From an optimization exercise on the open Yosys and OpenROAD flow, aimed at small area; shortcuts taken in it are not production practice. Only simulation tests tie the RTL to the original design; equivalence was not proved. The series may have gaps, and a smaller design here may also do less where the tests do not look. Power figures rest on the tool's default switching activity, not on a simulated workload.

`config.mk`:
```
export PLATFORM = sky130hd
export DESIGN_NAME = Pooling
export DESIGN_NICKNAME = Pooling
export VERILOG_FILES = /design/flow/design.v
export SDC_FILE = /design/flow/constraint.sdc
export NUM_CORES = 4
export LEC_CHECK = 0
export CAP_MARGIN = 20
export CORE_MARGIN = 2
export CORE_UTILIZATION = 40
export SLEW_MARGIN = 20
```
`constraint.sdc`:
```
create_clock -name core_clock -period 5.0 [get_ports {clk}]
set_input_delay 1.0000 -clock core_clock [delete_from_list [all_inputs] [get_ports {clk}]]
set_output_delay 1.0000 -clock core_clock [all_outputs]
set_load 0.01 [all_outputs]
```
`design.v`:
```
module Pooling #(
    parameter DATA_WIDTH = 8,
    parameter MAP_WIDTH = 10
)(
    input clk,
    input rst_n,
    input [DATA_WIDTH-1:0] input_data,
    output [DATA_WIDTH-1:0] output_data,
    output done
);
    reg [4:0] m;
    reg [2:0] p;
    always @(posedge clk or negedge rst_n) begin
        if (!rst_n) begin
            m <= 5'd0;
            p <= 3'd0;
        end else begin
            if (m == 5'd19) begin
                m <= 5'd0;
                if (p != 3'd7) p <= p + 3'd1;
            end else begin
                m <= m + 5'd1;
            end
        end
    end
    wire rot     = (p >= 3'd5);               
    wire row_odd = (m >= 5'd10);
    wire col_odd = m[0];
    reg [DATA_WIDTH-1:0] ra [0:14];           
    reg [DATA_WIDTH-1:0] rb [0:4];            
    reg [DATA_WIDTH-1:0] rt [0:3];            
    reg [DATA_WIDTH-1:0] acc;                 
    wire a_take = rot || (p <= 3'd3 && m >= 5'd5 && m <= 5'd9);
    wire b_loop = !rot && p == 3'd4 && m >= 5'd5;
    wire en_t   = rot || !col_odd || m < 5'd4;
    wire en_t3  = rot || !col_odd;
    wire [DATA_WIDTH-1:0] b   = col_odd ? acc : (row_odd ? rt[0] : {DATA_WIDTH{1'b0}});
    wire [DATA_WIDTH-1:0] mx  = (input_data > b) ? input_data : b;
    integer i;
    always @(posedge clk) begin
        for (i = 0; i < 14; i = i + 1) ra[i] <= ra[i+1];
        ra[14] <= a_take ? rb[0] : ra[0];
        for (i = 0; i < 4; i = i + 1) rb[i] <= rb[i+1];
        rb[4] <= b_loop ? rb[0] : rt[0];
        if (en_t) begin
            rt[0] <= rt[1];
            rt[1] <= rt[2];
            rt[2] <= rt[3];
        end
        if (en_t3) rt[3] <= acc;
        acc <= rot ? ra[0] : mx;
    end
    assign output_data = rt[2];
    assign done = (m[1:0] == 2'b11) && (p == 3'd7 || (p == 3'd6 && m != 5'd3));
endmodule
```
`run.sh`:
```
#!/bin/bash
# synth_recipe.tcl (not shown) runs the flow's synth.tcl, then flattens the netlist and writes it again
# the make line also repeats each setting of config.mk as NAME=value (left out here)
make -C /OpenROAD-flow-scripts/flow DESIGN_CONFIG=/design/flow/config.mk WORK_HOME=/design/flow/orfs CLKGATE_MAP_FILE= SYNTH_SCRIPT=/design/flow/synth_recipe.tcl finish
```
Fig. 1: run 1, power grid
The bar under the picture is 20 um long. Pins as bars on the die edge. Tap cells in gray.
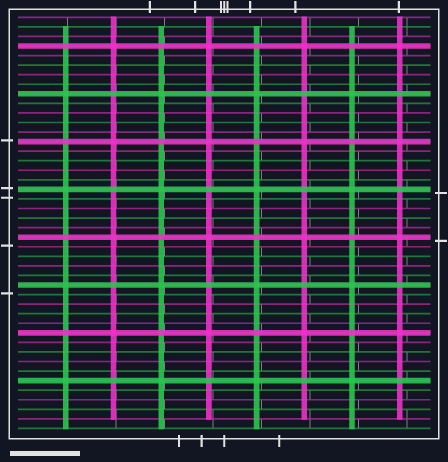
VDD: marked magenta. VSS: marked green.
180 tap cells. The core has 43 rows.
CORE AREA: 13,700 sq um
Peak supply drop: 187 uV

Fig. 2: run 1, cells colored by class
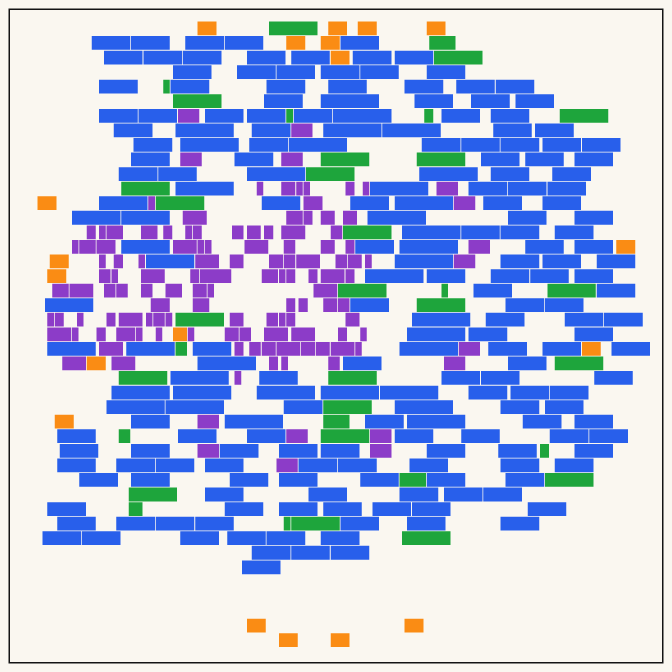
remaining logic cells: marked purple, cells 129, share of their area 15%. registers: marked blue, cells 208, share of their area 71%. clock drivers and dummy loads: marked green, cells 35, share of their area 10%. remaining buffers and delay cells: marked orange, cells 19, share of their area 3.0%.

Fig. 3: run 1, clock network drawn from the DEF
The bar under the picture is 20 um long.
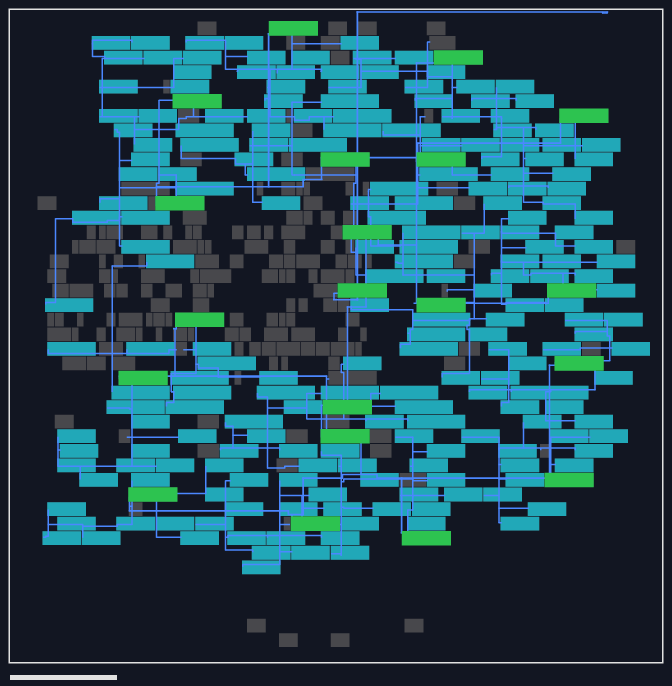
clock wires: marked blue, length 2,080 um. flip-flops: marked cyan, count 208. clock-net drivers: marked green, count 20.
There are 21 routed clock nets.

[run 1: metal layers]
metal / wire length, um / vias to the layer above / part of all wire / track usage
met5: 0 / - / 0 / 0
met4: 192 / 0 / 0.024 / 0.0417
met3: 401 / 18 / 0.051 / 0.0323
met2: 3360 / 46 / 0.43 / 0.166
met1: 3930 / 1188 / 0.50 / 0.162
li1: - / 1259 / - / -
[run 1: logic make-up after synthesis]
family / Yosys count / synth area share
and+or+nand+nor: 44 / 0.0426
muxes: 18 / 0.0361
buffers and inverters: 16 / 0.0147
adders and majority gates: 17 / 0.0383
AOI/OAI and AO/OA: 40 / 0.0478
DFF: 208 / 0.816
xor gates and xnor gates: 3 / 0.00474
[run 1: worst max path at each step]
stage,cells after the start,endpoint,start
2_1_floorplan,11,acc[5]$_DFF_P_,m[0]$_DFF_PN0_
3_3_place_gp,10,acc[0]$_DFF_P_,m[0]$_DFF_PN0_
3_5_place_dp,10,acc[1]$_DFF_P_,m[0]$_DFF_PN0_
4_1_cts,10,acc[1]$_DFF_P_,m[0]$_DFF_PN0_
5_1_grt,10,acc[4]$_DFF_P_,m[0]$_DFF_PN0_
6_report,10,acc[6]$_DFF_P_,m[0]$_DFF_PN0_
[run 1: area by class of cell]
cell class              instances  area (sq um)  share of cell area
repair buffers                 19           188              0.0286
flip-flops and latches        208          4520               0.688
clock buffers                  30           632              0.0962
multi-input cells             122           946               0.144
well taps                     180           225              0.0343
inverters                       7          26.3             0.00400
clock inverters                 5          30.0             0.00457
[run 1: power by group through the flow]
stage               clock network, mW  logic, mW  registers (mW)
global placement                    0     0.0723            1.79
detailed placement                  0     0.0742            1.79
floorplan                           0     0.0544            1.79
global route                     1.57     0.0844            1.76
finish                           1.46     0.0738            1.76
CTS                              1.50     0.0749            1.76
[run 1: cell usage in the layout, fill, tap and decap left out, types with 2 or more instances in the layout]
master / synthesis / layout
mux2i_1: 2 / 2
a21oi_1: 13 / 13
nor2b_1: 2 / 2
nand2_1: 14 / 14
clkbuf_8: 0 / 3
o21ai_0: 4 / 4
inv_4: 0 / 2
nor3_1: 2 / 2
and3_1: 7 / 7
clkdlybuf4s50_1: 0 / 18
mux2_2: 15 / 15
dfxtp_1: 168 / 168
clkbuf_1: 3 / 4
inv_1: 6 / 6
a22oi_1: 7 / 7
dfrtp_1: 8 / 8
o31ai_1: 8 / 8
edfxtp_1: 32 / 32
clkbuf_16: 0 / 23
nand4_1: 2 / 2
xnor2_1: 3 / 3
ha_1: 17 / 17
nor2_1: 8 / 8
clkinv_2: 0 / 2
[run 1: per-stage QoR]
| step | power (mW) | hold slack (ns) | utilization |
|---|---|---|---|
| finish | 3.29 | 0.323 | 0.479 |
| global route | 3.42 | 0.326 | 0.479 |
| CTS | 3.33 | 0.326 | 0.479 |
| global placement | 1.87 | 0.310 | 0.430 |
| detailed placement | 1.87 | 0.312 | 0.431 |
| floorplan | 1.84 | 0.310 | - |
[run 1: flip-flops by register name, summed over array words and instances, names as in the netlist]
signal,cells
acc,8
rb,40
m,5
p,3
rt,32
ra,120
[run 1: worst max-delay path, stage by stage (launching register included)]
cell     delay, ns
dfrtp_1       0.76
inv_2         0.07
ha_1          0.21
nor4_2        0.37
nor3_4        0.12
a22o_2        0.28
ha_1          0.27
nand4_1       0.11
o21ai_1       0.74
a21oi_1       0.15
o31ai_1       0.25
==> summary.txt, run 1 <==
STA
  – Setup Skew: 0.00805 ns
  – Fin. Hold Viols: 0
  – Ratio of final minimum period to clock period: 0.685
  – Final Worst Setup Slack: 1.58 ns
  – Fmax: 0.292 GHz
  – Setup_tns: 0 ns
  – RSZ-0062 raised after global routing: false
  – Min Clock Period, post-route: 3.42 ns
  – Final setup viols: 0
  – Max-slew headroom: 0.382
  – Max-slew violations: 0
  – Worst-Margin Slew: 0.921 ns

Layout
  – Final instance area: 6570 sq um
  – Fillers: 1,154
  – Final net count: 405
  – N_diodes: 0
  – Fin cells: 571
  – Layout area overhead: 18.5%
  – Layout cells sized above 1: 0.136

GRT
  – Largest net degree at the start of global routing: 25
  – Global Route Usage Sum: 0.114
  – GR Overflow Total: 0
  – Initial antenna violation count: 0
  – Vias in the first global route: 2,561
  – First-pass GRT wire length: 13.2 mm

Die
  – Core Rows: 43
  – Total die area: 14,800 sq um
  – Die H: 122 um
  – Top Ports: 19
  – Initial core utilization: 0.404
  – Die width: 122 um

Yosys
  – Cell Area, Synth: 5550 sq um
  – #FFs+latches synth: 208
  – Post-synth ARST share: 0.0385
  – Area fraction of the dominant cell type after synthesis: 0.606
  – Commonest cells post-synth: dfxtp_1, edfxtp_1, ha_1, mux2_2, nand2_1
  – Cell taking the most area after synthesis: dfxtp_1
  – Post-Syn Instances: 346
  – Synth warn: 4
  – Post-synth top flop: dfxtp_1
  – Syn Nets: 373
  – Top cells by area, synth: dfxtp_1, edfxtp_1, ha_1, dfrtp_1, mux2_2
  – Most common cell in the netlist: dfxtp_1
  – Post-synth cell types: 41
  – Post-synth EDFFs: 32
  – Post-Syn Area per Cell: 16.0 sq um

Hold path
  – Hold Crit Depth: 0
  – Worst Hold Path EP: ra[13][4]$_DFF_P_
  – Worst hold start: ra[14][4]$_DFF_P_
  – Hold Path Class: register to register

Clock tree
  – Reg clk slew, reported paths: 0.06 ns
  – Max Root-Sink Buffers: 3
  – CTS Sinks: 208
  – Later-pin clock latency in the skew report: 0.48 ns
  – Hold-fix buffers, CTS: 0
  – Root buf cell: clkbuf_16
  – Postcts setup bufs: 0
  – Htree depth: 1
  – CTS tree: yes
  – CTS buffer count: 20
  – Post-cts repair resize count: 0

Worst setup path
  – Required @ worst endpoint: 5.39 ns
  – CP Launch Type: register
  – CP arrival: 3.81 ns
  – Worst-path fanout max: 17
  – R2r setup slk: 1.58 ns
  – CP Capture Type: register
  – Kind of critical path: register to register
  – End of the worst register-to-register path: acc[6]$_DFF_P_
  – Worst r2r src: m[0]$_DFF_PN0_

Placed design
  – Pre-CTS setup slack: 1.64 ns
  – I/O Buffers: 18
  – Area after DPL: 5910 sq um
  – RePlAce Congestion: 0.755
  – Post-DP HPWL: 4.64 mm

Power and ir drop
  – Combinational power share: 0.022
  – Sequential Power Share: 0.534
  – Pleak: 2.61 nW
  – P_int: 2.66 mW
  – Sw Share: 0.193
  – PD cells: 501 nW/um^2
  – Clk pwr share: 0.444

Detailed routing
  – 1st-pass router iterations: 4
  – Post-route ant nets: 0
  – Drt total wl: 7.89 mm
  – Mean routed wirelength per cell: 13.8 um
  – Via count: 2,511
  – Initial DRC count: 155
  – # DRC: 0

Run
  – Max capacitance violation total: 0

Run status
  – Status: timing/DRC/antenna clean
==> run 2: changes to the inputs <==
==> flow/run.sh (new file) <==
#!/bin/bash
# Standard layout, with a leaner clock tree (no dummy loads) and small port buffers.
set -euo pipefail
bash standard.sh \
  "CTS_ARGS=-sink_clustering_enable -repair_clock_nets -dont_use_dummy_load -buf_list sky130_fd_sc_hd__clkbuf_4 -sink_clustering_size 16" \
  "BUFFER_PORTS_ARGS=-buffer_cell sky130_fd_sc_hd__buf_1" \
  finish > standard.log 2>&1
==> standard.sh (new file) <==
#!/bin/bash
# synth_recipe.tcl (not shown) runs the flow's synth.tcl, then flattens the netlist and writes it again
# the make line also repeats each setting of config.mk as NAME=value (left out here)
make -C /OpenROAD-flow-scripts/flow DESIGN_CONFIG=/design/flow/config.mk WORK_HOME=/design/flow/orfs CLKGATE_MAP_FILE= SYNTH_SCRIPT=/design/flow/synth_recipe.tcl "${@:-finish}"
--- a/config.mk
+++ b/config.mk
@@ -7,5 +7,5 @@
 export LEC_CHECK = 0
 export CAP_MARGIN = 20
 export CORE_MARGIN = 2
-export CORE_UTILIZATION = 40
+export CORE_UTILIZATION = 70
 export SLEW_MARGIN = 20
removed: run.sh
Fig. 4: run 2, routing congestion
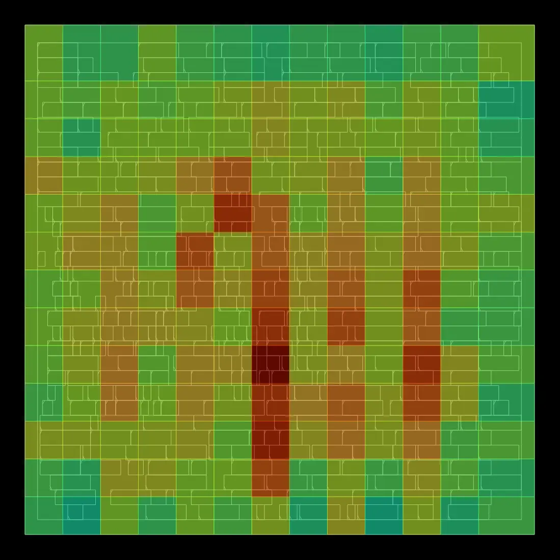
GRT busiest layer: met2
grt met1 use: 0.274
met2 Use GR: 0.325
final core utilization: 0.787
mean routed wirelength per cell: 16.4 um

Fig. 5: run 2, clock network drawn from the DEF
The bar under the picture is 20 um long.
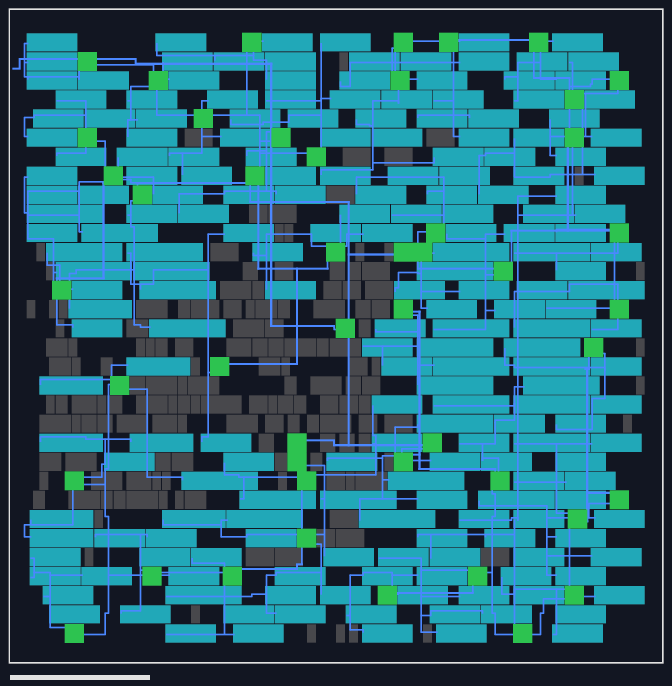
clock wires: marked blue, length 2,100 um. flip-flops: marked cyan, count 208. clock-net drivers: marked green, count 47.
Position of the flops: all over the die. There are 48 routed clock nets.

Fig. 6: run 2, cells colored by class
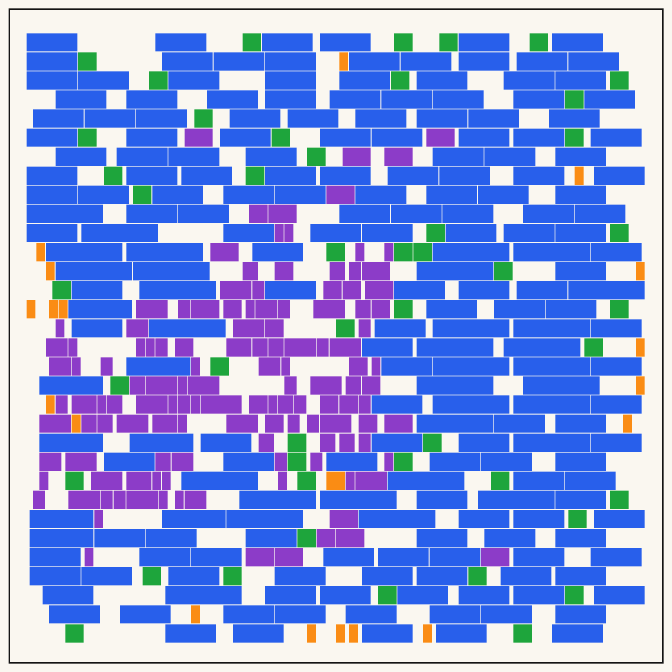
remaining buffers and delay cells: marked orange, cells 19, share of their area 1.3%. registers: marked blue, cells 208, share of their area 76%. clock-net drivers: marked green, cells 47, share of their area 6.0%. remaining logic cells: marked purple, cells 129, share of their area 16%.

==> run 2 against run 1 <==
Against the previous run: still clean on timing, DRC and antenna; die area is 42% lower; combinational power is 4.1% lower; core utilization is 31 points higher; power is 16% lower; count of clock-buffer cells in the layout is 17 higher; cell count is 12% lower; worst setup slack better by 0.057 ns; critical path depth stayed put; synthesized cell count stayed put.
==> summary.txt, run 2 <==
STA
  – Max-slew headroom: 0.410 (was 0.382)
  – Ratio of final minimum period to clock period: 0.673 (was 0.685)
  – Setup Skew: 0.0724 ns (was 0.00805 ns)
  – Setup_tns: 0 ns (unchanged)
  – Min Clock Period, post-route: 3.37 ns (was 3.42 ns)
  – Fin. Hold Viols: 0 (unchanged)
  – Fmax: 0.297 GHz (was 0.292 GHz)
  – RSZ-0062 raised after global routing: false (unchanged)
  – Final setup viols: 0 (unchanged)
  – Fin Hold WS: 0.291 ns (was 0.323 ns)
  – Worst-Margin Slew: 0.878 ns (was 0.921 ns)

Power and ir drop
  – Peak supply drop: 263 uV (was 187 uV)
  – Total Power: 2.77 mW (was 3.29 mW)
  – Pleak: 2.45 nW (was 2.61 nW)
  – PD cells: 458 nW/um^2 (was 501 nW/um^2)

Worst setup path
  – Worst Path Buf+Inv: 1 (unchanged)
  – Slowest stage delay, CP: 0.73 ns (was 0.76 ns)
  – CP dominant cell by count: ha_1 (unchanged)
  – Required @ worst endpoint: 5.47 ns (was 5.39 ns)
  – Crit-path cells: inv_2 > ha_1 > nor4_2 > nor3_4 > a22o_2 > ha_1 > nand4_1 > o21ai_1 > a21oi_1 > o31ai_1 (unchanged)
  – Crit-path leading delay family: compound AO/OA/AOI/OAI gates (unchanged)
  – CP arrival: 3.83 ns (was 3.81 ns)
  – CP Launch Type: register (unchanged)
  – Worst-path fanout max: 17 (unchanged)

Placed design
  – I/O Buffers: 18 (unchanged)
  – RePlAce Congestion: 0.788 (was 0.755)
  – Pre-CTS setup slack: 1.64 ns (about the same)
  – Post-DP HPWL: 4.94 mm (was 4.64 mm)
  – Area after DPL: 5690 sq um (was 5910 sq um)

Yosys
  – #FFs+latches synth: 208 (unchanged)
  – Area fraction of the dominant cell type after synthesis: 0.606 (unchanged)
  – Commonest cells post-synth: dfxtp_1, edfxtp_1, ha_1, mux2_2, nand2_1 (unchanged)
  – Post-Syn Area per Cell: 16.0 sq um (unchanged)
  – Cell taking the most area after synthesis: dfxtp_1 (unchanged)
  – Syn Nets: 373 (unchanged)
  – Post-synth ARST share: 0.0385 (unchanged)
  – Cell Area, Synth: 5550 sq um (unchanged)
  – Top cells by area, synth: dfxtp_1, edfxtp_1, ha_1, dfrtp_1, mux2_2 (unchanged)
  – Post-synth cell types: 41 (unchanged)
  – Synth warn: 4 (unchanged)
  – Post-Syn Instances: 346 (unchanged)

GRT
  – GR Overflow Total: 0 (unchanged)
  – Met3 Usage GRT: 0.0604 (was 0.0323)
  – Initial antenna violation count: 0 (unchanged)
  – Largest net degree at the start of global routing: 25 (unchanged)
  – Global Route Usage Sum: 0.206 (was 0.114)
  – First-pass GRT wire length: 13.4 mm (was 13.2 mm)
  – Vias in the first global route: 2,748 (was 2,561)

Clock tree
  – Postcts setup bufs: 0 (unchanged)
  – CTS Sinks: 208 (unchanged)
  – Max Root-Sink Buffers: 3 (unchanged)
  – Root buf cell: clkbuf_4 (was clkbuf_16)
  – Later-pin clock latency in the skew report: 0.57 ns (was 0.48 ns)
  – Reg clk slew, reported paths: 0.07 ns (was 0.06 ns)
  – Htree depth: 2 (was 1)
  – CTS buffer count: 47 (was 20)

Layout
  – Max reg flops: 120 (unchanged)
  – Commonest non-fill, non-tap cell in the layout: dfxtp_1 (unchanged)
  – Layout area overhead: 9.11% (was 18.5%)
  – Final instance area: 6050 sq um (was 6570 sq um)
  – N_diodes: 0 (unchanged)
  – Layout cells sized above 1: 0.171 (was 0.136)
  – Final net count: 432 (was 405)

Die
  – CORE AREA: 7690 sq um (was 13,700 sq um)
  – Die H: 93.0 um (was 122 um)
  – Die width: 93.0 um (was 122 um)
  – Top Ports: 19 (unchanged)

Detailed routing
  – Post-route ant nets: 0 (unchanged)
  – 1st-pass router iterations: 4 (unchanged)
  – # DRC: 0 (unchanged)
  – Via count: 2,660 (was 2,511)
  – Drt total wl: 8.30 mm (was 7.89 mm)
  – Initial DRC count: 108 (was 155)

Run
  – Max capacitance violation total: 0 (unchanged)

Run status
  – Status: timing/DRC/antenna clean (unchanged)
[run 2: cell counts after synthesis]
Identical to the previous run, type by type.
[run 2: final timing paths]
check	from	to	slack [ns]	cells after the start
setup / recovery	m[0]$_DFF_PN0_	acc[4]$_DFF_P_	1.63	10
hold / removal	ra[14][4]$_DFF_P_	ra[13][4]$_DFF_P_	0.29	0
max in group asynchronous	rst_n	m[1]$_DFF_PN0_	4.27	1
setup reg to reg	m[0]$_DFF_PN0_	acc[4]$_DFF_P_	1.63	10
hold reg to reg	ra[14][4]$_DFF_P_	ra[13][4]$_DFF_P_	0.29	0
min in group asynchronous	rst_n	m[3]$_DFF_PN0_	0.34	1
[run 2: logic make-up after synthesis]
kind of cell             count (synthesis)  synth area share
flip-flops                             208             0.816
multiplexers                            18            0.0361
AO/OA/AOI/OAI                           40            0.0478
buffers and inverters                   16            0.0147
AND/OR/NAND/NOR                         44            0.0426
XOR/XNOR                                 3           0.00474
adder cells (fa/ha/maj)                 17            0.0383
[run 2: final cells by class]
cell class	count	area, sq um
clock buffers	47	353
well taps	102	128
multi-input cells	122	946
inverters	7	26.3
repair buffers	19	75.1
flip-flops and latches	208	4520
fillers	457	1640
[run 2: where the power goes]
group | switching [mW] | internal, mW
Sequential | 0.0177 | 1.74
Clock | 0.513 | 0.429
Combinational | 0.0357 | 0.0351
Total | 0.567 | 2.21
[run 2: routing by layer]
metal | up-vias | wire [um]
met5 | - | 0
met2 | 71 | 3950
met4 | 0 | 167
met3 | 20 | 383
met1 | 1268 | 3800
li1 | 1301 | -
==> run 3: changes to the inputs <==
==> flow/run.sh (replaced) <==
#!/bin/bash
# Standard layout, with a leaner clock tree (no dummy loads) and small port buffers.
set -euo pipefail
bash standard.sh \
  "CTS_ARGS=-sink_clustering_enable -repair_clock_nets -dont_use_dummy_load -buf_list {sky130_fd_sc_hd__clkbuf_8 sky130_fd_sc_hd__clkbuf_4} -sink_clustering_size 24" \
  "BUFFER_PORTS_ARGS=-buffer_cell sky130_fd_sc_hd__buf_1" \
  finish > standard.log 2>&1
Fig. 7: run 3, cells colored by class
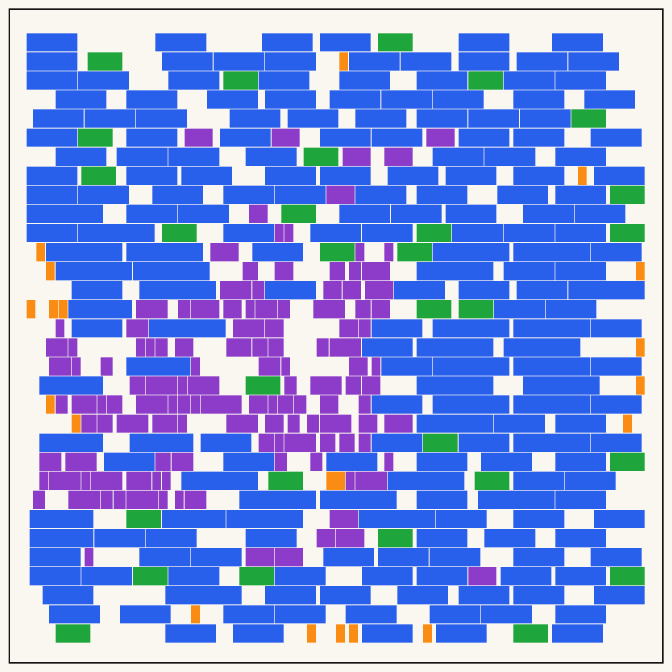
remaining buffers and delay cells: marked orange, cells 19, share of their area 1.3%. clock-net drivers: marked green, cells 29, share of their area 6.7%. remaining logic cells: marked purple, cells 129, share of their area 16%. registers: marked blue, cells 208, share of their area 76%.

Fig. 8: run 3, routing congestion
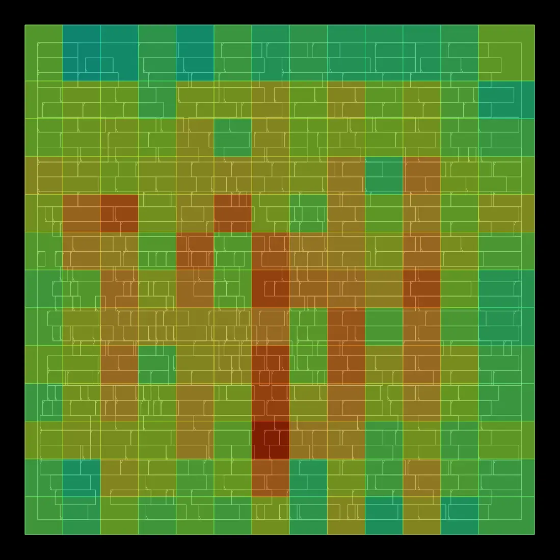
final core utilization: 0.793
grt met1 use: 0.269
met3 Usage GRT: 0.0451
mean routed wirelength per cell: 16.3 um

Fig. 9: run 3, clock network drawn from the DEF
The bar under the picture is 20 um long.
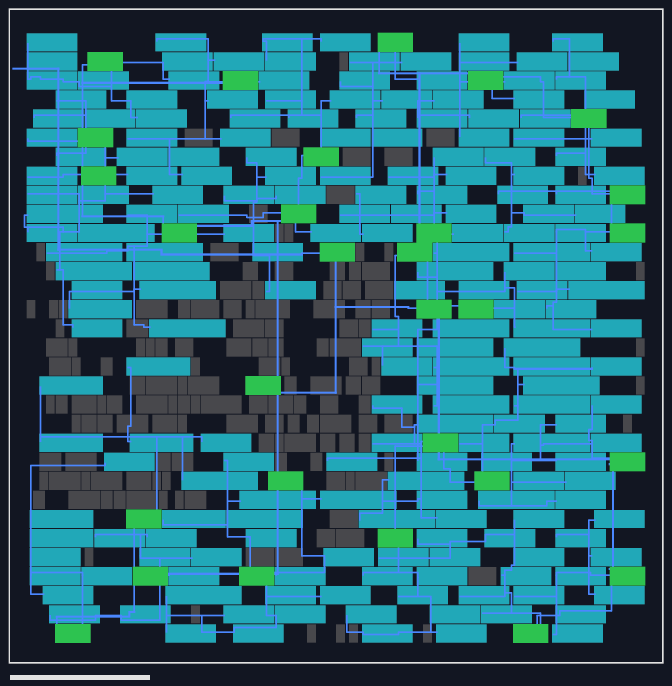
clock-net drivers: marked green, count 29. flip-flops: marked cyan, count 208. clock wires: marked blue, length 1,890 um.
Position of the flops: all over the die. There are 30 routed clock nets.
Clk pwr share: 0.355
Setup Skew: 0.0358 ns

==> run 3 against run 2 <==
Against the previous run: still clean; sequential cell count unchanged; register-to-register slack about the same; via count down 3.7%; worst setup slack better by 0.011 ns; synthesized cell count unchanged; routed wire length down 4.5%; cell count down 3.6%; first-iteration DRC count up 14%; largest power group unchanged; highest routed layer unchanged.
==> summary.txt, run 3 <==
Run status
  – Status: timing/DRC/antenna clean (unchanged)

Worst setup path
  – Worst Path Buf+Inv: 1 (unchanged)
  – Kind of critical path: register to register (unchanged)
  – CP Capture Type: register (unchanged)
  – Required @ worst endpoint: 5.36 ns (was 5.47 ns)
  – CP arrival: 3.71 ns (was 3.83 ns)
  – Worst r2r src: m[0]$_DFF_PN0_ (unchanged)
  – End of the worst register-to-register path: acc[6]$_DFF_P_ (was acc[4]$_DFF_P_)
  – Slowest stage delay, CP: 0.73 ns (about the same)

Hold path
  – Worst hold start: ra[10][2]$_DFF_P_ (was ra[14][4]$_DFF_P_)
  – Hold Crit Depth: 0 (unchanged)

Layout
  – Max reg flops: 120 (unchanged)
  – Layout cells sized above 1: 0.132 (was 0.171)
  – Most frequent cells in the layout: dfxtp_1, edfxtp_1, clkbuf_8 (was dfxtp_1, clkbuf_4, edfxtp_1)
  – Biggest register: ra (unchanged)
  – N_diodes: 0 (unchanged)
  – Fin cells: 487 (was 505)
  – Final instance area: 6100 sq um (was 6050 sq um)

Placed design
  – Pre-CTS setup slack: 1.64 ns (unchanged)
  – Area after DPL: 5690 sq um (unchanged)
  – Post-DP HPWL: 4.94 mm (unchanged)

STA
  – Fmax: 0.298 GHz (was 0.297 GHz)
  – Final setup viols: 0 (unchanged)
  – Ratio of final minimum period to clock period: 0.671 (was 0.673)
  – Max-slew headroom: 0.415 (was 0.410)
  – RSZ-0062 raised after global routing: false (unchanged)

Detailed routing
  – Initial DRC count: 123 (was 108)
  – Drt total wl: 7.93 mm (was 8.30 mm)

GRT
  – Largest net degree at the start of global routing: 25 (unchanged)
  – Vias in the first global route: 2,603 (was 2,748)
  – First-pass GRT wire length: 12.8 mm (was 13.4 mm)

Yosys
  – Cell Area, Synth: 5550 sq um (unchanged)
  – #FFs+latches synth: 208 (unchanged)
  – Synth warn: 4 (unchanged)
  – Commonest cells post-synth: dfxtp_1, edfxtp_1, ha_1, mux2_2, nand2_1 (unchanged)
  – Post-synth cell types: 41 (unchanged)
  – Area fraction of the dominant cell type after synthesis: 0.606 (unchanged)

Clock tree
  – Htree depth: 1 (was 2)
  – Root buf cell: clkbuf_8 (was clkbuf_4)
  – CTS buffer count: 29 (was 47)
  – Post-cts repair resize count: 0 (unchanged)

Die
  – Die H: 93.0 um (unchanged)
## run 3: area by class of cell
class	count	area, sq um
sequential	208	4520
tap	102	128
clock buffer	29	399
multi-input combinational	122	946
timing repair buffer	19	75.1
inverter	7	26.3
fill	429	1590
## run 3: routing by layer
layer	vias up	routed length, um	global-route usage
li1	1254	-	-
met2	52	3710	0.308
met3	17	363	0.0451
met4	0	155	0.0735
met5	-	0	0
met1	1239	3700	0.269
## run 3: power breakdown
| group | total (mW) | switching (mW) | leakage [nW] | internal (mW) |
|---|---|---|---|---|
| clock network | 1.01 | 0.500 | 0.209 | 0.510 |
| registers | 1.76 | 0.0177 | 1.79 | 1.74 |
| logic | 0.0701 | 0.0352 | 0.437 | 0.0349 |
## run 3: kinds of logic after synthesis
kind of cell,count (synthesis),synth area share
compound gates,40,0.0478
xor+xnor,3,0.00474
fa+ha+maj,17,0.0383
buf+inv,16,0.0147
flops,208,0.816
mux,18,0.0361
simple gates,44,0.0426
## run 3: how the worst max path moves through the flow
stage	slack (ns)	from	cells after the start	end
6_report	1.64	m[0]$_DFF_PN0_	10	acc[6]$_DFF_P_
2_1_floorplan	2.31	m[0]$_DFF_PN0_	11	acc[5]$_DFF_P_
3_5_place_dp	1.64	m[0]$_DFF_PN0_	10	acc[1]$_DFF_P_
4_1_cts	1.63	m[0]$_DFF_PN0_	10	acc[6]$_DFF_P_
5_1_grt	1.39	m[0]$_DFF_PN0_	10	acc[1]$_DFF_P_
3_3_place_gp	1.74	m[0]$_DFF_PN0_	10	acc[0]$_DFF_P_
==> run 4: changes to the inputs <==
==> flow/run.sh (replaced) <==
#!/bin/bash
# Standard layout, with a leaner clock tree (no dummy loads) and small port buffers.
set -euo pipefail
bash standard.sh \
  "CTS_ARGS=-sink_clustering_enable -repair_clock_nets -dont_use_dummy_load -buf_list sky130_fd_sc_hd__clkbuf_4 -sink_clustering_size 12 -sink_clustering_max_diameter 150" \
  "BUFFER_PORTS_ARGS=-buffer_cell sky130_fd_sc_hd__buf_1" \
  finish > standard.log 2>&1
Fig. 10: run 4, routed metal, one color a layer
Only two layers are drawn.
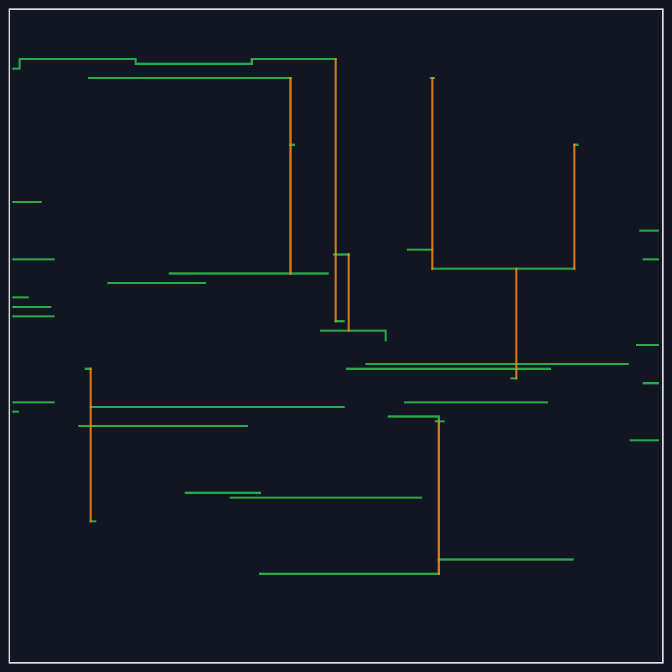
M3: marked green, wire length 434 um. M4: marked orange, wire length 180 um.
mean routed wirelength per cell: 16.4 um
drt total wl: 7.86 mm

Fig. 11: run 4, power grid
The bar under the picture is 20 um long. Pins as bars on the die edge. Tap cells in gray.
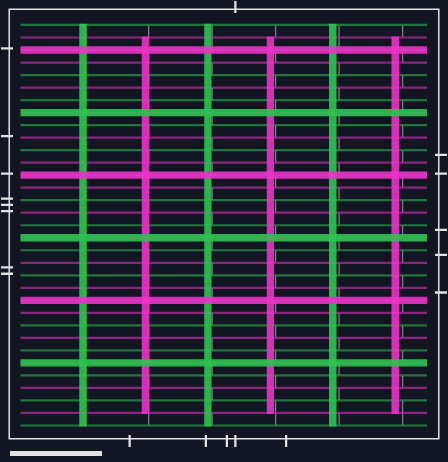
VSS: marked green. VDD: marked magenta.
33 met1 rails follow the rows. 6 straps on met4. 19 signal pins sit on the boundary. The core has 32 rows.

Fig. 12: run 4, clock network drawn from the DEF
The bar under the picture is 20 um long.
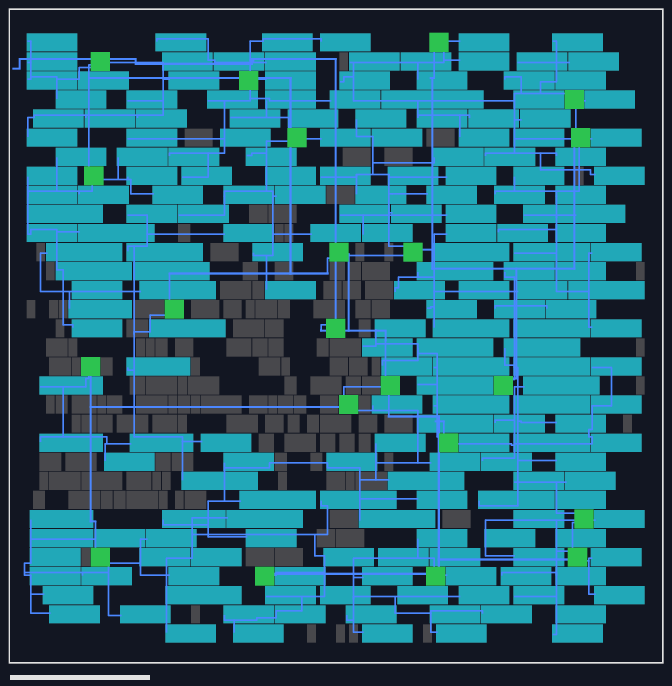
clock-net drivers: marked green, count 21. clock wires: marked blue, length 1,820 um. flip-flops: marked cyan, count 208.
Position of the flops: all over the die.

==> run 4 against run 3 <==
Against the previous run: largest power group unchanged; critical path depth stayed put; cell area decreased by 4.0%; cell count is 1.6% lower.
==> summary.txt, run 4 <==
Run status
  – Status: timing/DRC/antenna clean (unchanged)

Placed design
  – RePlAce Congestion: 0.788 (unchanged)
  – Pre-CTS setup slack: 1.64 ns (unchanged)
  – I/O Buffers: 18 (unchanged)

Layout
  – Commonest non-fill, non-tap cell in the layout: dfxtp_1 (unchanged)
  – Fillers: 486 (was 429)
  – Layout cells sized above 1: 0.114 (was 0.132)
  – Most frequent cells in the layout: dfxtp_1, edfxtp_1, clkbuf_4 (was dfxtp_1, edfxtp_1, clkbuf_8)
  – Layout area overhead: 5.59% (was 9.95%)
  – Final net count: 406 (was 414)
  – N_diodes: 0 (unchanged)
  – Biggest register: ra (unchanged)

STA
  – Fin. Hold Viols: 0 (unchanged)
  – Worst-Margin Slew: 0.890 ns (was 0.872 ns)
  – Min Clock Period, post-route: 3.34 ns (was 3.36 ns)
  – Ratio of final minimum period to clock period: 0.669 (was 0.671)
  – Final setup viols: 0 (unchanged)
  – Setup_tns: 0 ns (unchanged)
  – Setup Skew: 0.0834 ns (was 0.0358 ns)
  – Max-slew violations: 0 (unchanged)
  – RSZ-0062 raised after global routing: false (unchanged)

Yosys
  – Commonest cells post-synth: dfxtp_1, edfxtp_1, ha_1, mux2_2, nand2_1 (unchanged)
  – Post-Syn Area per Cell: 16.0 sq um (unchanged)
  – Area fraction of the dominant cell type after synthesis: 0.606 (unchanged)
  – Most common cell in the netlist: dfxtp_1 (unchanged)
  – #FFs+latches synth: 208 (unchanged)
  – Cell taking the most area after synthesis: dfxtp_1 (unchanged)
  – Synth warn: 4 (unchanged)
  – Cell Area, Synth: 5550 sq um (unchanged)
  – Post-synth top flop: dfxtp_1 (unchanged)
  – Syn Nets: 373 (unchanged)
  – Post-Syn Instances: 346 (unchanged)
  – Top cells by area, synth: dfxtp_1, edfxtp_1, ha_1, dfrtp_1, mux2_2 (unchanged)

GRT
  – Vias in the first global route: 2,509 (was 2,603)
  – Initial antenna violation count: 0 (unchanged)
  – Largest net degree at the start of global routing: 25 (unchanged)
  – Global Route Usage Sum: 0.191 (was 0.195)
  – First-pass GRT wire length: 12.5 mm (was 12.8 mm)

Detailed routing
  – Initial DRC count: 107 (was 123)
  – Via count: 2,553 (was 2,562)
  – # DRC: 0 (unchanged)
  – Post-route ant nets: 0 (unchanged)

Worst setup path
  – CP Launch Type: register (unchanged)
  – CP dominant cell by count: ha_1 (unchanged)
  – Worst-path fanout max: 17 (unchanged)
  – CP Capture Type: register (unchanged)
  – Required @ worst endpoint: 5.47 ns (was 5.36 ns)
  – Crit-path cells: inv_2 > ha_1 > nor4_2 > nor3_4 > a22o_2 > ha_1 > nand4_1 > o21ai_1 > a21oi_1 > o31ai_1 (was inv_2 > ha_1 > nor4_2 > nor3_4 > a22o_2 > ha_1 > nand4_1 > o21ai_1 > and3_1 > o31ai_1)
  – Slowest CP cell: dfrtp_1 (unchanged)
  – CP arrival: 3.81 ns (was 3.71 ns)

Clock tree
  – Postcts setup bufs: 0 (unchanged)
  – Post-cts repair resize count: 0 (unchanged)
  – CTS Sinks: 208 (unchanged)
  – Hold-fix buffers, CTS: 0 (unchanged)
  – Reg clk slew, reported paths: 0.12 ns (was 0.05 ns)
  – Root buf cell: clkbuf_4 (was clkbuf_8)
  – Htree depth: 1 (unchanged)
  – CTS buffer count: 21 (was 29)

Die
  – Top Ports: 19 (unchanged)
  – CORE AREA: 7690 sq um (unchanged)
  – Total die area: 8650 sq um (unchanged)
  – Core Rows: 32 (unchanged)
  – Die width: 93.0 um (unchanged)

Hold path
  – Hold Path Class: register to register (unchanged)

Power and ir drop
  – Peak supply drop: 275 uV (was 291 uV)
  – Pleak: 2.33 nW (was 2.44 nW)
[run 4: cells by family after synthesis]
group | share of synthesized area
flip-flops | 0.816
AND/OR/NAND/NOR | 0.0426
AO/OA/AOI/OAI | 0.0478
multiplexers | 0.0361
adder cells (fa/ha/maj) | 0.0383
buffers and inverters | 0.0147
XOR/XNOR | 0.00474
[run 4: metal layers]
layer | vias up | global-route usage | share of wire
li1 | 1251 | - | -
met1 | 1231 | 0.272 | 0.47
met2 | 51 | 0.300 | 0.45
met3 | 20 | 0.0411 | 0.055
met4 | 0 | 0.0625 | 0.023
met5 | - | 0 | 0
[run 4: final cells by class]
type | instances | area [sq um] | area share
Timing Repair Buffer | 19 | 75.1 | 0.0128
Multi-Input combinational cell | 122 | 946 | 0.162
Inverter | 7 | 26.3 | 0.00449
Tap cell | 102 | 128 | 0.0218
Clock buffer | 21 | 158 | 0.0269
Sequential cell | 208 | 4520 | 0.772
[run 4: per-stage QoR]
stage               power [mW]  std cells   util  cell area (sq um)
finish                    2.47        479  0.762               5860
global route              2.57        479  0.762               5860
CTS                       2.49        478  0.760               5840
detailed placement        1.86        457  0.740               5690
global placement          1.86        457  0.740               5690
floorplan                 1.84        346      -               5550
[run 4: worst paths after layout]
check	from	to	slack [ns]	cells past startpoint
worst max-delay path	m[0]$_DFF_PN0_	acc[4]$_DFF_P_	1.66	10
max in group asynchronous	rst_n	m[0]$_DFF_PN0_	4.27	1
worst min register to register	ra[8][6]$_DFF_P_	ra[7][6]$_DFF_P_	0.30	0
worst max register to register	m[0]$_DFF_PN0_	acc[4]$_DFF_P_	1.66	10
min in group asynchronous	rst_n	m[3]$_DFF_PN0_	0.32	1
worst min-delay path	ra[8][6]$_DFF_P_	ra[7][6]$_DFF_P_	0.30	0
[run 4: power breakdown]
part / switching [mW] / internal [mW]
clock: 0.443 / 0.195
combinational: 0.0351 / 0.0349
sequential: 0.0168 / 1.74
total: 0.495 / 1.97
[run 4: critical path: cells and delay by family (launching register included)]
family / cells / cell delay (ns)
buffers and inverters: 1 / 0.10
and+or+nand+nor: 3 / 0.60
AOI/OAI and AO/OA: 4 / 1.39
adders and majority gates: 2 / 0.49
DFF: 1 / 0.73
==> run 5: changes to the inputs <==
==> flow/run.sh (replaced) <==
#!/bin/bash
# Layout flow: the standard synthesis, its gates re-mapped for area (flip-flops
# untouched), then the standard layout with a clock tree without dummy loads
# and with small port buffers.
set -euo pipefail
HERE=$(pwd)
source flow/knobs.sh
R=$HERE/orfs/results/$FLOW_PLATFORM/Pooling/base
bash standard.sh "${KNOBS[@]}" synth > synth_standard.log 2>&1
cp "$R/1_2_yosys.v" "$HERE/standard_synth.v"
RS_LIB=$FLOW_HOME/platforms/$FLOW_PLATFORM/lib/sky130_fd_sc_hd__tt_025C_1v80.lib \
RS_IN=$HERE/standard_synth.v RS_OUT=$HERE/resynth.v RS_TOP=$FLOW_TOP \
RS_ABC=$HERE/flow/area.abc RS_STAT=$HERE/resynth_stat.txt \
  "$FLOW_HOME/../tools/install/yosys/bin/yosys" -c flow/resynth.tcl > resynth.log 2>&1
cp "$HERE/resynth.v" "$R/1_2_yosys.v"
rm -f "$R/1_synth.odb" "$R/1_synth.sdc"
bash standard.sh "${KNOBS[@]}" synth > synth_odb.log 2>&1
bash standard.sh "${KNOBS[@]}" finish > finish.log 2>&1
==> flow/area.abc (new file) <==
strash
ifraig
dc2
dch -f
map -a
topo
strash
dch -f
map -a
==> flow/knobs.sh (new file) <==
# make variables for every standard.sh call
KNOBS=(
  "CTS_ARGS=-sink_clustering_enable -repair_clock_nets -dont_use_dummy_load -buf_list sky130_fd_sc_hd__clkbuf_8 -sink_clustering_size 20 -sink_clustering_max_diameter 150"
  "BUFFER_PORTS_ARGS=-buffer_cell sky130_fd_sc_hd__buf_1"
)
==> flow/resynth.tcl (new file) <==
# Re-maps the combinational logic of the standard synthesis netlist for area.
# Every flip-flop stays the instance the standard synthesis made (same name,
# same cell), so only the gates between registers change.
yosys -import
set lib $::env(RS_LIB)
read_liberty -ignore_miss_func $lib
yosys blackbox sky130_fd_sc_hd__df* sky130_fd_sc_hd__edf* sky130_fd_sc_hd__sdf* sky130_fd_sc_hd__dl* sky130_fd_sc_hd__sedf*
read_verilog $::env(RS_IN)
hierarchy -top $::env(RS_TOP)
flatten
opt -purge
abc -script $::env(RS_ABC) -liberty $lib -dont_use *probe* -dont_use *lpflow* -dont_use *fill*
read_liberty -lib -overwrite $lib
setundef -zero
splitnets
opt_clean -purge
hilomap -singleton -hicell sky130_fd_sc_hd__conb_1 HI -locell sky130_fd_sc_hd__conb_1 LO
insbuf -buf sky130_fd_sc_hd__buf_4 A X
yosys rename -hide w:*.*
check -assert -mapped
tee -o $::env(RS_STAT) stat -liberty $lib
write_verilog -noattr -nohex -nodec $::env(RS_OUT)
--- a/config.mk
+++ b/config.mk
@@ -7,5 +7,5 @@
 export LEC_CHECK = 0
 export CAP_MARGIN = 20
 export CORE_MARGIN = 2
-export CORE_UTILIZATION = 70
+export CORE_UTILIZATION = 80
 export SLEW_MARGIN = 20
Fig. 13: run 5, cells colored by class
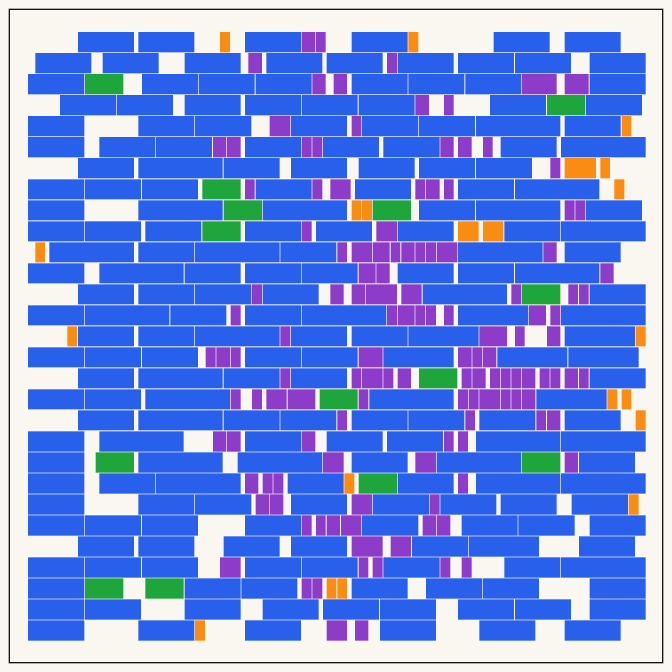
registers: marked blue, cells 208, share of their area 83%. clock-net drivers: marked green, cells 14, share of their area 3.5%. remaining buffers and delay cells: marked orange, cells 21, share of their area 1.7%. remaining logic cells: marked purple, cells 132, share of their area 12%.
final core utilization: 0.881
sequential cell area share: 0.813
Core Rows: 29

Fig. 14: run 5, power grid
The bar under the picture is 20 um long. Pins as bars on the die edge. Tap cells in gray.
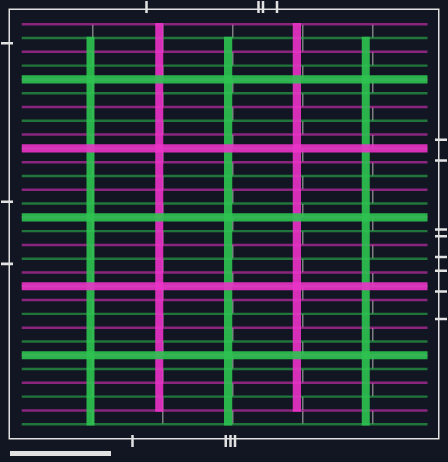
VDD: marked magenta. VSS: marked green.
30 met1 rails follow the rows. 77 tap cells.

Fig. 15: run 5, clock network drawn from the DEF
The bar under the picture is 20 um long.
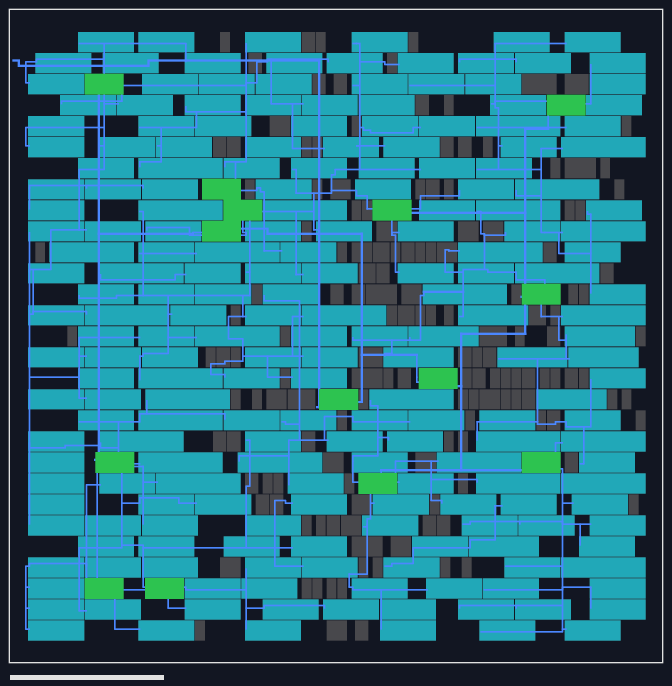
flip-flops: marked cyan, count 208. clock-net drivers: marked green, count 14. clock wires: marked blue, length 1,640 um.
Position of the flops: all over the die. There are 15 routed clock nets.

==> run 5 against run 4 <==
Against the previous run: power up 0.51%; die area down 18%; fmax down 22%; worst hold slack worse by 0.021 ns; routed wire length up 28%; clock skew down 0.040 ns; cell area down 5.0%; sequential cell count unchanged; non-clock buffer count up 2; global-route usage up 9.7 points; first-iteration DRC count rose to 2.9 times the previous value; largest cell class unchanged; highest routed layer unchanged.
==> summary.txt, run 5 <==
STA
  – Fin. Hold Viols: 0 (unchanged)
  – Setup Skew: 0.0438 ns (was 0.0834 ns)
  – RSZ-0062 raised after global routing: false (unchanged)
  – Max-slew headroom: 0.296 (was 0.403)
  – Ratio of final minimum period to clock period: 0.857 (was 0.669)
  – Final Worst Setup Slack: 0.716 ns (was 1.66 ns)
  – Final setup viols: 0 (unchanged)
  – Setup_tns: 0 ns (unchanged)
  – Worst-Margin Slew: 1.05 ns (was 0.890 ns)
  – Min Clock Period, post-route: 4.28 ns (was 3.34 ns)
  – Max-slew violations: 0 (unchanged)
  – Fmax: 0.233 GHz (was 0.299 GHz)
  – Fin Hold WS: 0.280 ns (was 0.300 ns)

Layout
  – Most frequent cells in the layout: dfxtp_1, edfxtp_1, clkinv_1 (was dfxtp_1, edfxtp_1, clkbuf_4)
  – Biggest register: ra (unchanged)
  – N_diodes: 0 (unchanged)
  – Layout cells sized above 1: 0.0613 (was 0.114)
  – Largest regs: ra x120, rb x40, rt x32 (unchanged)
  – Commonest non-fill, non-tap cell in the layout: dfxtp_1 (unchanged)
  – Layout area overhead: 7.60% (was 5.59%)
  – Fillers: 229 (was 486)
  – Area of the multi-input gates: 568 sq um (was 946 sq um)
  – Final net count: 387 (was 406)
  – Max reg flops: 120 (unchanged)
  – Register area: 4520 sq um (unchanged)

GRT
  – Vias in the first global route: 2,706 (was 2,509)
  – First-pass GRT wire length: 15.0 mm (was 12.5 mm)
  – Global Route Usage Sum: 0.288 (was 0.191)
  – Largest net degree at the start of global routing: 21 (was 25)
  – GR Overflow Total: 0 (unchanged)
  – Initial antenna violation count: 0 (unchanged)

Clock tree
  – Htree depth: 1 (unchanged)
  – Hold-fix buffers, CTS: 0 (unchanged)
  – CTS tree: yes (unchanged)
  – Reg clk slew, reported paths: 0.11 ns (was 0.12 ns)
  – Later-pin clock latency in the skew report: 0.47 ns (was 0.58 ns)
  – CTS Sinks: 208 (unchanged)
  – Root buf cell: clkbuf_8 (was clkbuf_4)
  – Max Root-Sink Buffers: 3 (unchanged)
  – CTS buffer count: 14 (was 21)
  – Postcts setup bufs: 0 (unchanged)
  – Post-cts repair resize count: 0 (unchanged)

Worst setup path
  – CP Launch Type: register (unchanged)
  – R2R depth: 13 (was 10)
  – CP Capture Type: register (unchanged)
  – Crit-path cells: a21oi_1 > a22oi_1 > a22oi_1 > nor3_1 > a221oi_1 > nor2_1 > a21oi_1 > a21oi_1 > a221o_2 > o21ai_1 > nand2_1 > o211ai_1 > o21ai_0 (was inv_2 > ha_1 > nor4_2 > nor3_4 > a22o_2 > ha_1 > nand4_1 > o21ai_1 > a21oi_1 > o31ai_1)
  – Slowest stage delay, CP: 0.72 ns (was 0.73 ns)
  – CP dominant cell by count: a21oi_1 (was ha_1)
  – Crit-path leading delay family: compound AO/OA/AOI/OAI gates (unchanged)
  – Critical Path Stages: 13 (was 10)
  – Required @ worst endpoint: 5.32 ns (was 5.47 ns)
  – CP arrival: 4.60 ns (was 3.81 ns)
  – Worst Path Buf+Inv: 0 (was 1)
  – Worst-path fanout max: 14 (was 17)
  – Kind of critical path: register to register (unchanged)
  – Slowest CP cell: a21oi_1 (was dfrtp_1)

Detailed routing
  – Post-route ant nets: 0 (unchanged)
  – DR WL met2: 5.10 mm (was 3.58 mm)
  – Via count: 2,714 (was 2,553)
  – # DRC: 0 (unchanged)
  – Highest metal used: met4 (unchanged)
  – Initial DRC count: 309 (was 107)
  – Metal3 WL: 650 um (was 434 um)
  – Drt total wl: 10.1 mm (was 7.86 mm)
  – Mean routed wirelength per cell: 22.3 um (was 16.4 um)
  – M1 wire length: 3.80 mm (was 3.67 mm)
  – 1st-pass router iterations: 5 (was 4)

Placed design
  – Post-DP HPWL: 5.70 mm (was 4.94 mm)
  – Pre-CTS setup slack: 1.38 ns (was 1.64 ns)
  – I/O Buffers: 18 (unchanged)
  – RePlAce Congestion: 0.837 (was 0.788)

Die
  – Die width: 84.4 um (was 93.0 um)
  – Initial core utilization: 0.819 (was 0.722)
  – Die H: 84.4 um (was 93.0 um)
  – Top Ports: 19 (unchanged)
  – CORE AREA: 6310 sq um (was 7690 sq um)
  – Total die area: 7130 sq um (was 8650 sq um)

Run
  – Max capacitance violation total: 0 (unchanged)

Run status
  – Status: timing/DRC/antenna clean (unchanged)

Power and ir drop
  – PD cells: 445 nW/um^2 (was 421 nW/um^2)
  – Total Power: 2.48 mW (was 2.47 mW)
  – Pleak: 2.17 nW (was 2.33 nW)
  – Peak supply drop: 433 uV (was 275 uV)

Hold path
  – Hold Crit Depth: 0 (unchanged)
  – Hold Path Class: register to register (unchanged)

Yosys
  – Cell Area, Synth: 5170 sq um (was 5550 sq um)
  – Post-Syn Instances: 340 (was 346)
  – Synth warn: 4 (unchanged)
  – Post-Syn Area per Cell: 15.2 sq um (was 16.0 sq um)
  – Syn Nets: 350 (was 373)
[run 5: cell count changes in the layout (fill, tap and decap cells not counted), sizes merged, moves of 9 or more]
cell and delta:
o31ai -9, nor2 +13, o21ai +13, mux2 -15
nand2 +9, ha -17, clkinv +24
[run 5: layout make-up]
class	count	area share
repair buffers	21	0.0169
clock buffers	14	0.0346
inverters	24	0.0162
flip-flops and latches	208	0.813
well taps	77	0.0173
multi-input cells	108	0.102
[run 5: through the flow]
| step | instances | area [sq um] | utilization |
|---|---|---|---|
| 2_1_floorplan | 340 | 5170 | - |
| 3_3_place_gp | 437 | 5360 | 0.849 |
| 3_5_place_dp | 437 | 5360 | 0.849 |
| 4_1_cts | 451 | 5550 | 0.879 |
| 5_1_grt | 452 | 5570 | 0.881 |
| 6_report | 452 | 5570 | 0.881 |
[run 5: per-layer routing]
| layer | vias up | GRT usage |
|---|---|---|
| li1 | 1200 | - |
| met1 | 1306 | 0.365 |
| met2 | 162 | 0.498 |
| met3 | 46 | 0.0442 |
| met4 | 0 | 0.128 |
| met5 | - | 0 |
[run 5: path summary, 6_finish.rpt]
path | start | endpoint | slack (ns)
worst max-delay path | m[0]$_DFF_PN0_ | acc[2]$_DFF_P_ | 0.72
worst min-delay path | ra[8][0]$_DFF_P_ | ra[7][0]$_DFF_P_ | 0.28
worst max register to register | m[0]$_DFF_PN0_ | acc[2]$_DFF_P_ | 0.72
worst min register to register | ra[8][0]$_DFF_P_ | ra[7][0]$_DFF_P_ | 0.28
max in group asynchronous | rst_n | m[4]$_DFF_PN0_ | 4.26
min in group asynchronous | rst_n | m[2]$_DFF_PN0_ | 0.43
[run 5: power by group]
part	internal [mW]	total, mW	switching, mW
Sequential	1.72	1.73	0.0113
Combinational	0.0157	0.0482	0.0325
Clock	0.255	0.697	0.442
[run 5: worst register-to-register path: stages, from the launching register on]
cell	delay, ns
dfrtp_1	0.58
a21oi_1	0.72
a22oi_1	0.30
a22oi_1	0.29
nor3_1	0.08
a221oi_1	0.23
nor2_1	0.10
a21oi_1	0.22
a21oi_1	0.09
a221o_2	0.30
o21ai_1	0.56
nand2_1	0.21
o211ai_1	0.24
o21ai_0	0.22
==> run 6: changes to the inputs <==
==> flow/knobs.sh (replaced) <==
# make variables for every standard.sh call
KNOBS=(
  "CTS_ARGS=-sink_clustering_enable -repair_clock_nets -dont_use_dummy_load -buf_list sky130_fd_sc_hd__clkbuf_4 -sink_clustering_size 10 -sink_clustering_max_diameter 150"
  "BUFFER_PORTS_ARGS=-buffer_cell sky130_fd_sc_hd__buf_1"
)
Fig. 16: run 6, routed metal, one color a layer
Only two layers are drawn.
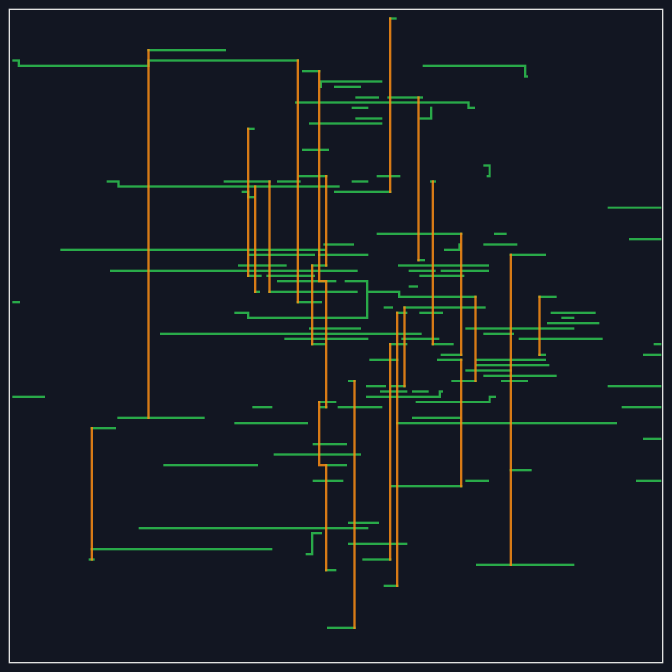
M3: marked green, wire length 840 um. M4: marked orange, wire length 492 um.
via count: 2,792
Global Route Usage Sum: 0.305
mean routed wirelength per cell: 22.7 um

Fig. 17: run 6, clock network drawn from the DEF
The bar under the picture is 20 um long.
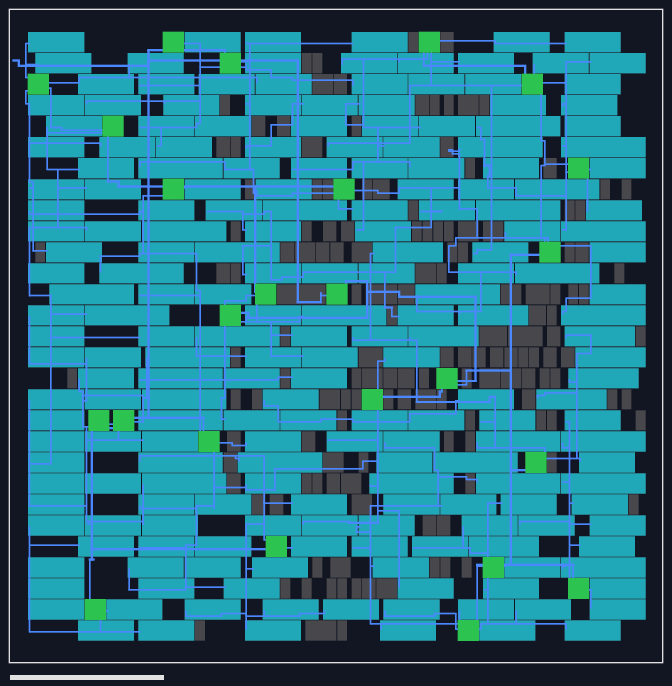
clock wires: marked blue, length 1,960 um. clock-net drivers: marked green, count 24. flip-flops: marked cyan, count 208.
There are 25 routed clock nets.
later-pin clock latency in the skew report: 0.60 ns
Clock Power: 0.704 mW

Fig. 18: run 6, routing congestion
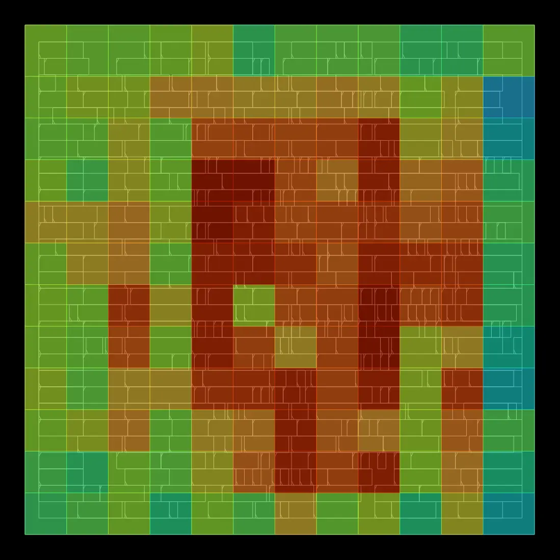
met2 Use GR: 0.509
grt met1 use: 0.385
met3 Usage GRT: 0.0777

==> run 6 against run 5 <==
Against the previous run: highest routed layer unchanged; still clean on timing, DRC and antenna; cell area decreased by 0.43%; die area unchanged; core utilization decreased by 0.38 points; synthesized cell count unchanged; combinational power decreased by 2%.
==> summary.txt, run 6 <==
STA
  – Setup_tns: 0 ns (unchanged)
  – Final setup viols: 0 (unchanged)
  – Ratio of final minimum period to clock period: 0.806 (was 0.857)
  – Max-slew headroom: 0.357 (was 0.296)
  – Min Clock Period, post-route: 4.03 ns (was 4.28 ns)
  – Fmax: 0.248 GHz (was 0.233 GHz)
  – Fin. Hold Viols: 0 (unchanged)
  – Max-slew violations: 0 (unchanged)
  – Worst-Margin Slew: 0.957 ns (was 1.05 ns)
  – RSZ-0062 raised after global routing: false (unchanged)

GRT
  – Largest net degree at the start of global routing: 20 (was 21)
  – Vias in the first global route: 3,009 (was 2,706)
  – Initial antenna violation count: 0 (unchanged)
  – GR Overflow Total: 0 (unchanged)
  – First-pass GRT wire length: 16.1 mm (was 15.0 mm)

Layout
  – Largest regs: ra x120, rb x40, rt x32 (unchanged)
  – Most frequent cells in the layout: dfxtp_1, edfxtp_1, clkinv_1, clkbuf_4, nand2_1 (was dfxtp_1, edfxtp_1, clkinv_1)
  – Commonest non-fill, non-tap cell in the layout: dfxtp_1 (unchanged)
  – Layout area overhead: 7.14% (was 7.60%)
  – Layout cells sized above 1: 0.0833 (was 0.0613)
  – N_diodes: 0 (unchanged)
  – Final net count: 396 (was 387)
  – Max reg flops: 120 (unchanged)
  – Biggest register: ra (unchanged)

Clock tree
  – Post-cts repair resize count: 0 (unchanged)
  – CTS buffer count: 24 (was 14)
  – CTS Sinks: 208 (unchanged)
  – Reg clk slew, reported paths: 0.11 ns (about the same)
  – Max Root-Sink Buffers: 3 (unchanged)
  – Postcts setup bufs: 0 (unchanged)
  – Root buf cell: clkbuf_4 (was clkbuf_8)
  – Htree depth: 1 (unchanged)
  – Hold-fix buffers, CTS: 0 (unchanged)
  – CTS tree: yes (unchanged)

Die
  – Core Rows: 29 (unchanged)
  – Die width: 84.4 um (unchanged)
  – Top Ports: 19 (unchanged)
  – CORE AREA: 6310 sq um (unchanged)
  – Die H: 84.4 um (unchanged)
  – Initial core utilization: 0.819 (unchanged)
  – Total die area: 7130 sq um (unchanged)

Power and ir drop
  – Pleak: 2.18 nW (was 2.17 nW)
  – PD cells: 448 nW/um^2 (was 445 nW/um^2)
  – Peak supply drop: 398 uV (was 433 uV)

Worst setup path
  – Required @ worst endpoint: 5.39 ns (was 5.32 ns)
  – Kind of critical path: register to register (unchanged)
  – Worst-path fanout max: 14 (unchanged)
  – CP Capture Type: register (unchanged)
  – Slowest stage delay, CP: 0.74 ns (was 0.72 ns)
  – Crit-path cells: a21oi_1 > a22oi_1 > a22oi_1 > nor3_1 > a221oi_1 > nor2_1 > a21oi_1 > a21oi_1 > a221o_2 > o21ai_1 > nand2_1 > o211ai_1 > o21ai_0 (unchanged)
  – CP arrival: 4.42 ns (was 4.60 ns)
  – Slowest CP cell: a21oi_1 (unchanged)
  – CP dominant cell by count: a21oi_1 (unchanged)

Hold path
  – Hold Path Class: register to register (unchanged)

Yosys
  – Synth warn: 4 (unchanged)
  – Post-Syn Area per Cell: 15.2 sq um (unchanged)
  – Post-Syn Instances: 340 (unchanged)
  – Cell Area, Synth: 5170 sq um (unchanged)
  – Syn Nets: 350 (unchanged)

Detailed routing
  – 1st-pass router iterations: 5 (unchanged)
  – Highest metal used: met4 (unchanged)
  – Post-route ant nets: 0 (unchanged)
  – DR WL met2: 5.11 mm (was 5.10 mm)
  – Initial DRC count: 333 (was 309)
  – M1 wire length: 4.00 mm (was 3.80 mm)
  – # DRC: 0 (unchanged)

Placed design
  – Post-DP HPWL: 5.70 mm (unchanged)
  – I/O Buffers: 18 (unchanged)
  – RePlAce Congestion: 0.837 (unchanged)

Run status
  – Status: timing/DRC/antenna clean (unchanged)

Run
  – Max capacitance violation total: 0 (unchanged)
-- run 6: cell type report --
type	instances	area, sq um
inverters	24	90.1
clock buffers	24	180
repair buffers	20	82.6
fillers	229	772
multi-input cells	108	568
flip-flops and latches	208	4520
well taps	77	96.3
-- run 6: final timing paths --
kind                                    end              from  slack, ns  depth (start not counted)
max reg2reg                  acc[2]$_DFF_P_    m[0]$_DFF_PN0_       0.97                         13
min reg2reg                rb[3][7]$_DFF_P_  rb[4][7]$_DFF_P_       0.29                          0
max in group asynchronous    m[4]$_DFF_PN0_             rst_n       4.31                          1
max                          acc[2]$_DFF_P_    m[0]$_DFF_PN0_       0.97                         13
min in group asynchronous    m[2]$_DFF_PN0_             rst_n       0.35                          1
min                        rb[3][7]$_DFF_P_  rb[4][7]$_DFF_P_       0.29                          0
-- run 6: power breakdown --
| group | internal [mW] | switching [mW] | leakage (nW) | total [mW] |
|---|---|---|---|---|
| clock network | 0.222 | 0.481 | 0.110 | 0.704 |
| registers | 1.72 | 0.0115 | 1.79 | 1.73 |
| logic | 0.0157 | 0.0317 | 0.274 | 0.0473 |
| total | 1.96 | 0.525 | 2.18 | 2.48 |
-- run 6: per-layer routing --
metal / GRT usage / up-vias
met5: 0 / -
met1: 0.385 / 1323
met3: 0.0777 / 52
met4: 0.130 / 0
met2: 0.509 / 197
li1: - / 1220
-- run 6: metrics by stage --
stage                     power [mW]  utilization  setup slack, ns  instance area (sq um)  hold WS, ns
final                           2.48        0.878            0.972                   5540        0.294
after global routing            2.55        0.878            0.727                   5540        0.290
after floorplan                 1.79            -             2.16                   5170        0.310
after detailed placement        1.81        0.849             1.38                   5360        0.312
after CTS                       2.49        0.877             1.12                   5540        0.287
after global placement          1.80        0.849             1.84                   5360        0.310
-- run 6: worst max-delay path: cells and delay by family (launching register included) --
| family | cells | cell delay (ns) |
|---|---|---|
| compound gates | 10 | 2.91 |
| flops | 1 | 0.60 |
| simple gates | 3 | 0.35 |

==> gallery <==
Routed metal, one color a layer.
Only two layers are drawn.
picture 1
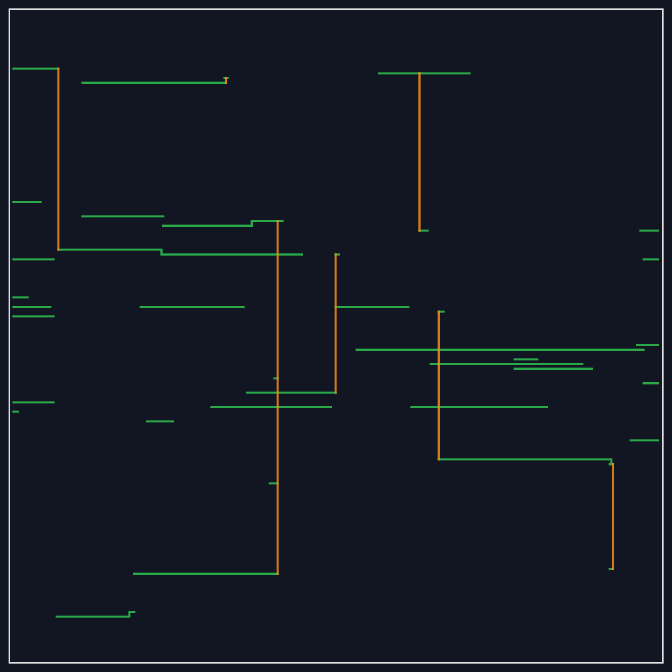
picture 2
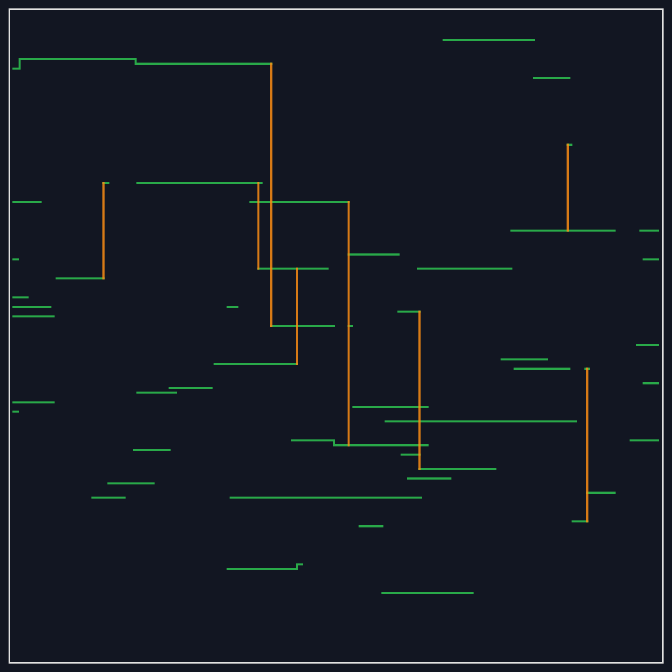
picture 3
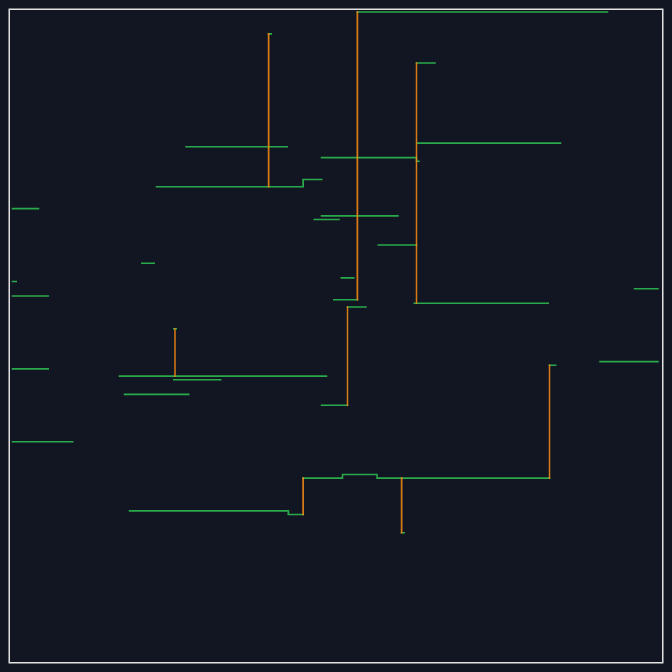
picture 4
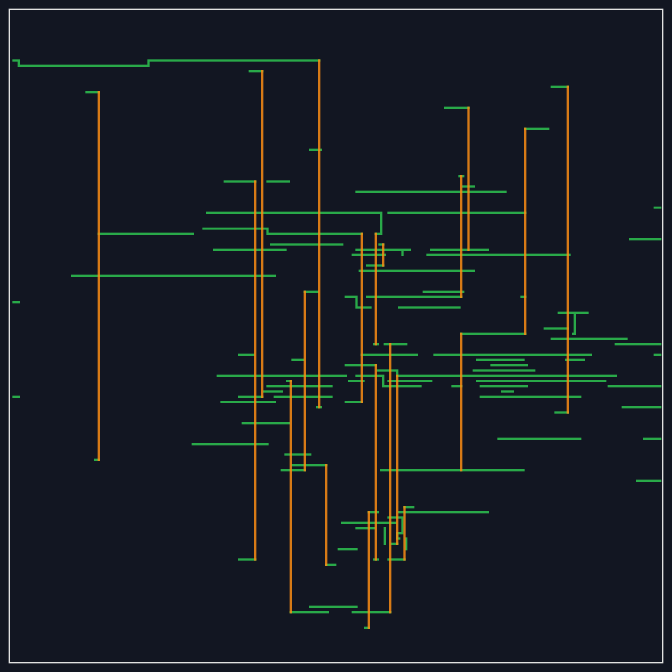
run 3 -> picture 1
run 5 -> picture 4
run 2 -> picture 2
run 1 -> picture 3


==> notes/layouts.md <==
Pictures saved along the way, in no particular order.

Routing congestion.
shot_01.png
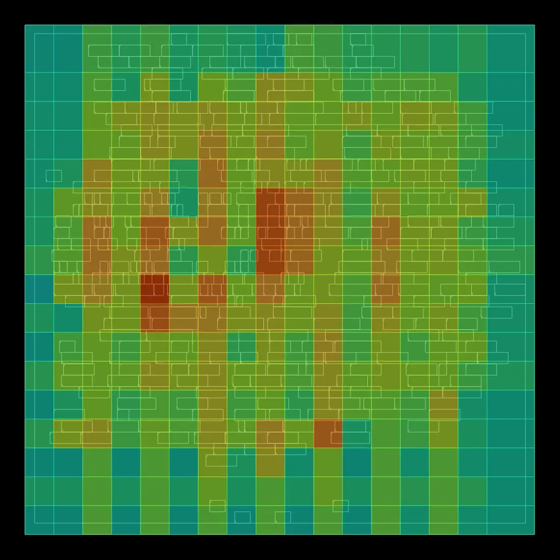
shot_02.png
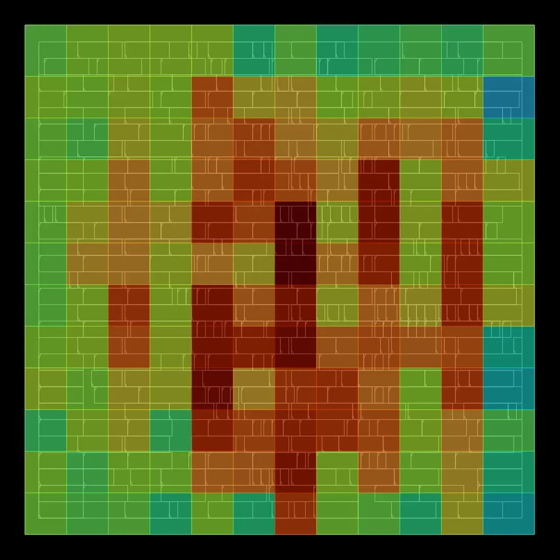
shot_03.png
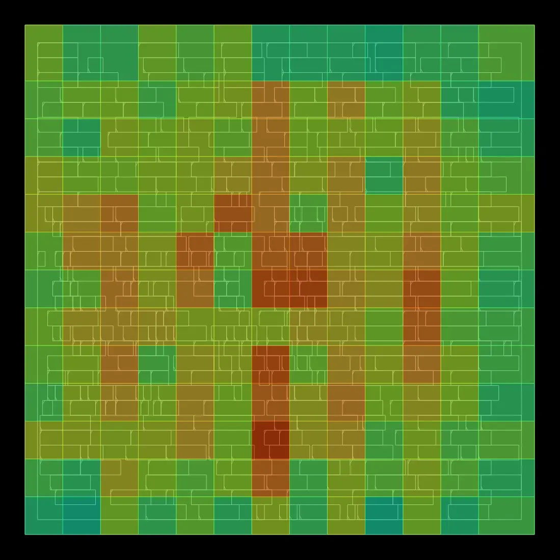
Of these, lowest track usage: shot_01.png
Of these, lowest utilization: shot_01.png
shot_03.png -> run 4
shot_02.png -> run 5
shot_01.png -> run 1

## re-timing with driven ports
In the flow no input, the clock included, has a driving cell. The finished layouts below were timed again as built, in two steps. Step 1 (the two cells are an assumption about what drives the block):
set clk [get_ports {clk}]
set_driving_cell -lib_cell sky130_fd_sc_hd__clkbuf_16 $clk
set_driving_cell -lib_cell sky130_fd_sc_hd__buf_2 [delete_from_list [all_inputs] $clk]
Step 2 also shifts input and output timing later by t, the mid clock arrival at the registers, as if the neighbouring blocks saw the same clock. Three values: ideal, step 1, step 2; two values: the first two.
run | t (ns) | slack for setup (ns) | worst data-port slew with drivers (ns)
run 1 | 0.512 | 1.577 / 1.577 / 1.577 | 0.03
run 2 | 0.565 | 1.633 / 1.633 / 1.633 | 0.03
run 3 | 0.528 | 1.645 / 1.645 / 1.645 | 0.03
run 4 | 0.565 | 1.657 / 1.657 / 1.657 | 0.03
run 5 | 0.478 | 0.716 / 0.716 / 0.716 | 0.05
run 6 | 0.603 | 0.972 / 0.972 / 0.972 | 0.05
After both steps every run listed still meets setup and hold.
